Source: an optimization exercise on an open RTL-to-GDS flow (aim: small area and a short achievable clock period). Production flows keep margins and buffers that such runs may drop.
Where RTL was checked, it was by simulation tests only, not by an equivalence proof against the original.
The series may have gaps, and a smaller design here may also do less where the tests do not look.
Only the layout flow was run in runs 1 to 7, 14 and 15; the RTL was not checked for function there.

### Register map, names as in the netlist, run 1

Bar = 50 um. Other sequential cells in the stronger gray, the rest of the logic in the fainter gray.
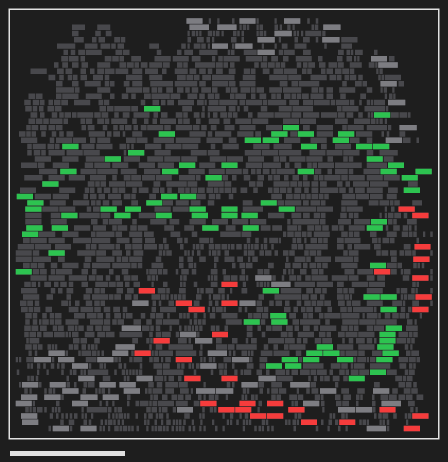
### Wires at chosen ports, followed through buffers, run 1

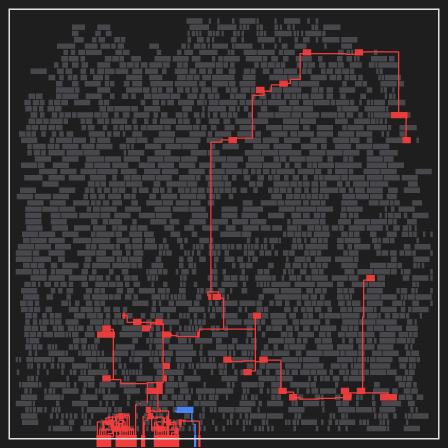
### Placed cells, one color a class, run 1

Bar = 50 um.
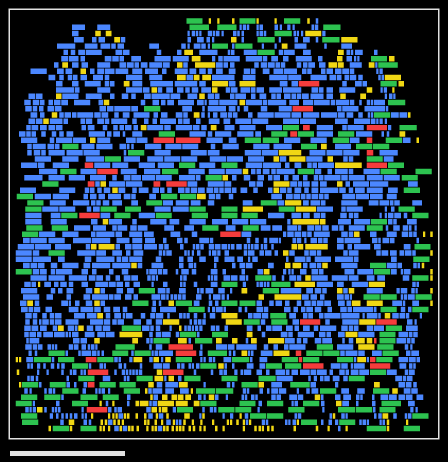
==> flow/design.v, too long to show whole: its modules and the start of the top module <==
// module APB_Square: 1507 lines
// module apb_fa: 4 lines
// module apb_ha: 4 lines
// module apb_sel: 3 lines
// module apb_xnor: 3 lines
// module apb_xor: 3 lines
module APB_Square
(
    input wire PWRITE,
    input wire PCLK,
    input wire PSEL,
    input wire [31:0] PADDR,
    input wire [31:0] PWDATA,
    output reg [31:0] PRDATA,
    input wire PENABLE,
    output reg PREADY,
    input PRESET
);
  // ...
==> flow/flow/run.sh <==
#!/bin/bash
# The standard layout (standard.sh: standard synthesis through finish), with the
# port buffers that buffer_ports inserts made the smallest buffer cell.
set -euo pipefail
export BUFFER_PORTS_ARGS="-buffer_cell sky130_fd_sc_hd__buf_1"
bash standard.sh > standard.log 2>&1
==> flow/standard.sh <==
#!/bin/bash
# synth_recipe.tcl (not shown) runs the flow's synth.tcl, then flattens the netlist and writes it again
# the make line also repeats each setting of config.mk as NAME=value (left out here)
make -C /OpenROAD-flow-scripts/flow DESIGN_CONFIG=/design/flow/config.mk WORK_HOME=/design/flow/orfs CLKGATE_MAP_FILE= SYNTH_SCRIPT=/design/flow/synth_recipe.tcl "${@:-finish}"
==> flow/config.mk <==
export PLATFORM = sky130hd
export DESIGN_NAME = APB_Square
export DESIGN_NICKNAME = APB_Square
export VERILOG_FILES = /design/flow/design.v
export SDC_FILE = /design/flow/constraint.sdc
export NUM_CORES = 4
export LEC_CHECK = 0
export CAP_MARGIN = 20
export CORE_MARGIN = 2
export CORE_UTILIZATION = 50
export SETUP_SLACK_MARGIN = 5
export SLEW_MARGIN = 20
export SYNTH_HIERARCHICAL = 1
==> flow/constraint.sdc <==
create_clock -name core_clock -period 8.5 [get_ports {PCLK}]
set_input_delay 1.7000 -clock core_clock [delete_from_list [all_inputs] [get_ports {PCLK}]]
set_output_delay 1.7000 -clock core_clock [all_outputs]
set_load 0.01 [all_outputs]
==> results.json, run 1 <==
{
  "vias": 15300,
  "cp_max_fo": 8,
  "seq_cell_count": 178,
  "max-clock-path-buffers": 2,
  "cp_common_cell": "fa_1",
  "num-clock-buffers": 19,
  "multi_input_area_share_pct": 66.3,
  "rsz0062_at_grt": "true",
  "final_common_cell": "xnor2_1",
  "status": "finished clean",
  "tns_ps": 0,
  "route.detailed.drc": 0,
  "ant_nets": 0,
  "post-synth-top-area-fraction_pct": 23.9,
  "clock_latency_ps": 480,
  "worst_pin_slew_ps": 780,
  "numClockSinks": 178,
  "timing.hold.ws_ps": 434,
  "crit_chain": "ha_2 > nor2b_4 > buf_12 > buf_6 > xnor2_1 > o22ai_2 > fa_2 > fa_1 > fa_1 > fa_1",
  "synthTopCellsByCount": "284 x xnor2_1, 258 x o22ai_1, 197 x fa_1",
  "synth-edff-count": 0,
  "critPathLaunchType": "flip-flop",
  "rrSetupSlack_ps": 4980,
  "multi_input_area_mm2": 0.0135,
  "start_util_pct": 50.7,
  "ctsHoldBuffers": 0,
  "overflow": 0,
  "yosys.area_share.simple_pct": 9.91,
  "fin_crit_sh_pct": 41.4,
  "ys_seq_area_share_pct": 21.6,
  "viasPerCell": 6.36,
  "synth_flop_cell": "dfxtp_1",
  "skew_ps": 19.4
}
Notes on 'Register map, names as in the netlist' above:
PRDATA: marked red, sequential cells 32. cs_r: marked green, sequential cells 80.
Another 66 sequential cells are not colored.
Reg area: 0.00362 mm2

Notes on 'Wires at chosen ports, followed through buffers' above:
PADDR: marked red, bits 32, direction input, edge bottom, end cells 46, buffers 33, wire 1000 um. PREADY: marked blue, bits 1, direction output, edge bottom, end cells 1, buffers 1, wire 18.5 um.

Notes on 'Placed cells, one color a class' above:
remaining buffers and delay cells: marked yellow, cells 242. clock drivers and dummy loads: marked red, cells 32. sequential cells: marked green, cells 178. combinational and other logic: marked blue, cells 1515.
sequential fraction of total cell area: 17.7%
row count: 66
core area: 0.0325 mm2
Final Cell Area: 0.0204 mm2
Final Core Density: 62.8%

## Run 2: what changed since run 1
--- a/flow/config.mk
+++ b/flow/config.mk
@@ -9,5 +9,5 @@
 export CORE_MARGIN = 2
 export CORE_UTILIZATION = 50
-export SETUP_SLACK_MARGIN = 5
+export SETUP_SLACK_MARGIN = 4.5
 export SLEW_MARGIN = 20
 export SYNTH_HIERARCHICAL = 1
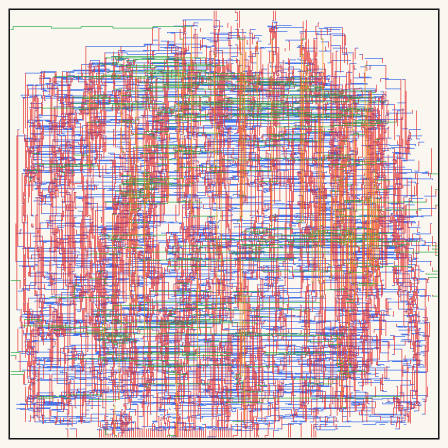
*Wiring by layer, run 2*
metal 2: marked red, wire length 26.9 mm. metal 4: marked orange, wire length 2760 um. metal 3: marked green, wire length 5040 um. metal 1: marked blue, wire length 23.5 mm.
DR vias: 14800
total track usage: 34.1%
DRT Wirelength: 58200 um
DR WL/cell: 25.1 um

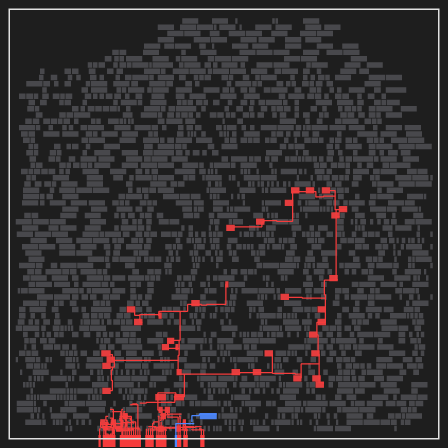
*Wires at chosen ports, followed through buffers, run 2*
PREADY: marked blue, bits 1, direction output, edge bottom, end cells 1, buffers 1, wire 27.8 um. PADDR: marked red, bits 32, direction input, edge bottom, end cells 46, buffers 33, wire 875 um.

==> run 2 against run 1 <==
  * Hold slack gained 1.6 ps
  * First-iteration DRC count is 12% lower
  * Die area unchanged
  * Non-clock buffer count shrank 86
  * Routed wire length is 5.7% lower
  * Synthesized cell count did not move
  * Final cell count fell by 3.7%
  * Highest routed layer is now met4
==> results.json, run 2 <==
{
  "seq_cell_count": 178,
  "yosys.area.top_type": "fa_1",
  "clock_latency_ps": 470,
  "status": "finished clean",
  "max-clock-path-buffers": 2,
  "seq-cell-share_pct": 19.3,
  "synth.most_common_cell": "xnor2_1",
  "crit_chain": "ha_1 > inv_1 > o22ai_1 > fa_1 > fa_1 > fa_1 > fa_1 > xnor2_1 > xnor2_1",
  "grt-busiest-layer": "met2",
  "viasPerCell": 6.38,
  "final_cell_area_mm2": 0.0185,
  "ys_seq_area_share_pct": 21.6,
  "timing.hold.ws_ps": 436,
  "cp_max_fo": 15,
  "cp_common_cell": "fa_1",
  "skew_ps": 20.3,
  "final_common_cell": "xnor2_1",
  "yosys.area_share.simple_pct": 9.91,
  "utilization_pct": 56.8,
  "num-clock-buffers": 19,
  "ant_nets": 0,
  "crit_slowest_cell": "fa_1",
  "clk_pin_slew_worst_paths_ps": 80,
  "post-synth-top-area-fraction_pct": 23.9,
  "rr_worst_depth": 9,
  "rsz0062_at_grt": "true",
  "synth-edff-count": 0,
  "port_buffers": 101,
  "arrival_ps": 4280,
  "ys_top_cells_by_area": "fa_1 24%, dfxtp_1 22%, xnor2_1 15%",
  "worst_pin_slew_ps": 1040,
  "multi_input_area_mm2": 0.0128,
  "synthCells": 1735,
  "rrSetupSlack_ps": 4620,
  "synthTopCellsByCount": "284 x xnor2_1, 258 x o22ai_1, 197 x fa_1",
  "critPathLaunchType": "flip-flop",
  "core_area_mm2": 0.0325,
  "layout.cells.non_filler": 2321,
  "tns_ps": 0,
  "overflow": 0,
  "multi_input_area_share_pct": 69.2,
  "num_rows": 66,
  "ctsHoldBuffers": 0,
  "start_util_pct": 50.7,
  "clk_root_buffer_cell": "clkbuf_16",
  "numClockSinks": 178,
  "htreeDepth": 4,
  "fin_crit_sh_pct": 45.6,
  "route.detailed.drc": 0
}
## Run 3: what changed since run 2
==> flow/flow/run.sh (replaced) <==
#!/bin/bash
# The standard layout (standard.sh), in two calls: synthesis, floorplan and placement
# with no setup margin, then clock tree, routing and finish with the repair aiming 5 ns
# below the clock period. buffer_ports uses the smallest buffer cell.
set -euo pipefail
export BUFFER_PORTS_ARGS="-buffer_cell sky130_fd_sc_hd__buf_1"
bash standard.sh synth floorplan place > standard_1.log 2>&1
export SETUP_SLACK_MARGIN=5
bash standard.sh > standard_2.log 2>&1
--- a/flow/config.mk
+++ b/flow/config.mk
@@ -9,5 +9,4 @@
 export CORE_MARGIN = 2
 export CORE_UTILIZATION = 50
-export SETUP_SLACK_MARGIN = 4.5
 export SLEW_MARGIN = 20
 export SYNTH_HIERARCHICAL = 1
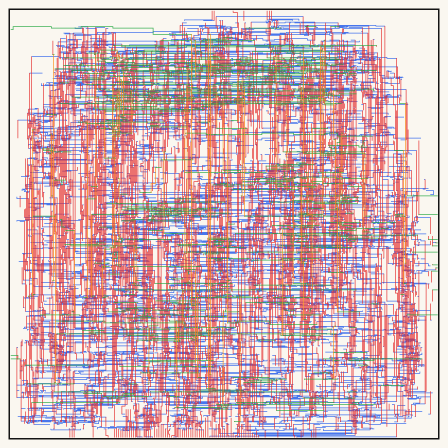
*Wiring by layer, run 3*
metal 2: marked red, wire length 29.8 mm. metal 3: marked green, wire length 6120 um. metal 4: marked orange, wire length 2870 um. metal 1: marked blue, wire length 24.2 mm.
DR vias: 15500
DRT Wirelength: 63000 um

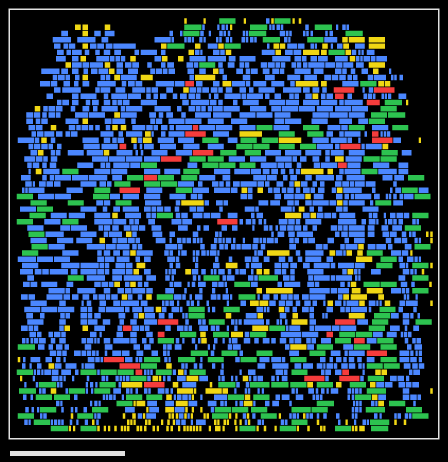
*Placed cells, one color a class, run 3*
Bar = 50 um.
sequential cells: marked green, cells 178. combinational and other logic: marked blue, cells 1513. remaining buffers and delay cells: marked yellow, cells 249. clock drivers and dummy loads: marked red, cells 31.

==> run 3 against run 2 <==
  * Still clean
  * Fmax increased by 10%
  * Area after synthesis unchanged
  * Global-route usage increased by 2.1 points
  * Clock skew decreased by 4.7 ps
==> results.json, run 3 <==
{
  "viasPerCell": 6.44,
  "final_cell_area_mm2": 0.0202,
  "synthCells": 1735,
  "worst_pin_slew_ps": 998,
  "status": "finished clean",
  "ant_nets": 0,
  "synth-edff-count": 0,
  "clk_root_buffer_cell": "clkbuf_16",
  "timing.hold.ws_ps": 433,
  "crit_chain": "ha_1 > nor2b_2 > buf_12 > buf_4 > xnor2_1 > o22ai_1 > fa_1 > fa_1 > fa_1 > fa_1",
  "clk_pin_slew_worst_paths_ps": 80,
  "route.detailed.drc": 0,
  "rsz0062_at_grt": "true",
  "yosys.area.top_type": "fa_1",
  "overflow": 0,
  "grt-busiest-layer": "met2",
  "core_area_mm2": 0.0325,
  "num_rows": 66,
  "max-clock-path-buffers": 2,
  "synth_flop_cell": "dfxtp_1",
  "numClockSinks": 178,
  "skew_ps": 15.7,
  "synthTopCellsByCount": "284 x xnor2_1, 258 x o22ai_1, 197 x fa_1",
  "synth.most_common_cell": "xnor2_1",
  "critPathLaunchType": "flip-flop",
  "final_common_cell": "xnor2_1",
  "start_util_pct": 50.7,
  "layout.cells.non_filler": 2413,
  "seq_area_mm2": 0.00361,
  "cp_max_fo": 17,
  "yosys.area_share.simple_pct": 9.91,
  "utilization_pct": 62.2,
  "htreeDepth": 4,
  "arrival_ps": 3860,
  "post-synth-top-area-fraction_pct": 23.9,
  "multi_input_area_mm2": 0.0134,
  "crit_slowest_cell": "fa_1",
  "cp_common_cell": "fa_1",
  "ys_seq_area_share_pct": 21.6
}
## Run 4: what changed since run 3
--- a/flow/design.v
+++ b/flow/design.v
@@ -37,9 +37,7 @@
     end
   end
-  wire one0 = b[0] ^ 1'b0;
-  wire two0 = (b[1] & ~b[0] & ~1'b0) | (~b[1] & b[0] & 1'b0);
-  wire none0 = ~one0;
-  wire ntwo0 = ~two0;
-  wire neg0 = b[1] & ~(b[0] & 1'b0);
+  wire none0, ntwo0, neg0;
+  apb_xnor u_none0 (.x(b[0]), .n(1'b0), .y(none0));
+  apb_benc u_benc0 (.b2(b[1]), .b1(b[0]), .b0(1'b0), .ntwo(ntwo0), .neg(neg0));
   wire [31:0] ny0;
   apb_xnor u_ny0_0 (.x(a[0]), .n(neg0), .y(ny0[0]));
@@ -75,5 +73,5 @@
   apb_xnor u_ny0_30 (.x(a[30]), .n(neg0), .y(ny0[30]));
   apb_xnor u_ny0_31 (.x(a[31]), .n(neg0), .y(ny0[31]));
-  wire pp0_0 = one0 & a[0];
+  wire pp0_0 = ~none0 & a[0];
   wire nc0 = neg0 & ~pp0_0;
   wire pp0_1;
@@ -139,9 +137,7 @@
   wire pp0_31;
   apb_sel u_pp0_31 (.none(none0), .ntwo(ntwo0), .nx(ny0[30]), .ny(ny0[31]), .t(pp0_31));
-  wire one1 = b[2] ^ b[1];
-  wire two1 = (b[3] & ~b[2] & ~b[1]) | (~b[3] & b[2] & b[1]);
-  wire none1 = ~one1;
-  wire ntwo1 = ~two1;
-  wire neg1 = b[3] & ~(b[2] & b[1]);
+  wire none1, ntwo1, neg1;
+  apb_xnor u_none1 (.x(b[2]), .n(b[1]), .y(none1));
+  apb_benc u_benc1 (.b2(b[3]), .b1(b[2]), .b0(b[1]), .ntwo(ntwo1), .neg(neg1));
   wire [29:0] ny1;
   apb_xnor u_ny1_0 (.x(a[0]), .n(neg1), .y(ny1[0]));
@@ -175,5 +171,5 @@
   apb_xnor u_ny1_28 (.x(a[28]), .n(neg1), .y(ny1[28]));
   apb_xnor u_ny1_29 (.x(a[29]), .n(neg1), .y(ny1[29]));
-  wire pp1_0 = one1 & a[0];
+  wire pp1_0 = ~none1 & a[0];
   wire nc1 = neg1 & ~pp1_0;
   wire pp1_1;
@@ -235,9 +231,7 @@
   wire pp1_29;
   apb_sel u_pp1_29 (.none(none1), .ntwo(ntwo1), .nx(ny1[28]), .ny(ny1[29]), .t(pp1_29));
-  wire one2 = b[4] ^ b[3];
-  wire two2 = (b[5] & ~b[4] & ~b[3]) | (~b[5] & b[4] & b[3]);
-  wire none2 = ~one2;
-  wire ntwo2 = ~two2;
-  wire neg2 = b[5] & ~(b[4] & b[3]);
+  wire none2, ntwo2, neg2;
+  apb_xnor u_none2 (.x(b[4]), .n(b[3]), .y(none2));
+  apb_benc u_benc2 (.b2(b[5]), .b1(b[4]), .b0(b[3]), .ntwo(ntwo2), .neg(neg2));
   wire [27:0] ny2;
   apb_xnor u_ny2_0 (.x(a[0]), .n(neg2), .y(ny2[0]));
@@ -269,5 +263,5 @@
   apb_xnor u_ny2_26 (.x(a[26]), .n(neg2), .y(ny2[26]));
   apb_xnor u_ny2_27 (.x(a[27]), .n(neg2), .y(ny2[27]));
-  wire pp2_0 = one2 & a[0];
+  wire pp2_0 = ~none2 & a[0];
   wire nc2 = neg2 & ~pp2_0;
   wire pp2_1;
@@ -325,9 +319,7 @@
   wire pp2_27;
   apb_sel u_pp2_27 (.none(none2), .ntwo(ntwo2), .nx(ny2[26]), .ny(ny2[27]), .t(pp2_27));
-  wire one3 = b[6] ^ b[5];
-  wire two3 = (b[7] & ~b[6] & ~b[5]) | (~b[7] & b[6] & b[5]);
-  wire none3 = ~one3;
-  wire ntwo3 = ~two3;
-  wire neg3 = b[7] & ~(b[6] & b[5]);
+  wire none3, ntwo3, neg3;
+  apb_xnor u_none3 (.x(b[6]), .n(b[5]), .y(none3));
+  apb_benc u_benc3 (.b2(b[7]), .b1(b[6]), .b0(b[5]), .ntwo(ntwo3), .neg(neg3));
   wire [25:0] ny3;
   apb_xnor u_ny3_0 (.x(a[0]), .n(neg3), .y(ny3[0]));
@@ -357,5 +349,5 @@
   apb_xnor u_ny3_24 (.x(a[24]), .n(neg3), .y(ny3[24]));
   apb_xnor u_ny3_25 (.x(a[25]), .n(neg3), .y(ny3[25]));
-  wire pp3_0 = one3 & a[0];
+  wire pp3_0 = ~none3 & a[0];
   wire nc3 = neg3 & ~pp3_0;
   wire pp3_1;
@@ -409,9 +401,7 @@
   wire pp3_25;
   apb_sel u_pp3_25 (.none(none3), .ntwo(ntwo3), .nx(ny3[24]), .ny(ny3[25]), .t(pp3_25));
-  wire one4 = b[8] ^ b[7];
-  wire two4 = (b[9] & ~b[8] & ~b[7]) | (~b[9] & b[8] & b[7]);
-  wire none4 = ~one4;
-  wire ntwo4 = ~two4;
-  wire neg4 = b[9] & ~(b[8] & b[7]);
+  wire none4, ntwo4, neg4;
+  apb_xnor u_none4 (.x(b[8]), .n(b[7]), .y(none4));
+  apb_benc u_benc4 (.b2(b[9]), .b1(b[8]), .b0(b[7]), .ntwo(ntwo4), .neg(neg4));
   wire [23:0] ny4;
   apb_xnor u_ny4_0 (.x(a[0]), .n(neg4), .y(ny4[0]));
@@ -439,5 +429,5 @@
   apb_xnor u_ny4_22 (.x(a[22]), .n(neg4), .y(ny4[22]));
   apb_xnor u_ny4_23 (.x(a[23]), .n(neg4), .y(ny4[23]));
-  wire pp4_0 = one4 & a[0];
+  wire pp4_0 = ~none4 & a[0];
   wire nc4 = neg4 & ~pp4_0;
   wire pp4_1;
@@ -487,9 +477,7 @@
   wire pp4_23;
   apb_sel u_pp4_23 (.none(none4), .ntwo(ntwo4), .nx(ny4[22]), .ny(ny4[23]), .t(pp4_23));
-  wire one5 = b[10] ^ b[9];
-  wire two5 = (b[11] & ~b[10] & ~b[9]) | (~b[11] & b[10] & b[9]);
-  wire none5 = ~one5;
-  wire ntwo5 = ~two5;
-  wire neg5 = b[11] & ~(b[10] & b[9]);
+  wire none5, ntwo5, neg5;
+  apb_xnor u_none5 (.x(b[10]), .n(b[9]), .y(none5));
+  apb_benc u_benc5 (.b2(b[11]), .b1(b[10]), .b0(b[9]), .ntwo(ntwo5), .neg(neg5));
   wire [21:0] ny5;
   apb_xnor u_ny5_0 (.x(a[0]), .n(neg5), .y(ny5[0]));
@@ -515,5 +503,5 @@
   apb_xnor u_ny5_20 (.x(a[20]), .n(neg5), .y(ny5[20]));
   apb_xnor u_ny5_21 (.x(a[21]), .n(neg5), .y(ny5[21]));
-  wire pp5_0 = one5 & a[0];
+  wire pp5_0 = ~none5 & a[0];
   wire nc5 = neg5 & ~pp5_0;
   wire pp5_1;
@@ -559,9 +547,7 @@
   wire pp5_21;
   apb_sel u_pp5_21 (.none(none5), .ntwo(ntwo5), .nx(ny5[20]), .ny(ny5[21]), .t(pp5_21));
-  wire one6 = b[12] ^ b[11];
-  wire two6 = (b[13] & ~b[12] & ~b[11]) | (~b[13] & b[12] & b[11]);
-  wire none6 = ~one6;
-  wire ntwo6 = ~two6;
-  wire neg6 = b[13] & ~(b[12] & b[11]);
+  wire none6, ntwo6, neg6;
+  apb_xnor u_none6 (.x(b[12]), .n(b[11]), .y(none6));
+  apb_benc u_benc6 (.b2(b[13]), .b1(b[12]), .b0(b[11]), .ntwo(ntwo6), .neg(neg6));
   wire [19:0] ny6;
   apb_xnor u_ny6_0 (.x(a[0]), .n(neg6), .y(ny6[0]));
@@ -585,5 +571,5 @@
   apb_xnor u_ny6_18 (.x(a[18]), .n(neg6), .y(ny6[18]));
   apb_xnor u_ny6_19 (.x(a[19]), .n(neg6), .y(ny6[19]));
-  wire pp6_0 = one6 & a[0];
+  wire pp6_0 = ~none6 & a[0];
   wire nc6 = neg6 & ~pp6_0;
   wire pp6_1;
@@ -625,9 +611,7 @@
   wire pp6_19;
   apb_sel u_pp6_19 (.none(none6), .ntwo(ntwo6), .nx(ny6[18]), .ny(ny6[19]), .t(pp6_19));
-  wire one7 = b[14] ^ b[13];
-  wire two7 = (b[15] & ~b[14] & ~b[13]) | (~b[15] & b[14] & b[13]);
-  wire none7 = ~one7;
-  wire ntwo7 = ~two7;
-  wire neg7 = b[15] & ~(b[14] & b[13]);
+  wire none7, ntwo7, neg7;
+  apb_xnor u_none7 (.x(b[14]), .n(b[13]), .y(none7));
+  apb_benc u_benc7 (.b2(b[15]), .b1(b[14]), .b0(b[13]), .ntwo(ntwo7), .neg(neg7));
   wire [17:0] ny7;
   apb_xnor u_ny7_0 (.x(a[0]), .n(neg7), .y(ny7[0]));
@@ -649,5 +633,5 @@
   apb_xnor u_ny7_16 (.x(a[16]), .n(neg7), .y(ny7[16]));
   apb_xnor u_ny7_17 (.x(a[17]), .n(neg7), .y(ny7[17]));
-  wire pp7_0 = one7 & a[0];
+  wire pp7_0 = ~none7 & a[0];
   wire nc7 = neg7 & ~pp7_0;
   wire pp7_1;
@@ -685,9 +669,7 @@
   wire pp7_17;
   apb_sel u_pp7_17 (.none(none7), .ntwo(ntwo7), .nx(ny7[16]), .ny(ny7[17]), .t(pp7_17));
-  wire one8 = b[16] ^ b[15];
-  wire two8 = (b[17] & ~b[16] & ~b[15]) | (~b[17] & b[16] & b[15]);
-  wire none8 = ~one8;
-  wire ntwo8 = ~two8;
-  wire neg8 = b[17] & ~(b[16] & b[15]);
+  wire none8, ntwo8, neg8;
+  apb_xnor u_none8 (.x(b[16]), .n(b[15]), .y(none8));
+  apb_benc u_benc8 (.b2(b[17]), .b1(b[16]), .b0(b[15]), .ntwo(ntwo8), .neg(neg8));
   wire [15:0] ny8;
   apb_xnor u_ny8_0 (.x(a[0]), .n(neg8), .y(ny8[0]));
@@ -707,5 +689,5 @@
   apb_xnor u_ny8_14 (.x(a[14]), .n(neg8), .y(ny8[14]));
   apb_xnor u_ny8_15 (.x(a[15]), .n(neg8), .y(ny8[15]));
-  wire pp8_0 = one8 & a[0];
+  wire pp8_0 = ~none8 & a[0];
   wire nc8 = neg8 & ~pp8_0;
   wire pp8_1;
@@ -739,9 +721,7 @@
   wire pp8_15;
   apb_sel u_pp8_15 (.none(none8), .ntwo(ntwo8), .nx(ny8[14]), .ny(ny8[15]), .t(pp8_15));
-  wire one9 = b[18] ^ b[17];
-  wire two9 = (b[19] & ~b[18] & ~b[17]) | (~b[19] & b[18] & b[17]);
-  wire none9 = ~one9;
-  wire ntwo9 = ~two9;
-  wire neg9 = b[19] & ~(b[18] & b[17]);
+  wire none9, ntwo9, neg9;
+  apb_xnor u_none9 (.x(b[18]), .n(b[17]), .y(none9));
+  apb_benc u_benc9 (.b2(b[19]), .b1(b[18]), .b0(b[17]), .ntwo(ntwo9), .neg(neg9));
   wire [13:0] ny9;
   apb_xnor u_ny9_0 (.x(a[0]), .n(neg9), .y(ny9[0]));
@@ -759,5 +739,5 @@
   apb_xnor u_ny9_12 (.x(a[12]), .n(neg9), .y(ny9[12]));
   apb_xnor u_ny9_13 (.x(a[13]), .n(neg9), .y(ny9[13]));
-  wire pp9_0 = one9 & a[0];
+  wire pp9_0 = ~none9 & a[0];
   wire nc9 = neg9 & ~pp9_0;
   wire pp9_1;
@@ -787,9 +767,7 @@
   wire pp9_13;
   apb_sel u_pp9_13 (.none(none9), .ntwo(ntwo9), .nx(ny9[12]), .ny(ny9[13]), .t(pp9_13));
-  wire one10 = b[20] ^ b[19];
-  wire two10 = (b[21] & ~b[20] & ~b[19]) | (~b[21] & b[20] & b[19]);
-  wire none10 = ~one10;
-  wire ntwo10 = ~two10;
-  wire neg10 = b[21] & ~(b[20] & b[19]);
+  wire none10, ntwo10, neg10;
+  apb_xnor u_none10 (.x(b[20]), .n(b[19]), .y(none10));
+  apb_benc u_benc10 (.b2(b[21]), .b1(b[20]), .b0(b[19]), .ntwo(ntwo10), .neg(neg10));
   wire [11:0] ny10;
   apb_xnor u_ny10_0 (.x(a[0]), .n(neg10), .y(ny10[0]));
@@ -805,5 +783,5 @@
   apb_xnor u_ny10_10 (.x(a[10]), .n(neg10), .y(ny10[10]));
   apb_xnor u_ny10_11 (.x(a[11]), .n(neg10), .y(ny10[11]));
-  wire pp10_0 = one10 & a[0];
+  wire pp10_0 = ~none10 & a[0];
   wire nc10 = neg10 & ~pp10_0;
   wire pp10_1;
@@ -829,9 +807,7 @@
   wire pp10_11;
   apb_sel u_pp10_11 (.none(none10), .ntwo(ntwo10), .nx(ny10[10]), .ny(ny10[11]), .t(pp10_11));
-  wire one11 = b[22] ^ b[21];
-  wire two11 = (b[23] & ~b[22] & ~b[21]) | (~b[23] & b[22] & b[21]);
-  wire none11 = ~one11;
-  wire ntwo11 = ~two11;
-  wire neg11 = b[23] & ~(b[22] & b[21]);
+  wire none11, ntwo11, neg11;
+  apb_xnor u_none11 (.x(b[22]), .n(b[21]), .y(none11));
+  apb_benc u_benc11 (.b2(b[23]), .b1(b[22]), .b0(b[21]), .ntwo(ntwo11), .neg(neg11));
   wire [9:0] ny11;
   apb_xnor u_ny11_0 (.x(a[0]), .n(neg11), .y(ny11[0]));
@@ -845,5 +821,5 @@
   apb_xnor u_ny11_8 (.x(a[8]), .n(neg11), .y(ny11[8]));
   apb_xnor u_ny11_9 (.x(a[9]), .n(neg11), .y(ny11[9]));
-  wire pp11_0 = one11 & a[0];
+  wire pp11_0 = ~none11 & a[0];
   wire nc11 = neg11 & ~pp11_0;
   wire pp11_1;
@@ -865,9 +841,7 @@
   wire pp11_9;
   apb_sel u_pp11_9 (.none(none11), .ntwo(ntwo11), .nx(ny11[8]), .ny(ny11[9]), .t(pp11_9));
-  wire one12 = b[24] ^ b[23];
-  wire two12 = (b[25] & ~b[24] & ~b[23]) | (~b[25] & b[24] & b[23]);
-  wire none12 = ~one12;
-  wire ntwo12 = ~two12;
-  wire neg12 = b[25] & ~(b[24] & b[23]);
+  wire none12, ntwo12, neg12;
+  apb_xnor u_none12 (.x(b[24]), .n(b[23]), .y(none12));
+  apb_benc u_benc12 (.b2(b[25]), .b1(b[24]), .b0(b[23]), .ntwo(ntwo12), .neg(neg12));
   wire [7:0] ny12;
   apb_xnor u_ny12_0 (.x(a[0]), .n(neg12), .y(ny12[0]));
@@ -879,5 +853,5 @@
   apb_xnor u_ny12_6 (.x(a[6]), .n(neg12), .y(ny12[6]));
   apb_xnor u_ny12_7 (.x(a[7]), .n(neg12), .y(ny12[7]));
-  wire pp12_0 = one12 & a[0];
+  wire pp12_0 = ~none12 & a[0];
   wire nc12 = neg12 & ~pp12_0;
   wire pp12_1;
@@ -895,9 +869,7 @@
   wire pp12_7;
   apb_sel u_pp12_7 (.none(none12), .ntwo(ntwo12), .nx(ny12[6]), .ny(ny12[7]), .t(pp12_7));
-  wire one13 = b[26] ^ b[25];
-  wire two13 = (b[27] & ~b[26] & ~b[25]) | (~b[27] & b[26] & b[25]);
-  wire none13 = ~one13;
-  wire ntwo13 = ~two13;
-  wire neg13 = b[27] & ~(b[26] & b[25]);
+  wire none13, ntwo13, neg13;
+  apb_xnor u_none13 (.x(b[26]), .n(b[25]), .y(none13));
+  apb_benc u_benc13 (.b2(b[27]), .b1(b[26]), .b0(b[25]), .ntwo(ntwo13), .neg(neg13));
   wire [5:0] ny13;
   apb_xnor u_ny13_0 (.x(a[0]), .n(neg13), .y(ny13[0]));
@@ -907,5 +879,5 @@
   apb_xnor u_ny13_4 (.x(a[4]), .n(neg13), .y(ny13[4]));
   apb_xnor u_ny13_5 (.x(a[5]), .n(neg13), .y(ny13[5]));
-  wire pp13_0 = one13 & a[0];
+  wire pp13_0 = ~none13 & a[0];
   wire nc13 = neg13 & ~pp13_0;
   wire pp13_1;
@@ -919,9 +891,7 @@
   wire pp13_5;
   apb_sel u_pp13_5 (.none(none13), .ntwo(ntwo13), .nx(ny13[4]), .ny(ny13[5]), .t(pp13_5));
-  wire one14 = b[28] ^ b[27];
-  wire two14 = (b[29] & ~b[28] & ~b[27]) | (~b[29] & b[28] & b[27]);
-  wire none14 = ~one14;
-  wire ntwo14 = ~two14;
-  wire neg14 = b[29] & ~(b[28] & b[27]);
+  wire none14, ntwo14, neg14;
+  apb_xnor u_none14 (.x(b[28]), .n(b[27]), .y(none14));
+  apb_benc u_benc14 (.b2(b[29]), .b1(b[28]), .b0(b[27]), .ntwo(ntwo14), .neg(neg14));
   wire [3:0] ny14;
   apb_xnor u_ny14_0 (.x(a[0]), .n(neg14), .y(ny14[0]));
@@ -929,5 +899,5 @@
   apb_xnor u_ny14_2 (.x(a[2]), .n(neg14), .y(ny14[2]));
   apb_xnor u_ny14_3 (.x(a[3]), .n(neg14), .y(ny14[3]));
-  wire pp14_0 = one14 & a[0];
+  wire pp14_0 = ~none14 & a[0];
   wire nc14 = neg14 & ~pp14_0;
   wire pp14_1;
@@ -937,13 +907,11 @@
   wire pp14_3;
   apb_sel u_pp14_3 (.none(none14), .ntwo(ntwo14), .nx(ny14[2]), .ny(ny14[3]), .t(pp14_3));
-  wire one15 = b[30] ^ b[29];
-  wire two15 = (b[31] & ~b[30] & ~b[29]) | (~b[31] & b[30] & b[29]);
-  wire none15 = ~one15;
-  wire ntwo15 = ~two15;
-  wire neg15 = b[31] & ~(b[30] & b[29]);
+  wire none15, ntwo15, neg15;
+  apb_xnor u_none15 (.x(b[30]), .n(b[29]), .y(none15));
+  apb_benc u_benc15 (.b2(b[31]), .b1(b[30]), .b0(b[29]), .ntwo(ntwo15), .neg(neg15));
   wire [1:0] ny15;
   apb_xnor u_ny15_0 (.x(a[0]), .n(neg15), .y(ny15[0]));
   apb_xnor u_ny15_1 (.x(a[1]), .n(neg15), .y(ny15[1]));
-  wire pp15_0 = one15 & a[0];
+  wire pp15_0 = ~none15 & a[0];
   wire nc15 = neg15 & ~pp15_0;
   wire pp15_1;
@@ -1371,8 +1339,5 @@
   wire s397;
   apb_xor u_s397 (.t(s394), .neg(s395), .p(s397));
-  wire s398 = k382 ^ k384;
-  wire s399 = s396 ^ s397;
-  wire s400 = s398 ^ s399;
-  reg [79:0] cs_r;
+  reg [82:0] cs_r;
   always @(posedge PCLK) begin
     cs_r[0] <= pp0_0;
@@ -1455,53 +1420,61 @@
     cs_r[77] <= s381;
     cs_r[78] <= s383;
-    cs_r[79] <= s400;
+    cs_r[79] <= k382;
+    cs_r[80] <= k384;
+    cs_r[81] <= s396;
+    cs_r[82] <= s397;
   end
-  wire s401, k402;
-  apb_ha u_s401 (.x(cs_r[29]), .y(cs_r[30]), .s(s401), .c(k402));
-  wire s403, k404;
-  apb_ha u_s403 (.x(cs_r[32]), .y(cs_r[33]), .s(s403), .c(k404));
-  wire s405, k406;
-  apb_fa u_s405 (.x(cs_r[34]), .y(cs_r[35]), .z(cs_r[36]), .s(s405), .c(k406));
-  wire s407, k408;
-  apb_fa u_s407 (.x(cs_r[37]), .y(cs_r[38]), .z(cs_r[39]), .s(s407), .c(k408));
-  wire s409, k410;
-  apb_ha u_s409 (.x(cs_r[40]), .y(cs_r[41]), .s(s409), .c(k410));
-  wire s411, k412;
-  apb_fa u_s411 (.x(cs_r[42]), .y(cs_r[43]), .z(cs_r[44]), .s(s411), .c(k412));
-  wire s413, k414;
-  apb_fa u_s413 (.x(cs_r[45]), .y(cs_r[46]), .z(cs_r[47]), .s(s413), .c(k414));
-  wire s415, k416;
-  apb_fa u_s415 (.x(cs_r[48]), .y(cs_r[49]), .z(cs_r[50]), .s(s415), .c(k416));
-  wire s417, k418;
-  apb_fa u_s417 (.x(cs_r[51]), .y(cs_r[52]), .z(cs_r[53]), .s(s417), .c(k418));
-  wire s419, k420;
-  apb_fa u_s419 (.x(cs_r[54]), .y(cs_r[55]), .z(cs_r[56]), .s(s419), .c(k420));
-  wire s421, k422;
-  apb_fa u_s421 (.x(cs_r[57]), .y(cs_r[58]), .z(cs_r[59]), .s(s421), .c(k422));
-  wire s423, k424;
-  apb_fa u_s423 (.x(cs_r[60]), .y(cs_r[61]), .z(cs_r[62]), .s(s423), .c(k424));
-  wire s425, k426;
-  apb_ha u_s425 (.x(cs_r[63]), .y(k422), .s(s425), .c(k426));
-  wire s427, k428;
-  apb_fa u_s427 (.x(cs_r[64]), .y(cs_r[65]), .z(cs_r[66]), .s(s427), .c(k428));
-  wire s429, k430;
-  apb_fa u_s429 (.x(cs_r[67]), .y(k424), .z(s427), .s(s429), .c(k430));
-  wire s431, k432;
-  apb_fa u_s431 (.x(cs_r[68]), .y(cs_r[69]), .z(cs_r[70]), .s(s431), .c(k432));
-  wire s433, k434;
-  apb_ha u_s433 (.x(k428), .y(s431), .s(s433), .c(k434));
-  wire s435, k436;
-  apb_fa u_s435 (.x(cs_r[71]), .y(cs_r[72]), .z(cs_r[73]), .s(s435), .c(k436));
-  wire s437, k438;
-  apb_fa u_s437 (.x(cs_r[74]), .y(k432), .z(s435), .s(s437), .c(k438));
-  wire s439, k440;
-  apb_fa u_s439 (.x(cs_r[75]), .y(cs_r[76]), .z(cs_r[77]), .s(s439), .c(k440));
-  wire s441, k442;
-  apb_fa u_s441 (.x(cs_r[78]), .y(k436), .z(s439), .s(s441), .c(k442));
-  wire s443_h, s443;
-  apb_xor u_s443_h (.t(cs_r[79]), .neg(k440), .p(s443_h));
-  apb_xor u_s443 (.t(s443_h), .neg(k442), .p(s443));
-  wire [31:0] r0 = {s443, k438, k434, k430, k426, s423, k420, k418, k416, k414, k412, k410, k408, k406, k404, k402, cs_r[31], cs_r[27], cs_r[25], cs_r[23], cs_r[21], cs_r[19], cs_r[17], cs_r[15], cs_r[13], cs_r[11], cs_r[9], cs_r[7], cs_r[5], cs_r[3], cs_r[1], cs_r[0]};
-  wire [31:0] r1 = {1'b0, s441, s437, s433, s429, s425, s421, s419, s417, s415, s413, s411, s409, s407, s405, s403, s401, cs_r[28], cs_r[26], cs_r[24], cs_r[22], cs_r[20], cs_r[18], cs_r[16], cs_r[14], cs_r[12], cs_r[10], cs_r[8], cs_r[6], cs_r[4], cs_r[2], 1'b0};
+  wire s398, k399;
+  apb_ha u_s398 (.x(cs_r[29]), .y(cs_r[30]), .s(s398), .c(k399));
+  wire s400, k401;
+  apb_ha u_s400 (.x(cs_r[32]), .y(cs_r[33]), .s(s400), .c(k401));
+  wire s402, k403;
+  apb_fa u_s402 (.x(cs_r[34]), .y(cs_r[35]), .z(cs_r[36]), .s(s402), .c(k403));
+  wire s404, k405;
+  apb_fa u_s404 (.x(cs_r[37]), .y(cs_r[38]), .z(cs_r[39]), .s(s404), .c(k405));
+  wire s406, k407;
+  apb_ha u_s406 (.x(cs_r[40]), .y(cs_r[41]), .s(s406), .c(k407));
+  wire s408, k409;
+  apb_fa u_s408 (.x(cs_r[42]), .y(cs_r[43]), .z(cs_r[44]), .s(s408), .c(k409));
+  wire s410, k411;
+  apb_fa u_s410 (.x(cs_r[45]), .y(cs_r[46]), .z(cs_r[47]), .s(s410), .c(k411));
+  wire s412, k413;
+  apb_fa u_s412 (.x(cs_r[48]), .y(cs_r[49]), .z(cs_r[50]), .s(s412), .c(k413));
+  wire s414, k415;
+  apb_fa u_s414 (.x(cs_r[51]), .y(cs_r[52]), .z(cs_r[53]), .s(s414), .c(k415));
+  wire s416, k417;
+  apb_fa u_s416 (.x(cs_r[54]), .y(cs_r[55]), .z(cs_r[56]), .s(s416), .c(k417));
+  wire s418, k419;
+  apb_fa u_s418 (.x(cs_r[57]), .y(cs_r[58]), .z(cs_r[59]), .s(s418), .c(k419));
+  wire s420, k421;
+  apb_fa u_s420 (.x(cs_r[60]), .y(cs_r[61]), .z(cs_r[62]), .s(s420), .c(k421));
+  wire s422, k423;
+  apb_ha u_s422 (.x(cs_r[63]), .y(k419), .s(s422), .c(k423));
+  wire s424, k425;
+  apb_fa u_s424 (.x(cs_r[64]), .y(cs_r[65]), .z(cs_r[66]), .s(s424), .c(k425));
+  wire s426, k427;
+  apb_fa u_s426 (.x(cs_r[67]), .y(k421), .z(s424), .s(s426), .c(k427));
+  wire s428, k429;
+  apb_fa u_s428 (.x(cs_r[68]), .y(cs_r[69]), .z(cs_r[70]), .s(s428), .c(k429));
+  wire s430, k431;
+  apb_ha u_s430 (.x(k425), .y(s428), .s(s430), .c(k431));
+  wire s432, k433;
+  apb_fa u_s432 (.x(cs_r[71]), .y(cs_r[72]), .z(cs_r[73]), .s(s432), .c(k433));
+  wire s434, k435;
+  apb_fa u_s434 (.x(cs_r[74]), .y(k429), .z(s432), .s(s434), .c(k435));
+  wire s436, k437;
+  apb_fa u_s436 (.x(cs_r[75]), .y(cs_r[76]), .z(cs_r[77]), .s(s436), .c(k437));
+  wire s438, k439;
+  apb_fa u_s438 (.x(cs_r[78]), .y(k433), .z(s436), .s(s438), .c(k439));
+  wire s440_h, s440;
+  apb_xor u_s440_h (.t(cs_r[79]), .neg(cs_r[80]), .p(s440_h));
+  apb_xor u_s440 (.t(s440_h), .neg(cs_r[81]), .p(s440));
+  wire s441_h, s441;
+  apb_xor u_s441_h (.t(cs_r[82]), .neg(k437), .p(s441_h));
+  apb_xor u_s441 (.t(s441_h), .neg(s440), .p(s441));
+  wire s442;
+  apb_xor u_s442 (.t(k439), .neg(s441), .p(s442));
+  wire [31:0] r0 = {s442, k435, k431, k427, k423, s420, k417, k415, k413, k411, k409, k407, k405, k403, k401, k399, cs_r[31], cs_r[27], cs_r[25], cs_r[23], cs_r[21], cs_r[19], cs_r[17], cs_r[15], cs_r[13], cs_r[11], cs_r[9], cs_r[7], cs_r[5], cs_r[3], cs_r[1], cs_r[0]};
+  wire [31:0] r1 = {1'b0, s438, s434, s430, s426, s422, s418, s416, s414, s412, s410, s408, s406, s404, s402, s400, s398, cs_r[28], cs_r[26], cs_r[24], cs_r[22], cs_r[20], cs_r[18], cs_r[16], cs_r[14], cs_r[12], cs_r[10], cs_r[8], cs_r[6], cs_r[4], cs_r[2], 1'b0};
   wire [31:0] prod = r0 + r1;
 endmodule
@@ -1517,4 +1490,8 @@
   assign t = ~((none | ny) & (ntwo | nx));
 endmodule
+module apb_benc (input wire b2, input wire b1, input wire b0, output wire ntwo, output wire neg);
+  assign ntwo = ~((b2 & ~b1 & ~b0) | (~b2 & b1 & b0));
+  assign neg = b2 & ~(b1 & b0);
+endmodule
 module apb_xnor (input wire x, input wire n, output wire y);
   assign y = ~(x ^ n);
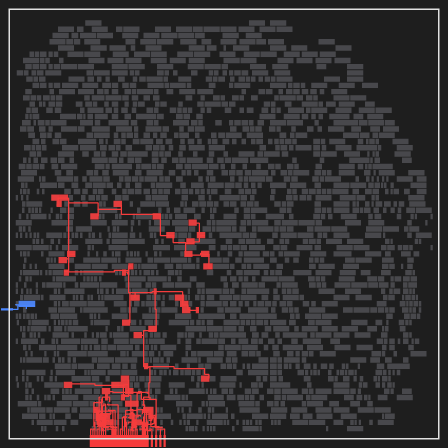
*Wires at chosen ports, followed through buffers, run 4*
PREADY: marked blue, bits 1, direction output, edge left, end cells 1, buffers 1, wire 14.8 um. PADDR: marked red, bits 32, direction input, edge bottom, end cells 45, buffers 33, wire 940 um.
Port-buffer cells: 101
IO Count: 102

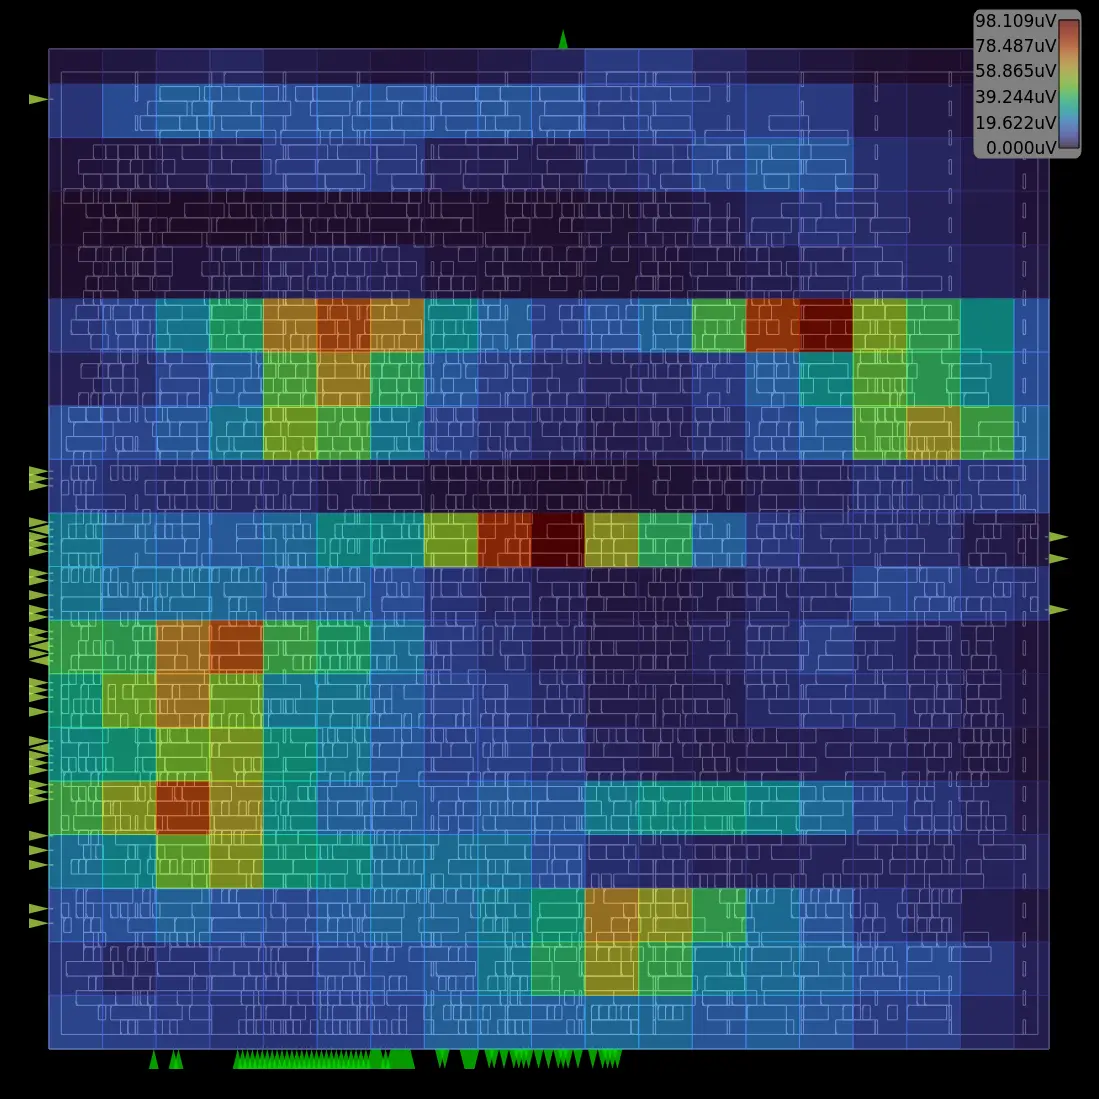
*Supply voltage drop heat map, run 4*

==> run 4 against run 3 <==
  * Still clean
  * Sequential cell count up 3
  * Clock skew about the same
  * First-iteration DRC count up 19%
  * Highest routed layer unchanged
==> results.json, run 4 <==
{
  "final_cell_area_mm2": 0.0199,
  "synth-edff-count": 0,
  "utilization_pct": 61.0,
  "final_common_cell": "xnor2_1",
  "cp_common_cell": "fa_1",
  "grt-busiest-layer": "met2",
  "status": "finished clean",
  "skew_ps": 15.5,
  "tns_ps": 0,
  "synth_flop_cell": "dfxtp_1",
  "max-clock-path-buffers": 2,
  "finalWirelength_um": 62000,
  "worst_pin_slew_ps": 970,
  "rsz0062_at_grt": "true",
  "htreeDepth": 4,
  "synthCells": 1732,
  "fin_crit_sh_pct": 41.9,
  "ys_top_cells_by_area": "fa_1 24%, dfxtp_1 22%, xnor2_1 16%",
  "num_rows": 66,
  "crit_slowest_cell": "fa_1",
  "synth.most_common_cell": "xnor2_1",
  "crit_chain": "buf_12 > a21boi_4 > buf_12 > buf_12 > clkbuf_16 > xnor2_1 > o22ai_1 > fa_1 > fa_1 > fa_1 > fa_1",
  "critPathLaunchType": "flip-flop",
  "viasPerCell": 6.50,
  "multi_input_area_share_pct": 66.7,
  "core_area_mm2": 0.0327,
  "timing.hold.ws_ps": 429,
  "seq-cell-share_pct": 18.5,
  "yosys.area.top_type": "fa_1",
  "ant_nets": 0,
  "clk_pin_slew_worst_paths_ps": 70,
  "overflow": 0,
  "ys_seq_area_share_pct": 21.8,
  "cp_max_fo": 11,
  "rr_worst_depth": 11,
  "grt_usage_pct": 34.2,
  "num-clock-buffers": 20,
  "layout.cells.non_filler": 2369,
  "ctsHoldBuffers": 0,
  "arrival_ps": 3900,
  "rrSetupSlack_ps": 4940,
  "synthTopCellsByCount": "303 x xnor2_1, 258 x o22ai_1, 197 x fa_1",
  "multi_input_area_mm2": 0.0133,
  "post-synth-top-area-fraction_pct": 23.7,
  "seq_cell_count": 181,
  "numClockSinks": 181
}
## Run 5: what changed since run 4
==> flow/flow/run.sh (replaced) <==
#!/bin/bash
# The standard layout (standard.sh), in two calls: synthesis, floorplan and placement
# with no setup margin, then clock tree, routing and finish with the repair aiming 4.75 ns
# below the clock period. buffer_ports uses the smallest buffer cell.
set -euo pipefail
export BUFFER_PORTS_ARGS="-buffer_cell sky130_fd_sc_hd__buf_1"
bash standard.sh synth floorplan place > standard_1.log 2>&1
export SETUP_SLACK_MARGIN=4.75
bash standard.sh > standard_2.log 2>&1
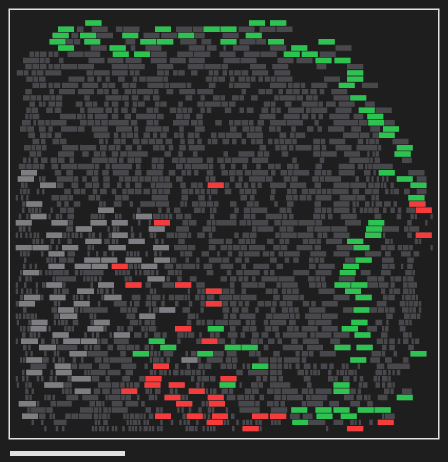
*Register map, names as in the netlist, run 5*
Bar = 50 um. Other sequential cells in the stronger gray, the rest of the logic in the fainter gray.
PRDATA: marked red, sequential cells 32. cs_r: marked green, sequential cells 83, where all over the die.

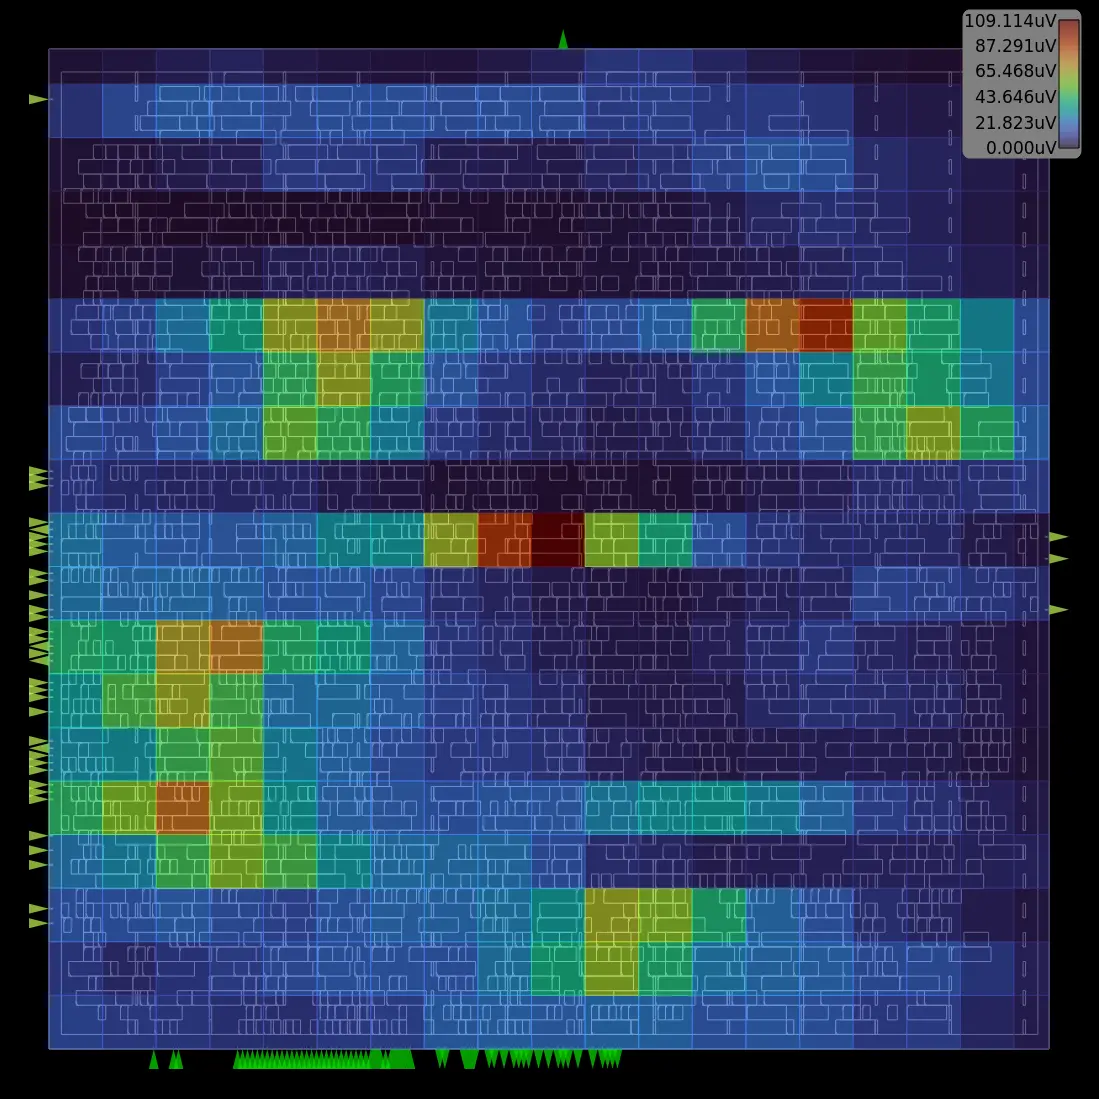
*Supply voltage drop heat map, run 5*

==> run 5 against run 4 <==
  * Die area stayed put
  * Sequential cell count stayed put
  * Fmax is 3.5% lower
  * Global-route usage is 0.71 points lower
  * Count of clock-buffer cells in the layout stayed put
==> results.json, run 5 <==
{
  "status": "finished clean",
  "synth.most_common_cell": "xnor2_1",
  "tns_ps": 0,
  "multi_input_area_share_pct": 69.5,
  "post-synth-top-area-fraction_pct": 23.7,
  "synth_flop_cell": "dfxtp_1",
  "synth-edff-count": 0,
  "fin_crit_sh_pct": 43.5,
  "yosys.area_share.simple_pct": 9.93,
  "finalWirelength_um": 58800,
  "synthCells": 1732,
  "ant_nets": 0,
  "grt_usage_pct": 33.5,
  "route.detailed.drc": 0,
  "vias": 14900,
  "worst_pin_slew_ps": 1100,
  "multi_input_area_mm2": 0.0131,
  "synthTopCellsByCount": "303 x xnor2_1, 258 x o22ai_1, 197 x fa_1",
  "rrSetupSlack_ps": 4810,
  "final_cell_area_mm2": 0.0188,
  "max-clock-path-buffers": 2,
  "cp_max_fo": 25,
  "critPathLaunchType": "flip-flop",
  "clk_pin_slew_worst_paths_ps": 70,
  "skew_ps": 15.6,
  "viasPerCell": 6.43,
  "ys_seq_area_share_pct": 21.8,
  "htreeDepth": 4,
  "overflow": 0,
  "ys_top_cells_by_area": "fa_1 24%, dfxtp_1 22%, xnor2_1 16%",
  "ctsHoldBuffers": 0,
  "utilization_pct": 57.5,
  "timing.hold.ws_ps": 431,
  "clock_latency_ps": 460,
  "crit_slowest_cell": "dfxtp_1",
  "seq_cell_count": 181,
  "crit_chain": "buf_4 > nor2b_1 > nor2b_1 > fa_1 > fa_1 > fa_1 > fa_1",
  "numClockSinks": 181
}
## Run 6: what changed since run 5
==> flow/flow/run.sh (replaced) <==
#!/bin/bash
# The standard layout (standard.sh), in two calls: synthesis, floorplan and placement
# with no setup margin, then clock tree, routing and finish with the repair aiming 4.5 ns
# below the clock period. buffer_ports uses the smallest buffer cell.
set -euo pipefail
export BUFFER_PORTS_ARGS="-buffer_cell sky130_fd_sc_hd__buf_1"
bash standard.sh synth floorplan place > standard_1.log 2>&1
export SETUP_SLACK_MARGIN=4.5
bash standard.sh > standard_2.log 2>&1
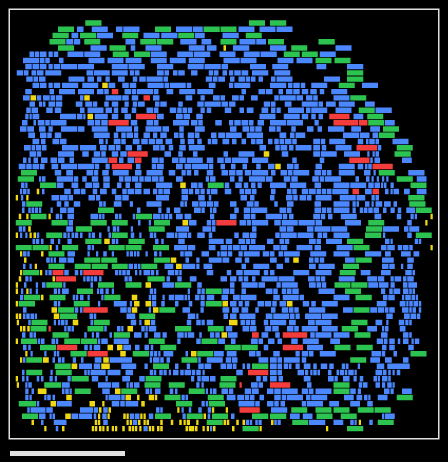
*Placed cells, one color a class, run 6*
Bar = 50 um.
remaining buffers and delay cells: marked yellow, cells 145. sequential cells: marked green, cells 181. combinational and other logic: marked blue, cells 1506. clock drivers and dummy loads: marked red, cells 31.
sequential fraction of total cell area: 19.6%
Final Core Density: 56.8%
core area: 0.0327 mm2
Final Cell Area: 0.0186 mm2

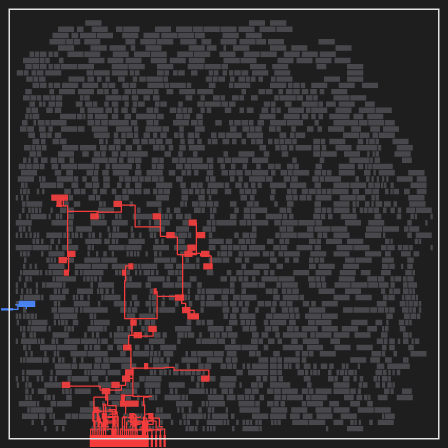
*Wires at chosen ports, followed through buffers, run 6*
PREADY: marked blue, bits 1, direction output, edge left, end cells 1, buffers 1, wire 14.8 um. PADDR: marked red, bits 32, direction input, edge bottom, end cells 45, buffers 33, wire 877 um.

==> run 6 against run 5 <==
  * Worst setup slack worse by 290 ps
  * Routed wire length shrank 0.59%
  * Area after synthesis unchanged
  * Non-clock buffer count fell by 11
  * Synthesized cell count did not move
  * Utilization is 0.72 points lower
  * Largest cell class unchanged
  * Via count shrank 0.97%
  * Final cell count is 0.47% lower
==> results.json, run 6 <==
{
  "vias": 14700,
  "synth-edff-count": 0,
  "ys_seq_area_share_pct": 21.8,
  "ios": 102,
  "grt_usage_pct": 33.2,
  "worst_pin_slew_ps": 1110,
  "synth_flop_cell": "dfxtp_1",
  "crit_chain": "a21boi_4 > buf_4 > xnor2_1 > o22ai_1 > fa_1 > fa_1 > fa_1 > fa_1",
  "ctsHoldBuffers": 0,
  "rr_worst_depth": 8,
  "critPathLaunchType": "flip-flop",
  "grt-busiest-layer": "met2",
  "synthTopCellsByCount": "303 x xnor2_1, 258 x o22ai_1, 197 x fa_1",
  "yosys.area_share.simple_pct": 9.93,
  "skew_ps": 15.6,
  "timing.hold.ws_ps": 430,
  "final_common_cell": "xnor2_1",
  "start_util_pct": 50.9,
  "multi_input_area_share_pct": 70.0,
  "clock_latency_ps": 460,
  "cp_common_cell": "fa_1",
  "yosys.area.top_type": "fa_1",
  "num_rows": 66,
  "synthCells": 1732,
  "clk_root_buffer_cell": "clkbuf_16",
  "port_buffers": 101,
  "tns_ps": 0,
  "seq_area_mm2": 0.00363,
  "post-synth-top-area-fraction_pct": 23.7,
  "num-clock-buffers": 20,
  "overflow": 0,
  "clk_pin_slew_worst_paths_ps": 70,
  "rsz0062_at_grt": "true",
  "layout.cells.non_filler": 2305,
  "status": "finished clean",
  "htreeDepth": 4,
  "finalWirelength_um": 58500,
  "numClockSinks": 181,
  "cp_max_fo": 31,
  "max-clock-path-buffers": 2,
  "route.detailed.drc": 0
}
## Run 7: what changed since run 6
==> flow/flow/run.sh (replaced) <==
#!/bin/bash
# The standard layout (standard.sh), in two calls: synthesis, floorplan and placement
# with no setup margin, then clock tree, routing and finish with the repair aiming 4.25 ns
# below the clock period. buffer_ports uses the smallest buffer cell.
set -euo pipefail
export BUFFER_PORTS_ARGS="-buffer_cell sky130_fd_sc_hd__buf_1"
bash standard.sh synth floorplan place > standard_1.log 2>&1
export SETUP_SLACK_MARGIN=4.25
bash standard.sh > standard_2.log 2>&1
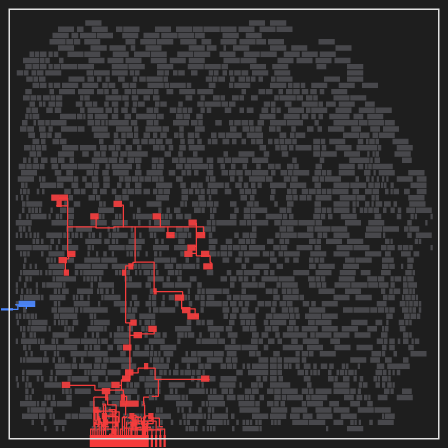
*Wires at chosen ports, followed through buffers, run 7*
PADDR: marked red, bits 32, direction input, edge bottom, end cells 45, buffers 33, wire 868 um. PREADY: marked blue, bits 1, direction output, edge left, end cells 1, buffers 1, wire 14.8 um.

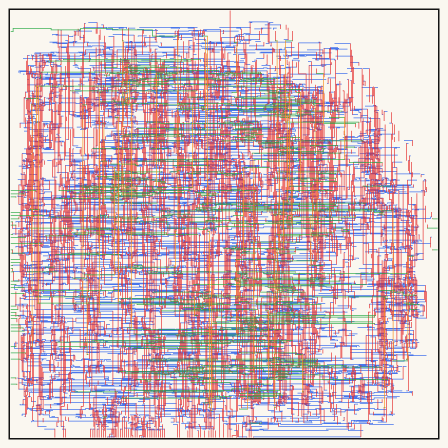
*Wiring by layer, run 7*
metal 4: marked orange, wire length 2150 um. metal 2: marked red, wire length 25.1 mm. metal 1: marked blue, wire length 24.2 mm. metal 3: marked green, wire length 6470 um.

==> run 7 against run 6 <==
  * Utilization fell by 0.17 points
  * Synthesized cell count is the same
  * Count of clock-buffer cells in the layout unchanged
  * Hold slack worse by 1.6 ps
  * Routed wire length decreased by 0.93%
  * Area after synthesis is the same
  * Clock skew barely moved
==> results.json, run 7 <==
{
  "post-synth-top-area-fraction_pct": 23.7,
  "numClockSinks": 181,
  "clk_share_pct": 3.31,
  "rrSetupSlack_ps": 4430,
  "route.detailed.drc": 0,
  "tns_ps": 0,
  "yosys.area_share.simple_pct": 9.93,
  "ys_seq_area_share_pct": 21.8,
  "fin_crit_sh_pct": 47.9,
  "grt-busiest-layer": "met2",
  "timing.hold.ws_ps": 429,
  "seq_area_mm2": 0.00363,
  "arrival_ps": 4400,
  "rr_worst_depth": 8,
  "synthCells": 1732,
  "yosys.area.top_type": "fa_1",
  "utilization_pct": 56.6,
  "seq_cell_count": 181,
  "crit_chain": "a21boi_2 > buf_4 > xnor2_1 > o22ai_1 > fa_1 > fa_1 > fa_1 > fa_1",
  "multi_input_area_mm2": 0.0130,
  "synth.most_common_cell": "xnor2_1",
  "synthTopCellsByCount": "303 x xnor2_1, 258 x o22ai_1, 197 x fa_1",
  "num-clock-buffers": 20,
  "cp_max_fo": 13,
  "cp_common_cell": "fa_1",
  "start_util_pct": 50.9,
  "multi_input_area_share_pct": 70.1,
  "overflow": 0,
  "core_area_mm2": 0.0327,
  "clk_root_buffer_cell": "clkbuf_16",
  "vias": 14700,
  "rsz0062_at_grt": "false",
  "status": "finished clean",
  "crit_slowest_cell": "fa_1",
  "critPathLaunchType": "flip-flop",
  "ios": 102,
  "largest_reg_flops": 83,
  "ctsHoldBuffers": 0,
  "seq-cell-share_pct": 19.6,
  "final_cell_area_mm2": 0.0185,
  "clock_latency_ps": 460,
  "max-clock-path-buffers": 2,
  "clk_pin_slew_worst_paths_ps": 70,
  "synth-edff-count": 0,
  "port_buffers": 101,
  "wl_per_cell_um": 25.2,
  "viasPerCell": 6.40
}
## Run 8: what changed since run 7
--- a/flow/design.v
+++ b/flow/design.v
@@ -74,5 +74,5 @@
   apb_xnor u_ny0_31 (.x(a[31]), .n(neg0), .y(ny0[31]));
   wire pp0_0 = ~none0 & a[0];
-  wire nc0 = neg0 & ~pp0_0;
+  wire nc0 = neg0 & (none0 | ~a[0]);
   wire pp0_1;
   apb_sel u_pp0_1 (.none(none0), .ntwo(ntwo0), .nx(ny0[0]), .ny(ny0[1]), .t(pp0_1));
@@ -172,5 +172,5 @@
   apb_xnor u_ny1_29 (.x(a[29]), .n(neg1), .y(ny1[29]));
   wire pp1_0 = ~none1 & a[0];
-  wire nc1 = neg1 & ~pp1_0;
+  wire nc1 = neg1 & (none1 | ~a[0]);
   wire pp1_1;
   apb_sel u_pp1_1 (.none(none1), .ntwo(ntwo1), .nx(ny1[0]), .ny(ny1[1]), .t(pp1_1));
@@ -264,5 +264,5 @@
   apb_xnor u_ny2_27 (.x(a[27]), .n(neg2), .y(ny2[27]));
   wire pp2_0 = ~none2 & a[0];
-  wire nc2 = neg2 & ~pp2_0;
+  wire nc2 = neg2 & (none2 | ~a[0]);
   wire pp2_1;
   apb_sel u_pp2_1 (.none(none2), .ntwo(ntwo2), .nx(ny2[0]), .ny(ny2[1]), .t(pp2_1));
@@ -350,5 +350,5 @@
   apb_xnor u_ny3_25 (.x(a[25]), .n(neg3), .y(ny3[25]));
   wire pp3_0 = ~none3 & a[0];
-  wire nc3 = neg3 & ~pp3_0;
+  wire nc3 = neg3 & (none3 | ~a[0]);
   wire pp3_1;
   apb_sel u_pp3_1 (.none(none3), .ntwo(ntwo3), .nx(ny3[0]), .ny(ny3[1]), .t(pp3_1));
@@ -430,5 +430,5 @@
   apb_xnor u_ny4_23 (.x(a[23]), .n(neg4), .y(ny4[23]));
   wire pp4_0 = ~none4 & a[0];
-  wire nc4 = neg4 & ~pp4_0;
+  wire nc4 = neg4 & (none4 | ~a[0]);
   wire pp4_1;
   apb_sel u_pp4_1 (.none(none4), .ntwo(ntwo4), .nx(ny4[0]), .ny(ny4[1]), .t(pp4_1));
@@ -504,5 +504,5 @@
   apb_xnor u_ny5_21 (.x(a[21]), .n(neg5), .y(ny5[21]));
   wire pp5_0 = ~none5 & a[0];
-  wire nc5 = neg5 & ~pp5_0;
+  wire nc5 = neg5 & (none5 | ~a[0]);
   wire pp5_1;
   apb_sel u_pp5_1 (.none(none5), .ntwo(ntwo5), .nx(ny5[0]), .ny(ny5[1]), .t(pp5_1));
@@ -572,5 +572,5 @@
   apb_xnor u_ny6_19 (.x(a[19]), .n(neg6), .y(ny6[19]));
   wire pp6_0 = ~none6 & a[0];
-  wire nc6 = neg6 & ~pp6_0;
+  wire nc6 = neg6 & (none6 | ~a[0]);
   wire pp6_1;
   apb_sel u_pp6_1 (.none(none6), .ntwo(ntwo6), .nx(ny6[0]), .ny(ny6[1]), .t(pp6_1));
@@ -634,5 +634,5 @@
   apb_xnor u_ny7_17 (.x(a[17]), .n(neg7), .y(ny7[17]));
   wire pp7_0 = ~none7 & a[0];
-  wire nc7 = neg7 & ~pp7_0;
+  wire nc7 = neg7 & (none7 | ~a[0]);
   wire pp7_1;
   apb_sel u_pp7_1 (.none(none7), .ntwo(ntwo7), .nx(ny7[0]), .ny(ny7[1]), .t(pp7_1));
@@ -690,5 +690,5 @@
   apb_xnor u_ny8_15 (.x(a[15]), .n(neg8), .y(ny8[15]));
   wire pp8_0 = ~none8 & a[0];
-  wire nc8 = neg8 & ~pp8_0;
+  wire nc8 = neg8 & (none8 | ~a[0]);
   wire pp8_1;
   apb_sel u_pp8_1 (.none(none8), .ntwo(ntwo8), .nx(ny8[0]), .ny(ny8[1]), .t(pp8_1));
@@ -740,5 +740,5 @@
   apb_xnor u_ny9_13 (.x(a[13]), .n(neg9), .y(ny9[13]));
   wire pp9_0 = ~none9 & a[0];
-  wire nc9 = neg9 & ~pp9_0;
+  wire nc9 = neg9 & (none9 | ~a[0]);
   wire pp9_1;
   apb_sel u_pp9_1 (.none(none9), .ntwo(ntwo9), .nx(ny9[0]), .ny(ny9[1]), .t(pp9_1));
@@ -784,5 +784,5 @@
   apb_xnor u_ny10_11 (.x(a[11]), .n(neg10), .y(ny10[11]));
   wire pp10_0 = ~none10 & a[0];
-  wire nc10 = neg10 & ~pp10_0;
+  wire nc10 = neg10 & (none10 | ~a[0]);
   wire pp10_1;
   apb_sel u_pp10_1 (.none(none10), .ntwo(ntwo10), .nx(ny10[0]), .ny(ny10[1]), .t(pp10_1));
@@ -822,5 +822,5 @@
   apb_xnor u_ny11_9 (.x(a[9]), .n(neg11), .y(ny11[9]));
   wire pp11_0 = ~none11 & a[0];
-  wire nc11 = neg11 & ~pp11_0;
+  wire nc11 = neg11 & (none11 | ~a[0]);
   wire pp11_1;
   apb_sel u_pp11_1 (.none(none11), .ntwo(ntwo11), .nx(ny11[0]), .ny(ny11[1]), .t(pp11_1));
@@ -854,5 +854,5 @@
   apb_xnor u_ny12_7 (.x(a[7]), .n(neg12), .y(ny12[7]));
   wire pp12_0 = ~none12 & a[0];
-  wire nc12 = neg12 & ~pp12_0;
+  wire nc12 = neg12 & (none12 | ~a[0]);
   wire pp12_1;
   apb_sel u_pp12_1 (.none(none12), .ntwo(ntwo12), .nx(ny12[0]), .ny(ny12[1]), .t(pp12_1));
@@ -880,5 +880,5 @@
   apb_xnor u_ny13_5 (.x(a[5]), .n(neg13), .y(ny13[5]));
   wire pp13_0 = ~none13 & a[0];
-  wire nc13 = neg13 & ~pp13_0;
+  wire nc13 = neg13 & (none13 | ~a[0]);
   wire pp13_1;
   apb_sel u_pp13_1 (.none(none13), .ntwo(ntwo13), .nx(ny13[0]), .ny(ny13[1]), .t(pp13_1));
@@ -900,5 +900,5 @@
   apb_xnor u_ny14_3 (.x(a[3]), .n(neg14), .y(ny14[3]));
   wire pp14_0 = ~none14 & a[0];
-  wire nc14 = neg14 & ~pp14_0;
+  wire nc14 = neg14 & (none14 | ~a[0]);
   wire pp14_1;
   apb_sel u_pp14_1 (.none(none14), .ntwo(ntwo14), .nx(ny14[0]), .ny(ny14[1]), .t(pp14_1));
@@ -914,5 +914,5 @@
   apb_xnor u_ny15_1 (.x(a[1]), .n(neg15), .y(ny15[1]));
   wire pp15_0 = ~none15 & a[0];
-  wire nc15 = neg15 & ~pp15_0;
+  wire nc15 = neg15 & (none15 | ~a[0]);
   wire pp15_1;
   apb_sel u_pp15_1 (.none(none15), .ntwo(ntwo15), .nx(ny15[0]), .ny(ny15[1]), .t(pp15_1));
==> flow/flow/run.sh (replaced) <==
#!/bin/bash
# The standard layout (standard.sh), in two calls: synthesis, floorplan and placement
# with no setup margin, then clock tree, routing and finish with the repair aiming 4.75 ns
# below the clock period. buffer_ports uses the smallest buffer cell.
set -euo pipefail
export BUFFER_PORTS_ARGS="-buffer_cell sky130_fd_sc_hd__buf_1"
bash standard.sh synth floorplan place > standard_1.log 2>&1
export SETUP_SLACK_MARGIN=4.75
bash standard.sh > standard_2.log 2>&1
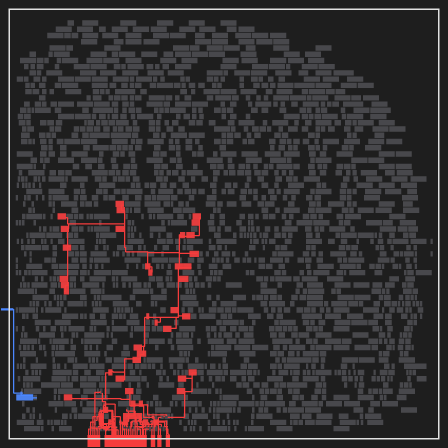
*Wires at chosen ports, followed through buffers, run 8*
PADDR: marked red, bits 32, direction input, edge bottom, end cells 45, buffers 33, wire 810 um. PREADY: marked blue, bits 1, direction output, edge left, end cells 1, buffers 1, wire 50.8 um.

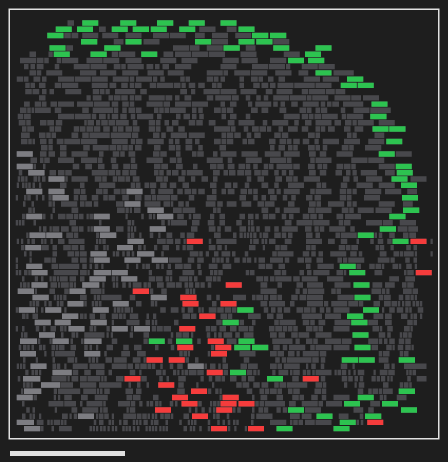
*Register map, names as in the netlist, run 8*
Bar = 50 um. Other sequential cells in the stronger gray, the rest of the logic in the fainter gray.
PRDATA: marked red, sequential cells 32, where bottom middle. cs_r: marked green, sequential cells 83, where all over the die.
sequential fraction of total cell area: 19.4%
Final Core Density: 57.3%
Reg area: 0.00364 mm2

==> run 8 against run 7 <==
  * Still clean
  * Via count rose by 2.5%
  * Design area rose by 1.3%
  * Hold slack improved by 4.1 ps
  * Critical endpoint is now cs_r[50]$_DFF_P_
==> results.json, run 8 <==
{
  "htreeDepth": 4,
  "final_cell_area_mm2": 0.0188,
  "status": "finished clean",
  "ys_top_cells_by_area": "fa_1 24%, dfxtp_1 22%, xnor2_1 16%",
  "largest_reg_flops": 83,
  "clk_root_buffer_cell": "clkbuf_16",
  "critPathLaunchType": "flip-flop",
  "clk_share_pct": 3.26,
  "start_util_pct": 50.9,
  "rsz0062_at_grt": "true",
  "ios": 102,
  "clk_pin_slew_worst_paths_ps": 70,
  "synth-edff-count": 0,
  "fin_crit_sh_pct": 43.2,
  "ctsHoldBuffers": 0,
  "viasPerCell": 6.52,
  "overflow": 0,
  "tns_ps": 0,
  "skew_ps": 23.7,
  "multi_input_area_share_pct": 69.5,
  "num-clock-buffers": 19,
  "post-synth-top-area-fraction_pct": 23.7,
  "num_rows": 66,
  "synthCells": 1732,
  "grt_usage_pct": 34.2,
  "clock_latency_ps": 470,
  "max-clock-path-buffers": 2,
  "numClockSinks": 181,
  "rrSetupSlack_ps": 4820,
  "route.detailed.drc": 0,
  "cp_common_cell": "fa_1",
  "grt-busiest-layer": "met2",
  "multi_input_area_mm2": 0.0130,
  "vias": 15100,
  "synth_flop_cell": "dfxtp_1"
}
## Run 9: what changed since run 8
==> flow/flow/run.sh (replaced) <==
#!/bin/bash
# The standard layout (standard.sh), in two calls: synthesis, floorplan and placement
# with no setup margin, then clock tree, routing and finish with the repair aiming 5.25 ns
# below the clock period. buffer_ports uses the smallest buffer cell.
set -euo pipefail
export BUFFER_PORTS_ARGS="-buffer_cell sky130_fd_sc_hd__buf_1"
bash standard.sh synth floorplan place > standard_1.log 2>&1
export SETUP_SLACK_MARGIN=5.25
bash standard.sh > standard_2.log 2>&1
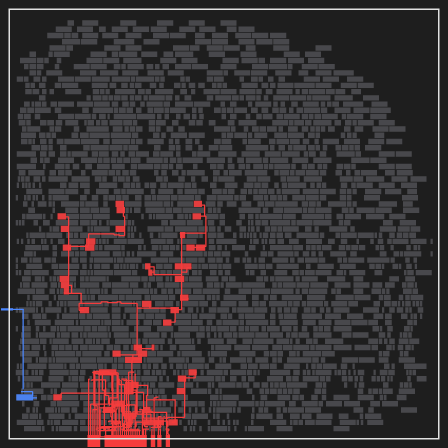
*Wires at chosen ports, followed through buffers, run 9*
PREADY: marked blue, bits 1, direction output, edge left, end cells 1, buffers 1, wire 49.1 um. PADDR: marked red, bits 32, direction input, edge bottom, end cells 48, buffers 33, wire 1290 um.

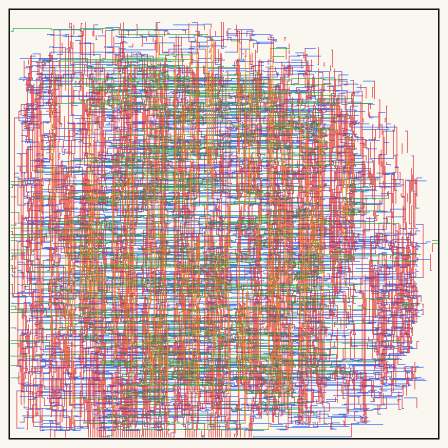
*Wiring by layer, run 9*
metal 3: marked green, wire length 9990 um. metal 1: marked blue, wire length 25.5 mm. metal 4: marked orange, wire length 5230 um. metal 2: marked red, wire length 30.4 mm.

==> run 9 against run 8 <==
  * Clock skew up 1.1 ps
  * Critical path type is now input port to flip-flop
  * Die area unchanged
  * Highest routed layer unchanged
  * Critical endpoint is now a[11]$_SDFFE_PP0P_
  * Fmax rose by 3.2%
  * Hold slack got worse by 5.3 ps
  * Utilization increased by 12 points
  * Still clean
  * Critical path depth grew 7
==> results.json, run 9 <==
{
  "route.detailed.drc": 0,
  "synth_flop_cell": "dfxtp_1",
  "rr_worst_depth": 8,
  "arrival_ps": 3930,
  "start_util_pct": 50.9,
  "post-synth-top-area-fraction_pct": 23.7,
  "timing.hold.ws_ps": 428,
  "grt-busiest-layer": "met2",
  "clk_root_buffer_cell": "clkbuf_16",
  "wl_per_cell_um": 28.9,
  "status": "finished clean",
  "largest_reg_flops": 83,
  "multi_input_area_mm2": 0.0149,
  "final_common_cell": "xnor2_1",
  "yosys.area_share.simple_pct": 9.93,
  "ios": 102,
  "numClockSinks": 181,
  "skew_ps": 24.7,
  "viasPerCell": 6.83,
  "ys_seq_area_share_pct": 21.8,
  "core_area_mm2": 0.0327,
  "cp_max_fo": 16,
  "rsz0062_at_grt": "true",
  "critPathLaunchType": "input port",
  "clk_share_pct": 2.69,
  "synthCells": 1732,
  "rrSetupSlack_ps": 5080,
  "num-clock-buffers": 19,
  "synth-edff-count": 0,
  "synthTopCellsByCount": "303 x xnor2_1, 258 x o22ai_1, 197 x fa_1"
}
## Run 10: what changed since run 9
==> flow/flow/run.sh (replaced) <==
#!/bin/bash
# The standard layout (standard.sh), in two calls: synthesis, floorplan and placement
# with no setup margin, then clock tree, routing and finish with the repair aiming 5 ns
# below the clock period. buffer_ports uses the smallest buffer cell.
set -euo pipefail
export BUFFER_PORTS_ARGS="-buffer_cell sky130_fd_sc_hd__buf_1"
bash standard.sh synth floorplan place > standard_1.log 2>&1
export SETUP_SLACK_MARGIN=5
bash standard.sh > standard_2.log 2>&1
--- a/flow/config.mk
+++ b/flow/config.mk
@@ -8,5 +8,5 @@
 export CAP_MARGIN = 20
 export CORE_MARGIN = 2
-export CORE_UTILIZATION = 50
+export CORE_UTILIZATION = 60
 export SLEW_MARGIN = 20
 export SYNTH_HIERARCHICAL = 1
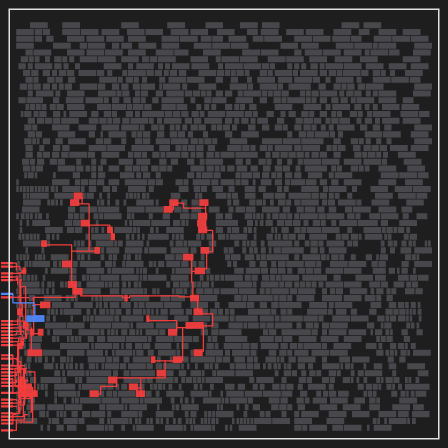
*Wires at chosen ports, followed through buffers, run 10*
PADDR: marked red, bits 32, direction input, edge left, end cells 46, buffers 33, wire 820 um. PREADY: marked blue, bits 1, direction output, edge left, end cells 1, buffers 1, wire 22.5 um.

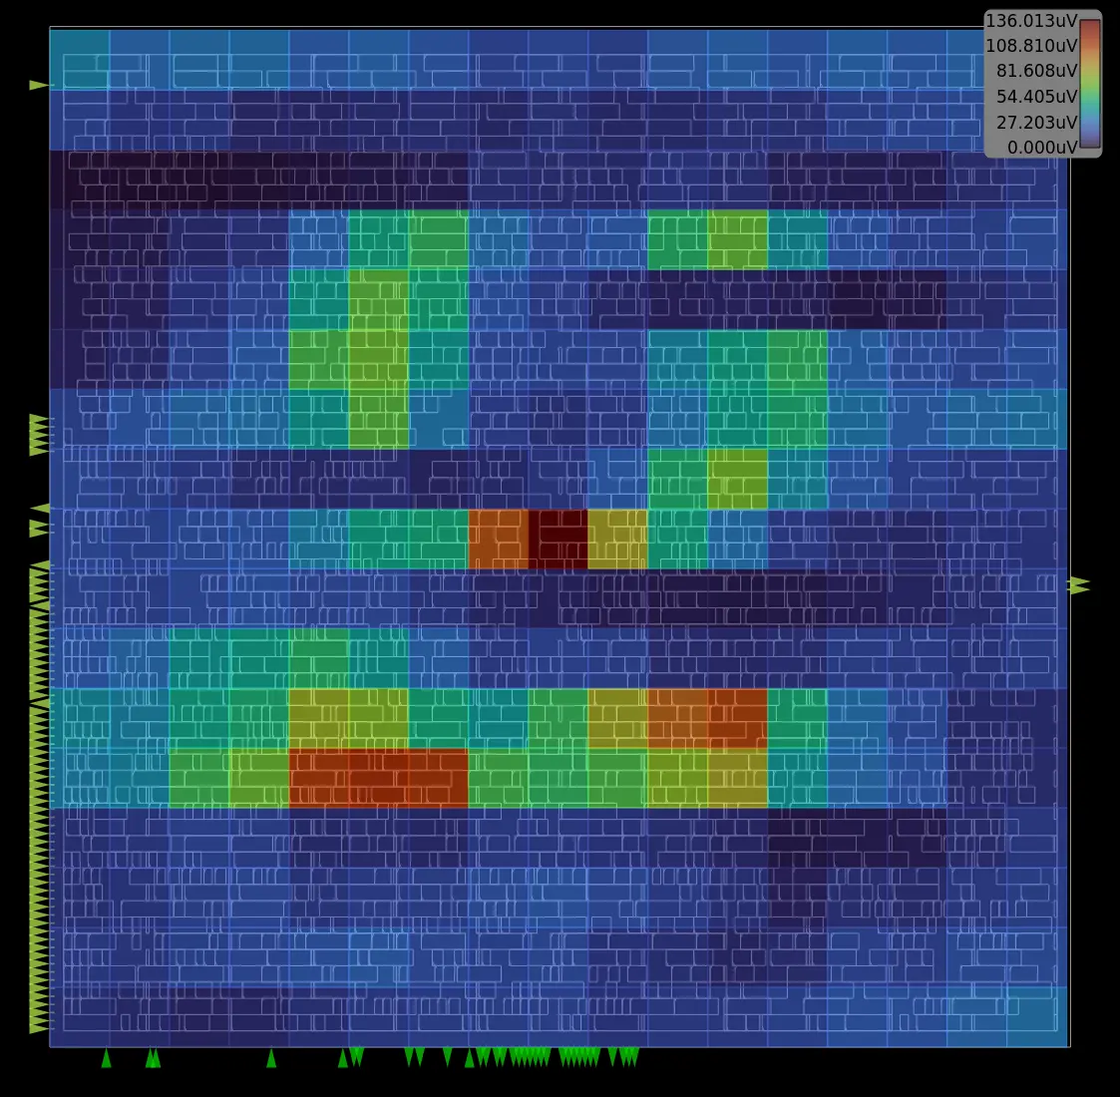
*Supply voltage drop heat map, run 10*

==> run 10 against run 9 <==
  * Sequential cell count is the same
  * Via count shrank 6.2%
  * First-iteration DRC count decreased by 18%
  * Sequential share of layout area up 2.3 points
  * Non-clock buffer count decreased by 107
  * Critical endpoint is now cs_r[28]$_DFF_P_
==> results.json, run 10 <==
{
  "status": "finished clean",
  "multi_input_area_mm2": 0.0134,
  "ys_seq_area_share_pct": 21.8,
  "layout.cells.non_filler": 2286,
  "start_util_pct": 61.5,
  "rsz0062_at_grt": "true",
  "num_rows": 60,
  "rrSetupSlack_ps": 4980,
  "seq-cell-share_pct": 18.7,
  "max-clock-path-buffers": 2,
  "wl_per_cell_um": 27.4,
  "seq_area_mm2": 0.00369,
  "ctsHoldBuffers": 0,
  "num-clock-buffers": 17,
  "skew_ps": 20.4,
  "crit_chain": "a21boi_4 > buf_12 > clkbuf_16 > xnor2_1 > o22ai_1 > fa_1 > fa_2 > fa_1 > fa_1",
  "utilization_pct": 72.7,
  "tns_ps": 0,
  "grt-busiest-layer": "met2",
  "synth_flop_cell": "dfxtp_1",
  "yosys.area_share.simple_pct": 9.93,
  "numClockSinks": 181,
  "grt_usage_pct": 41.9,
  "fin_crit_sh_pct": 41.5,
  "synth-edff-count": 0,
  "port_buffers": 101,
  "core_area_mm2": 0.0271,
  "htreeDepth": 4,
  "timing.hold.ws_ps": 431,
  "worst_pin_slew_ps": 941,
  "synth.most_common_cell": "xnor2_1",
  "rr_worst_depth": 9,
  "overflow": 0,
  "critPathLaunchType": "flip-flop",
  "ios": 102,
  "ys_top_cells_by_area": "fa_1 24%, dfxtp_1 22%, xnor2_1 16%",
  "clk_pin_slew_worst_paths_ps": 100,
  "arrival_ps": 3870,
  "clock_latency_ps": 460,
  "route.detailed.drc": 0,
  "yosys.area.top_type": "fa_1",
  "clk_root_buffer_cell": "clkbuf_16",
  "viasPerCell": 6.91,
  "largest_reg_flops": 83,
  "synthCells": 1732,
  "final_cell_area_mm2": 0.0197
}
## Run 11: what changed since run 10
--- a/flow/config.mk
+++ b/flow/config.mk
@@ -8,5 +8,5 @@
 export CAP_MARGIN = 20
 export CORE_MARGIN = 2
-export CORE_UTILIZATION = 60
+export CORE_UTILIZATION = 55
 export SLEW_MARGIN = 20
 export SYNTH_HIERARCHICAL = 1
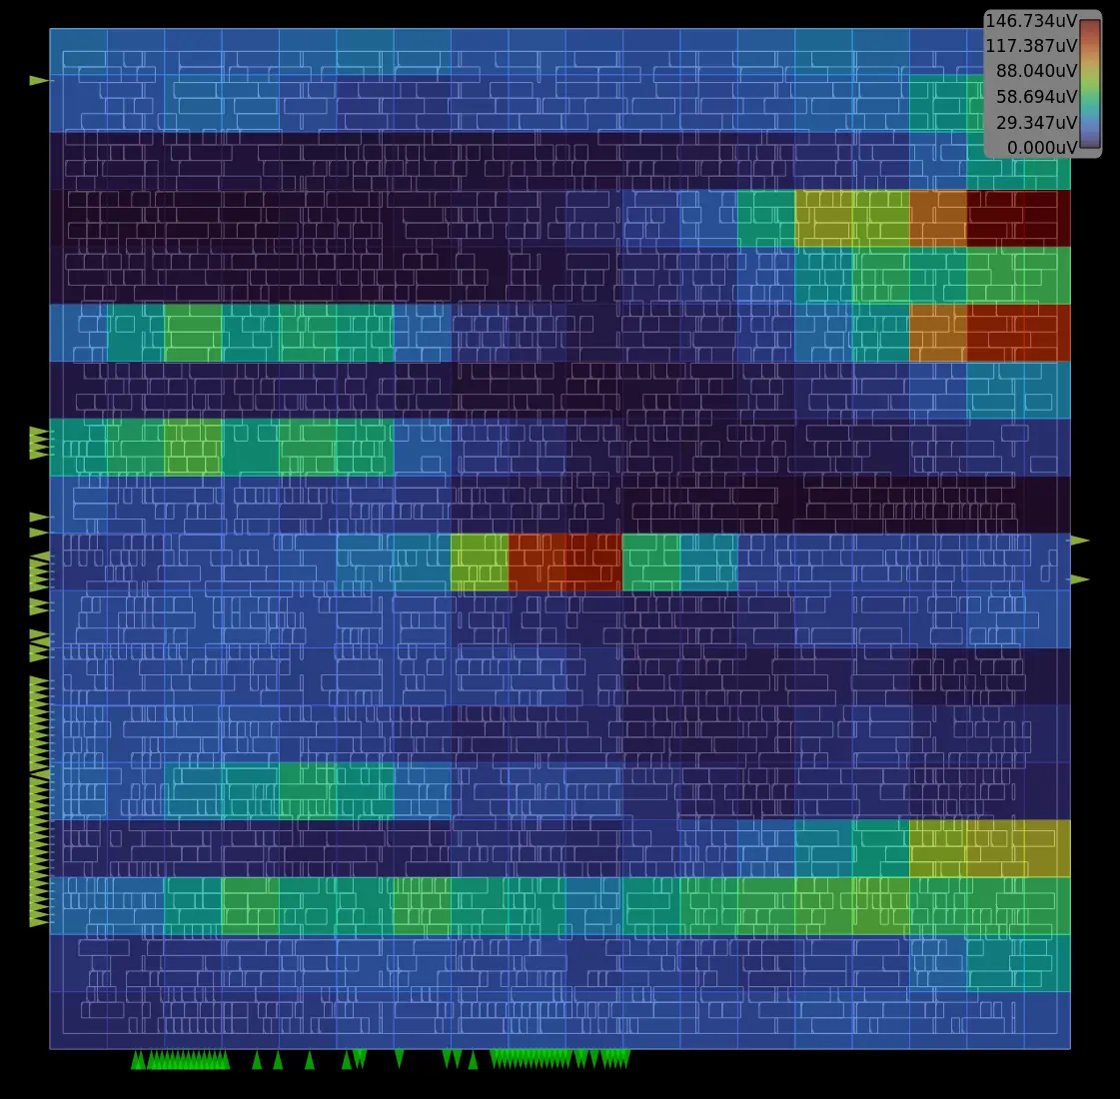
*Supply voltage drop heat map, run 11*

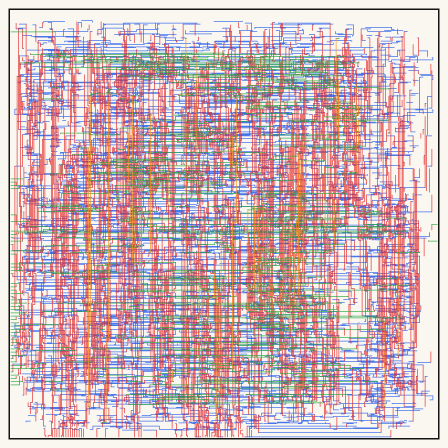
*Wiring by layer, run 11*
metal 2: marked red, wire length 27.2 mm. metal 4: marked orange, wire length 2570 um. metal 1: marked blue, wire length 24.6 mm. metal 3: marked green, wire length 7610 um.

==> run 11 against run 10 <==
  * Critical path type unchanged
  * Fmax increased by 0.67%
  * Routed wire length decreased by 1.1%
  * Final cell count increased by 0.79%
  * Hold slack improved by 16 ps
  * Design area decreased by 0.43%
==> results.json, run 11 <==
{
  "clk_root_buffer_cell": "clkbuf_16",
  "tns_ps": 0,
  "synth_flop_cell": "dfxtp_1",
  "htreeDepth": 4,
  "max-clock-path-buffers": 2,
  "utilization_pct": 66.0,
  "layout.cells.non_filler": 2304,
  "status": "finished clean",
  "clk_share_pct": 2.97,
  "worst_pin_slew_ps": 923,
  "yosys.area_share.simple_pct": 9.93,
  "start_util_pct": 56.1,
  "yosys.area.top_type": "fa_1",
  "rsz0062_at_grt": "true",
  "vias": 15500,
  "port_buffers": 101,
  "numClockSinks": 181,
  "synthCells": 1732,
  "timing.hold.ws_ps": 447,
  "core_area_mm2": 0.0297,
  "clk_pin_slew_worst_paths_ps": 80,
  "rr_worst_depth": 10,
  "multi_input_area_mm2": 0.0133,
  "multi_input_area_share_pct": 67.9,
  "largest_reg_flops": 83,
  "final_cell_area_mm2": 0.0196,
  "arrival_ps": 3850,
  "crit_slowest_cell": "fa_1",
  "route.detailed.drc": 0,
  "seq_area_mm2": 0.00370,
  "overflow": 0,
  "clock_latency_ps": 480,
  "final_common_cell": "xnor2_1",
  "cp_common_cell": "fa_1"
}
## Run 12: what changed since run 11
--- a/flow/config.mk
+++ b/flow/config.mk
@@ -8,5 +8,5 @@
 export CAP_MARGIN = 20
 export CORE_MARGIN = 2
-export CORE_UTILIZATION = 55
+export CORE_UTILIZATION = 50
 export SLEW_MARGIN = 20
 export SYNTH_HIERARCHICAL = 1
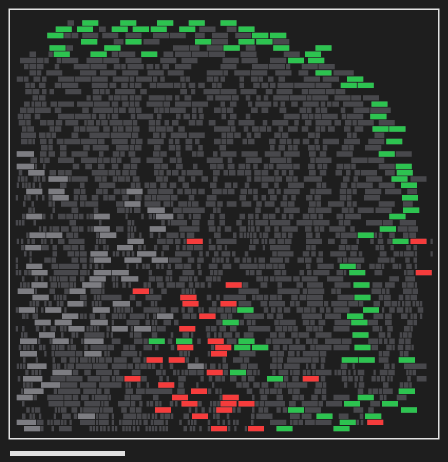
*Register map, names as in the netlist, run 12*
Bar = 50 um. Other sequential cells in the stronger gray, the rest of the logic in the fainter gray.
cs_r: marked green, sequential cells 83, where all over the die. PRDATA: marked red, sequential cells 32, where bottom middle.
Another 66 sequential cells are not colored.

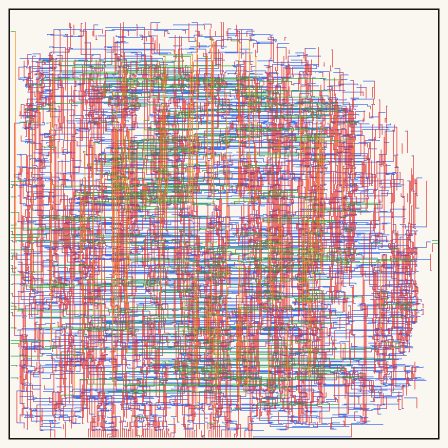
*Wiring by layer, run 12*
metal 2: marked red, wire length 27.1 mm. metal 4: marked orange, wire length 3540 um. metal 3: marked green, wire length 7240 um. metal 1: marked blue, wire length 24.2 mm.

==> run 12 against run 11 <==
  * Non-clock buffer count fell by 7
  * Via count fell by 0.76%
  * Routed wire length rose by 0.23%
  * Critical path type unchanged
  * First-iteration DRC count fell by 0.72%
  * Fmax barely moved
==> results.json, run 12 <==
{
  "status": "finished clean",
  "synth.most_common_cell": "xnor2_1",
  "synth_flop_cell": "dfxtp_1",
  "seq_area_mm2": 0.00368,
  "fin_crit_sh_pct": 41.2,
  "vias": 15400,
  "max-clock-path-buffers": 2,
  "seq-cell-share_pct": 18.9,
  "worst_pin_slew_ps": 973,
  "synthCells": 1732,
  "clk_pin_slew_worst_paths_ps": 70,
  "utilization_pct": 59.6,
  "num_rows": 66,
  "multi_input_area_share_pct": 67.9,
  "viasPerCell": 6.54,
  "clock_latency_ps": 470,
  "overflow": 0,
  "ant_nets": 0,
  "grt-busiest-layer": "met2",
  "skew_ps": 22.6,
  "cp_common_cell": "fa_1",
  "route.detailed.drc": 0,
  "post-synth-top-area-fraction_pct": 23.7,
  "yosys.area_share.simple_pct": 9.93,
  "clk_share_pct": 3.13,
  "start_util_pct": 50.9,
  "largest_reg_flops": 83,
  "numClockSinks": 181,
  "antenna_found_initial": 1,
  "synthTopCellsByCount": "303 x xnor2_1, 258 x o22ai_1, 197 x fa_1",
  "rrSetupSlack_ps": 5000,
  "crit_slowest_cell": "fa_1",
  "grt_usage_pct": 34.9,
  "num-clock-buffers": 19,
  "wl_per_cell_um": 26.4,
  "final_cell_area_mm2": 0.0195,
  "clk_root_buffer_cell": "clkbuf_16",
  "seq_cell_count": 181,
  "multi_input_area_mm2": 0.0132,
  "port_buffers": 101,
  "rsz0062_at_grt": "true",
  "layout.cells.non_filler": 2348,
  "arrival_ps": 3840,
  "crit_chain": "buf_4 > xnor2_4 > o22ai_1 > fa_1 > fa_1 > fa_1 > fa_1",
  "final_common_cell": "xnor2_1",
  "core_area_mm2": 0.0327,
  "synth-edff-count": 0
}
## Run 13: what changed since run 12
--- a/flow/config.mk
+++ b/flow/config.mk
@@ -9,4 +9,5 @@
 export CORE_MARGIN = 2
 export CORE_UTILIZATION = 50
+export GPL_ROUTABILITY_DRIVEN = 0
 export SLEW_MARGIN = 20
 export SYNTH_HIERARCHICAL = 1
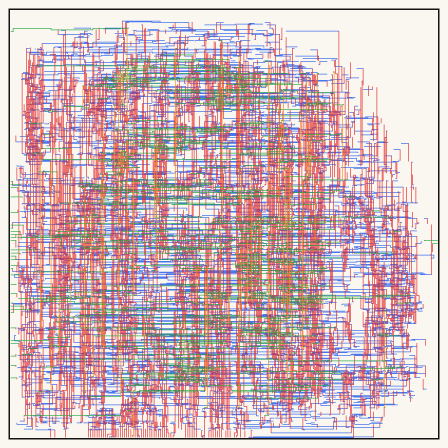
*Wiring by layer, run 13*
metal 4: marked orange, wire length 2630 um. metal 1: marked blue, wire length 25.1 mm. metal 3: marked green, wire length 6900 um. metal 2: marked red, wire length 27.3 mm.
total track usage: 34.4%
DR vias: 15400
DR WL/cell: 26.2 um

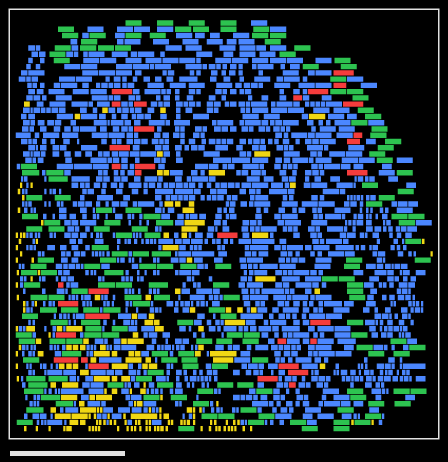
*Placed cells, one color a class, run 13*
Bar = 50 um.
sequential cells: marked green, cells 181. clock drivers and dummy loads: marked red, cells 32. combinational and other logic: marked blue, cells 1511. remaining buffers and delay cells: marked yellow, cells 193.

==> run 13 against run 12 <==
  * Via count about the same
  * Design area increased by 1.5%
  * Still clean
  * Area after synthesis unchanged
  * Non-clock buffer count increased by 8
  * Global-route usage decreased by 0.51 points
  * Routed wire length decreased by 0.29%
  * Synthesized cell count unchanged
  * Clock skew increased by 2.5 ps
  * Worst setup slack got worse by 21 ps
==> results.json, run 13 <==
{
  "status": "finished clean",
  "grt-busiest-layer": "met2",
  "cp_max_fo": 8,
  "rrSetupSlack_ps": 4980,
  "critPathLaunchType": "flip-flop",
  "final_cell_area_mm2": 0.0198,
  "crit_chain": "buf_4 > a21boi_4 > buf_4 > buf_12 > xnor2_1 > o22ai_1 > fa_1 > fa_1 > fa_1 > fa_1",
  "synth-edff-count": 0,
  "core_area_mm2": 0.0327,
  "antenna_found_initial": 0,
  "ctsHoldBuffers": 0,
  "synthTopCellsByCount": "303 x xnor2_1, 258 x o22ai_1, 197 x fa_1",
  "route.detailed.drc": 0,
  "timing.hold.ws_ps": 427,
  "overflow": 0,
  "arrival_ps": 3860,
  "num-clock-buffers": 17,
  "ios": 102,
  "clk_root_buffer_cell": "clkbuf_16",
  "tns_ps": 0,
  "fin_crit_sh_pct": 41.4,
  "num_rows": 66,
  "multi_input_area_mm2": 0.0134,
  "synth.most_common_cell": "xnor2_1",
  "synth_flop_cell": "dfxtp_1",
  "ys_seq_area_share_pct": 21.8,
  "yosys.area_share.simple_pct": 9.93,
  "worst_pin_slew_ps": 980,
  "clk_pin_slew_worst_paths_ps": 70,
  "htreeDepth": 4,
  "yosys.area.top_type": "fa_1"
}
==> run 14: too many edits to list; what changed since run 13 <==
flow/design.v: 1501 -> 1525 lines; modules unchanged: 6
  APB_Square: edited, 1480 -> 1504 lines
--- a/flow/config.mk
+++ b/flow/config.mk
@@ -9,5 +9,4 @@
 export CORE_MARGIN = 2
 export CORE_UTILIZATION = 50
-export GPL_ROUTABILITY_DRIVEN = 0
 export SLEW_MARGIN = 20
 export SYNTH_HIERARCHICAL = 1
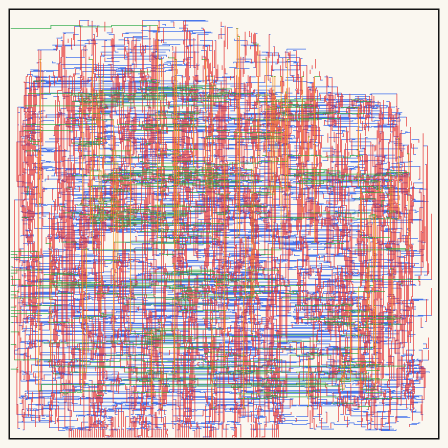
*Wiring by layer, run 14*
metal 1: marked blue, wire length 24.3 mm. metal 2: marked red, wire length 27.9 mm. metal 4: marked orange, wire length 3310 um. metal 3: marked green, wire length 5690 um.

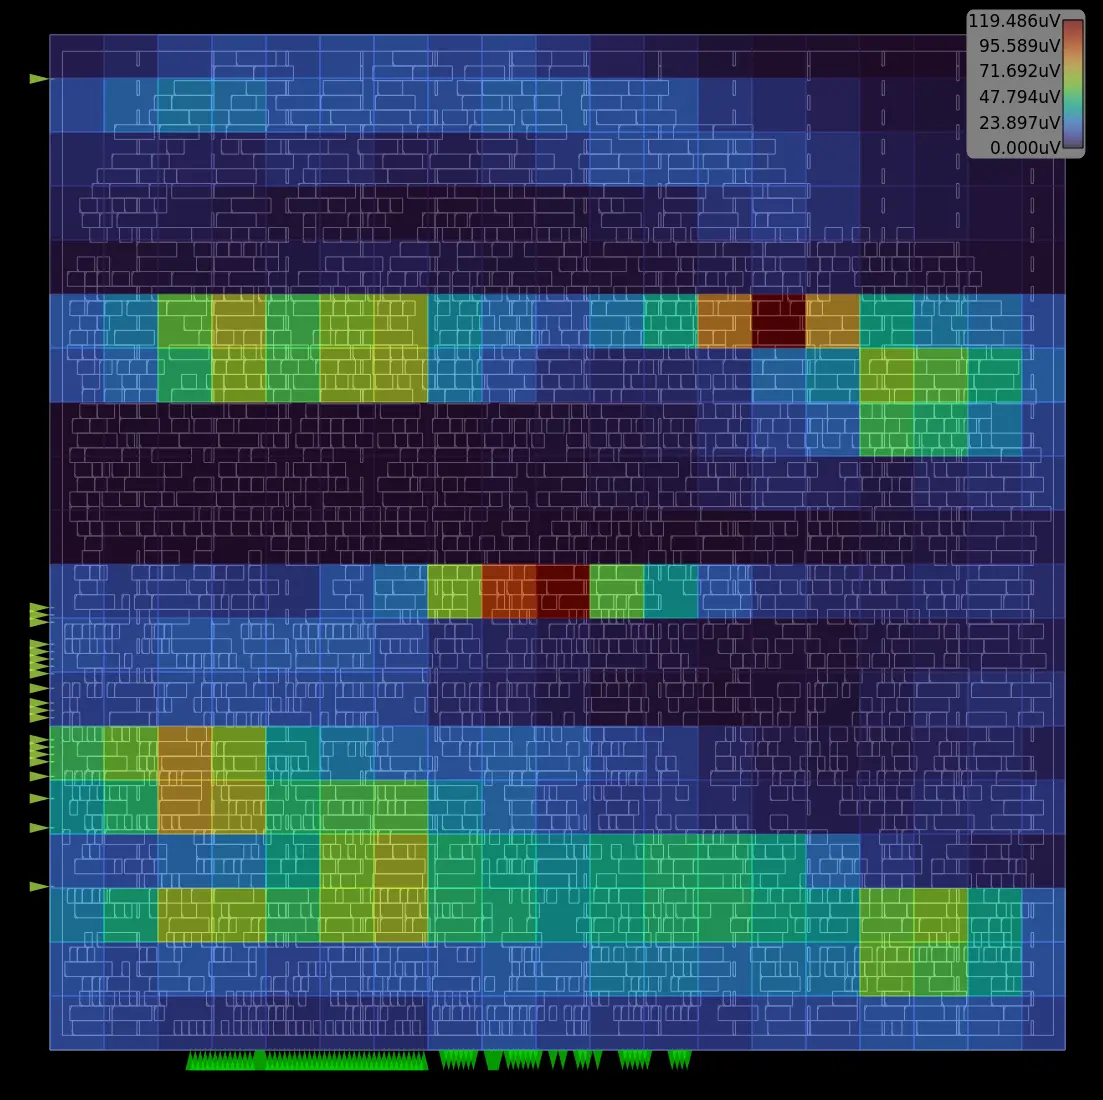
*Supply voltage drop heat map, run 14*

==> run 14 against run 13 <==
  * Critical path type unchanged
  * Non-clock buffer count increased by 27
  * Utilization fell by 0.62 points
  * Die area is 1.6% higher
  * Final cell count grew 3.1%
  * Fmax is 1.0% higher
  * Global-route usage is 0.52 points lower
  * Critical endpoint is now cs_r[78]$_DFF_P_
  * Design area rose by 1.2%
==> results.json, run 14 <==
{
  "status": "finished clean",
  "ys_seq_area_share_pct": 21.4,
  "seq_area_mm2": 0.00369,
  "ctsHoldBuffers": 0,
  "route.detailed.drc": 0,
  "synth.most_common_cell": "xnor2_1",
  "multi_input_area_mm2": 0.0136,
  "num-clock-buffers": 18,
  "clk_pin_slew_worst_paths_ps": 80,
  "htreeDepth": 4,
  "synth-edff-count": 0,
  "clock_latency_ps": 460,
  "wl_per_cell_um": 25.2,
  "cp_common_cell": "fa_1",
  "rsz0062_at_grt": "true",
  "ant_nets": 0,
  "critPathLaunchType": "flip-flop",
  "ios": 102,
  "vias": 15500,
  "timing.hold.ws_ps": 460,
  "clk_root_buffer_cell": "clkbuf_16",
  "clk_share_pct": 3.19,
  "ys_top_cells_by_area": "fa_1 23%, dfxtp_1 21%, xnor2_1 16%",
  "finalWirelength_um": 61200,
  "start_util_pct": 50.6,
  "tns_ps": 0,
  "synth_flop_cell": "dfxtp_1",
  "largest_reg_flops": 83,
  "num_rows": 67,
  "seq-cell-share_pct": 18.4,
  "final_common_cell": "xnor2_1",
  "rrSetupSlack_ps": 5020,
  "arrival_ps": 3810,
  "utilization_pct": 59.9,
  "post-synth-top-area-fraction_pct": 23.3,
  "numClockSinks": 181,
  "overflow": 0,
  "yosys.area.top_type": "fa_1",
  "layout.cells.non_filler": 2431,
  "fin_crit_sh_pct": 41.0,
  "worst_pin_slew_ps": 943,
  "antenna_found_initial": 0
}
## Run 15: what changed since run 14
==> flow/flow/run.sh (replaced) <==
#!/bin/bash
# The standard layout (standard.sh), in two calls: synthesis, floorplan and placement
# with no setup margin, then clock tree, routing and finish with the repair aiming 4.75 ns
# below the clock period. buffer_ports uses the smallest buffer cell.
set -euo pipefail
export BUFFER_PORTS_ARGS="-buffer_cell sky130_fd_sc_hd__buf_1"
bash standard.sh synth floorplan place > standard_1.log 2>&1
export SETUP_SLACK_MARGIN=4.75
bash standard.sh > standard_2.log 2>&1
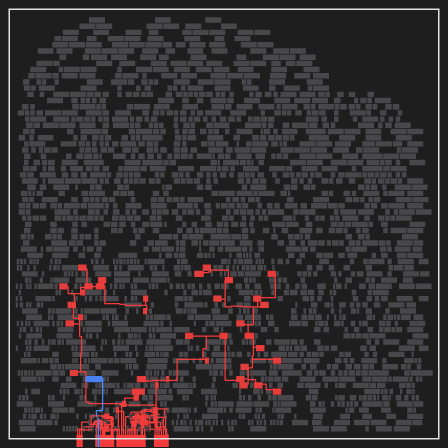
*Wires at chosen ports, followed through buffers, run 15*
PREADY: marked blue, bits 1, direction output, edge bottom, end cells 1, buffers 1, wire 28.5 um. PADDR: marked red, bits 32, direction input, edge bottom, end cells 45, buffers 33, wire 880 um.

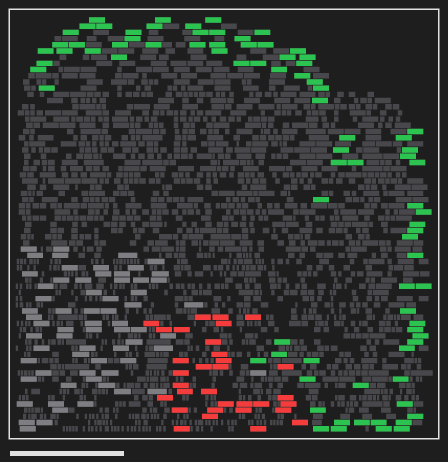
*Register map, names as in the netlist, run 15*
Bar = 50 um. Other sequential cells in the stronger gray, the rest of the logic in the fainter gray.
cs_r: marked green, sequential cells 83, where all over the die. PRDATA: marked red, sequential cells 32, where bottom middle.
Another 66 sequential cells are not colored.

==> run 15 against run 14 <==
  * Fmax shrank 7.0%
  * Still clean on timing, DRC and antenna
  * Critical path depth shrank 2
  * Utilization shrank 2.4 points
  * Clock skew grew 1.8 ps
  * Highest routed layer unchanged
==> results.json, run 15 <==
{
  "clk_pin_slew_worst_paths_ps": 80,
  "cp_common_cell": "fa_1",
  "seq_cell_count": 181,
  "final_common_cell": "xnor2_1",
  "ctsHoldBuffers": 0,
  "cp_max_fo": 11,
  "largest_reg_flops": 83,
  "num_rows": 67,
  "numClockSinks": 181,
  "ant_nets": 0,
  "start_util_pct": 50.6,
  "ys_top_cells_by_area": "fa_1 23%, dfxtp_1 21%, xnor2_1 16%",
  "route.detailed.drc": 0,
  "wl_per_cell_um": 24.8,
  "tns_ps": 0,
  "synth_flop_cell": "dfxtp_1",
  "synthCells": 1772,
  "grt_usage_pct": 33.7,
  "crit_slowest_cell": "xnor2_1",
  "rr_worst_depth": 6,
  "critPathLaunchType": "flip-flop",
  "htreeDepth": 4,
  "status": "finished clean",
  "rrSetupSlack_ps": 4760,
  "seq_area_mm2": 0.00365,
  "ios": 102,
  "post-synth-top-area-fraction_pct": 23.3,
  "arrival_ps": 4070
}

==> layout pictures side by side <==
Register map, names as in the netlist.
Bar = 50 um. Other sequential cells in the stronger gray, the rest of the logic in the fainter gray.
(a)
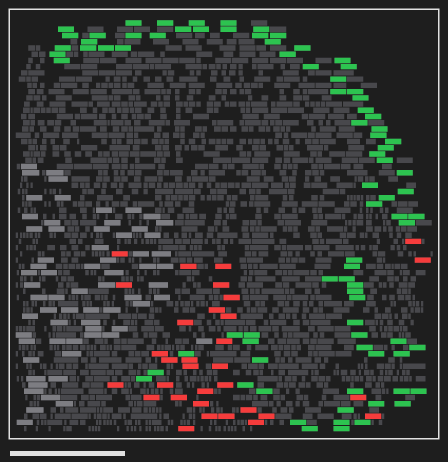
(b)
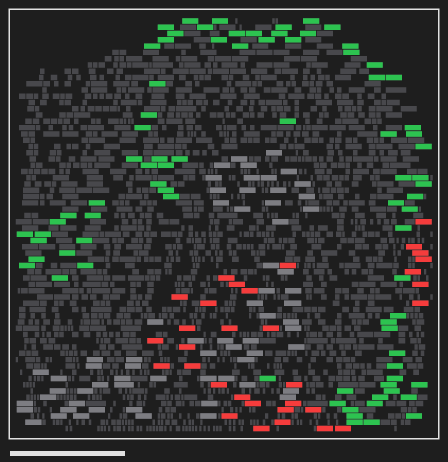
(c)
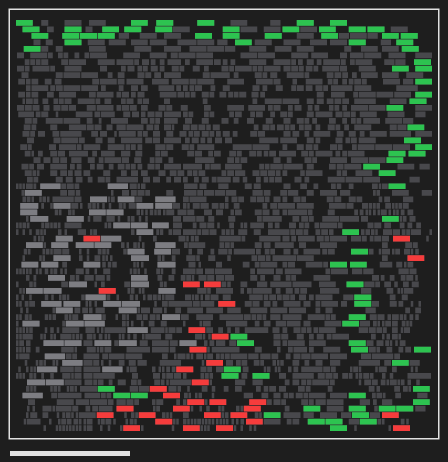
(d)
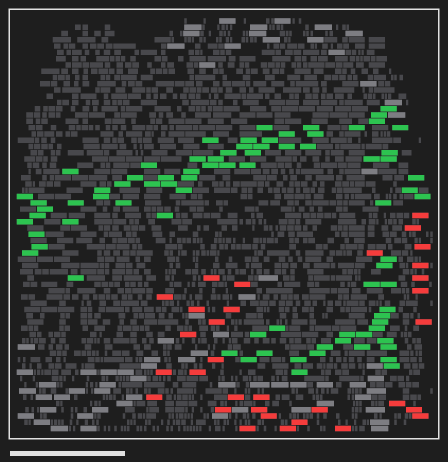
- (c) = run 11
- (d) = run 3
- (b) = run 2
- (a) = run 13

Key to (d):
PRDATA: marked red, sequential cells 32. cs_r: marked green, sequential cells 80.

==> what the ideal ports hide <==
The results above use ideal ports. As a check the final layouts listed here were re-extracted and re-timed, cells and wires unchanged. Step 1, drivers: a clkbuf_16 drives PCLK and a buf_2 each remaining input, both assumed. Step 2 moves the port delays by t, midway between the first and last clock arrival at a register: inputs arrive t later, outputs are due t later. That takes back most of the time a late clock gives input paths. Slacks: ideal ports / drivers / drivers and shift; pairs: ideal ports / drivers.
run | t, ns | setup WS [ns] | hold WS [ns] | cell pins on the clock port's net
run 1 | 0.520 | 4.979 / 4.979 / 4.628 | 0.434 / 0.434 / 0.434 | 1
run 2 | 0.513 | 4.623 / 4.623 / 4.291 | 0.436 / 0.436 / 0.436 | 1
run 3 | 0.504 | 4.981 / 4.981 / 4.620 | 0.433 / 0.433 / 0.433 | 1
run 4 | 0.509 | 4.935 / 4.935 / 4.582 | 0.429 / 0.429 / 0.429 | 1
run 5 | 0.507 | 4.807 / 4.807 / 4.406 | 0.431 / 0.431 / 0.431 | 1
run 6 | 0.504 | 4.516 / 4.516 / 4.236 | 0.430 / 0.430 / 0.430 | 1
run 7 | 0.502 | 4.429 / 4.429 / 4.249 | 0.429 / 0.429 / 0.429 | 1
run 8 | 0.519 | 4.825 / 4.825 / 4.447 | 0.433 / 0.433 / 0.433 | 1
run 9 | 0.520 | 4.939 / 4.948 / 4.428 | 0.428 / 0.428 / 0.428 | 1
run 10 | 0.500 | 4.976 / 4.976 / 4.539 | 0.431 / 0.431 / 0.431 | 1
run 11 | 0.524 | 4.999 / 4.999 / 4.525 | 0.447 / 0.447 / 0.447 | 1
run 12 | 0.518 | 5.002 / 5.002 / 4.564 | 0.426 / 0.426 / 0.426 | 1
run 13 | 0.512 | 4.981 / 4.981 / 4.547 | 0.427 / 0.427 / 0.427 | 1
run 14 | 0.506 | 5.017 / 5.017 / 4.601 | 0.460 / 0.460 / 0.460 | 1
run 15 | 0.511 | 4.756 / 4.756 / 4.468 | 0.462 / 0.462 / 0.462 | 1
After both steps every run listed still meets setup and hold. The setup slack of run 9, which loses most, moves by +0.009 ns with the drivers and by -0.511 ns with both steps.
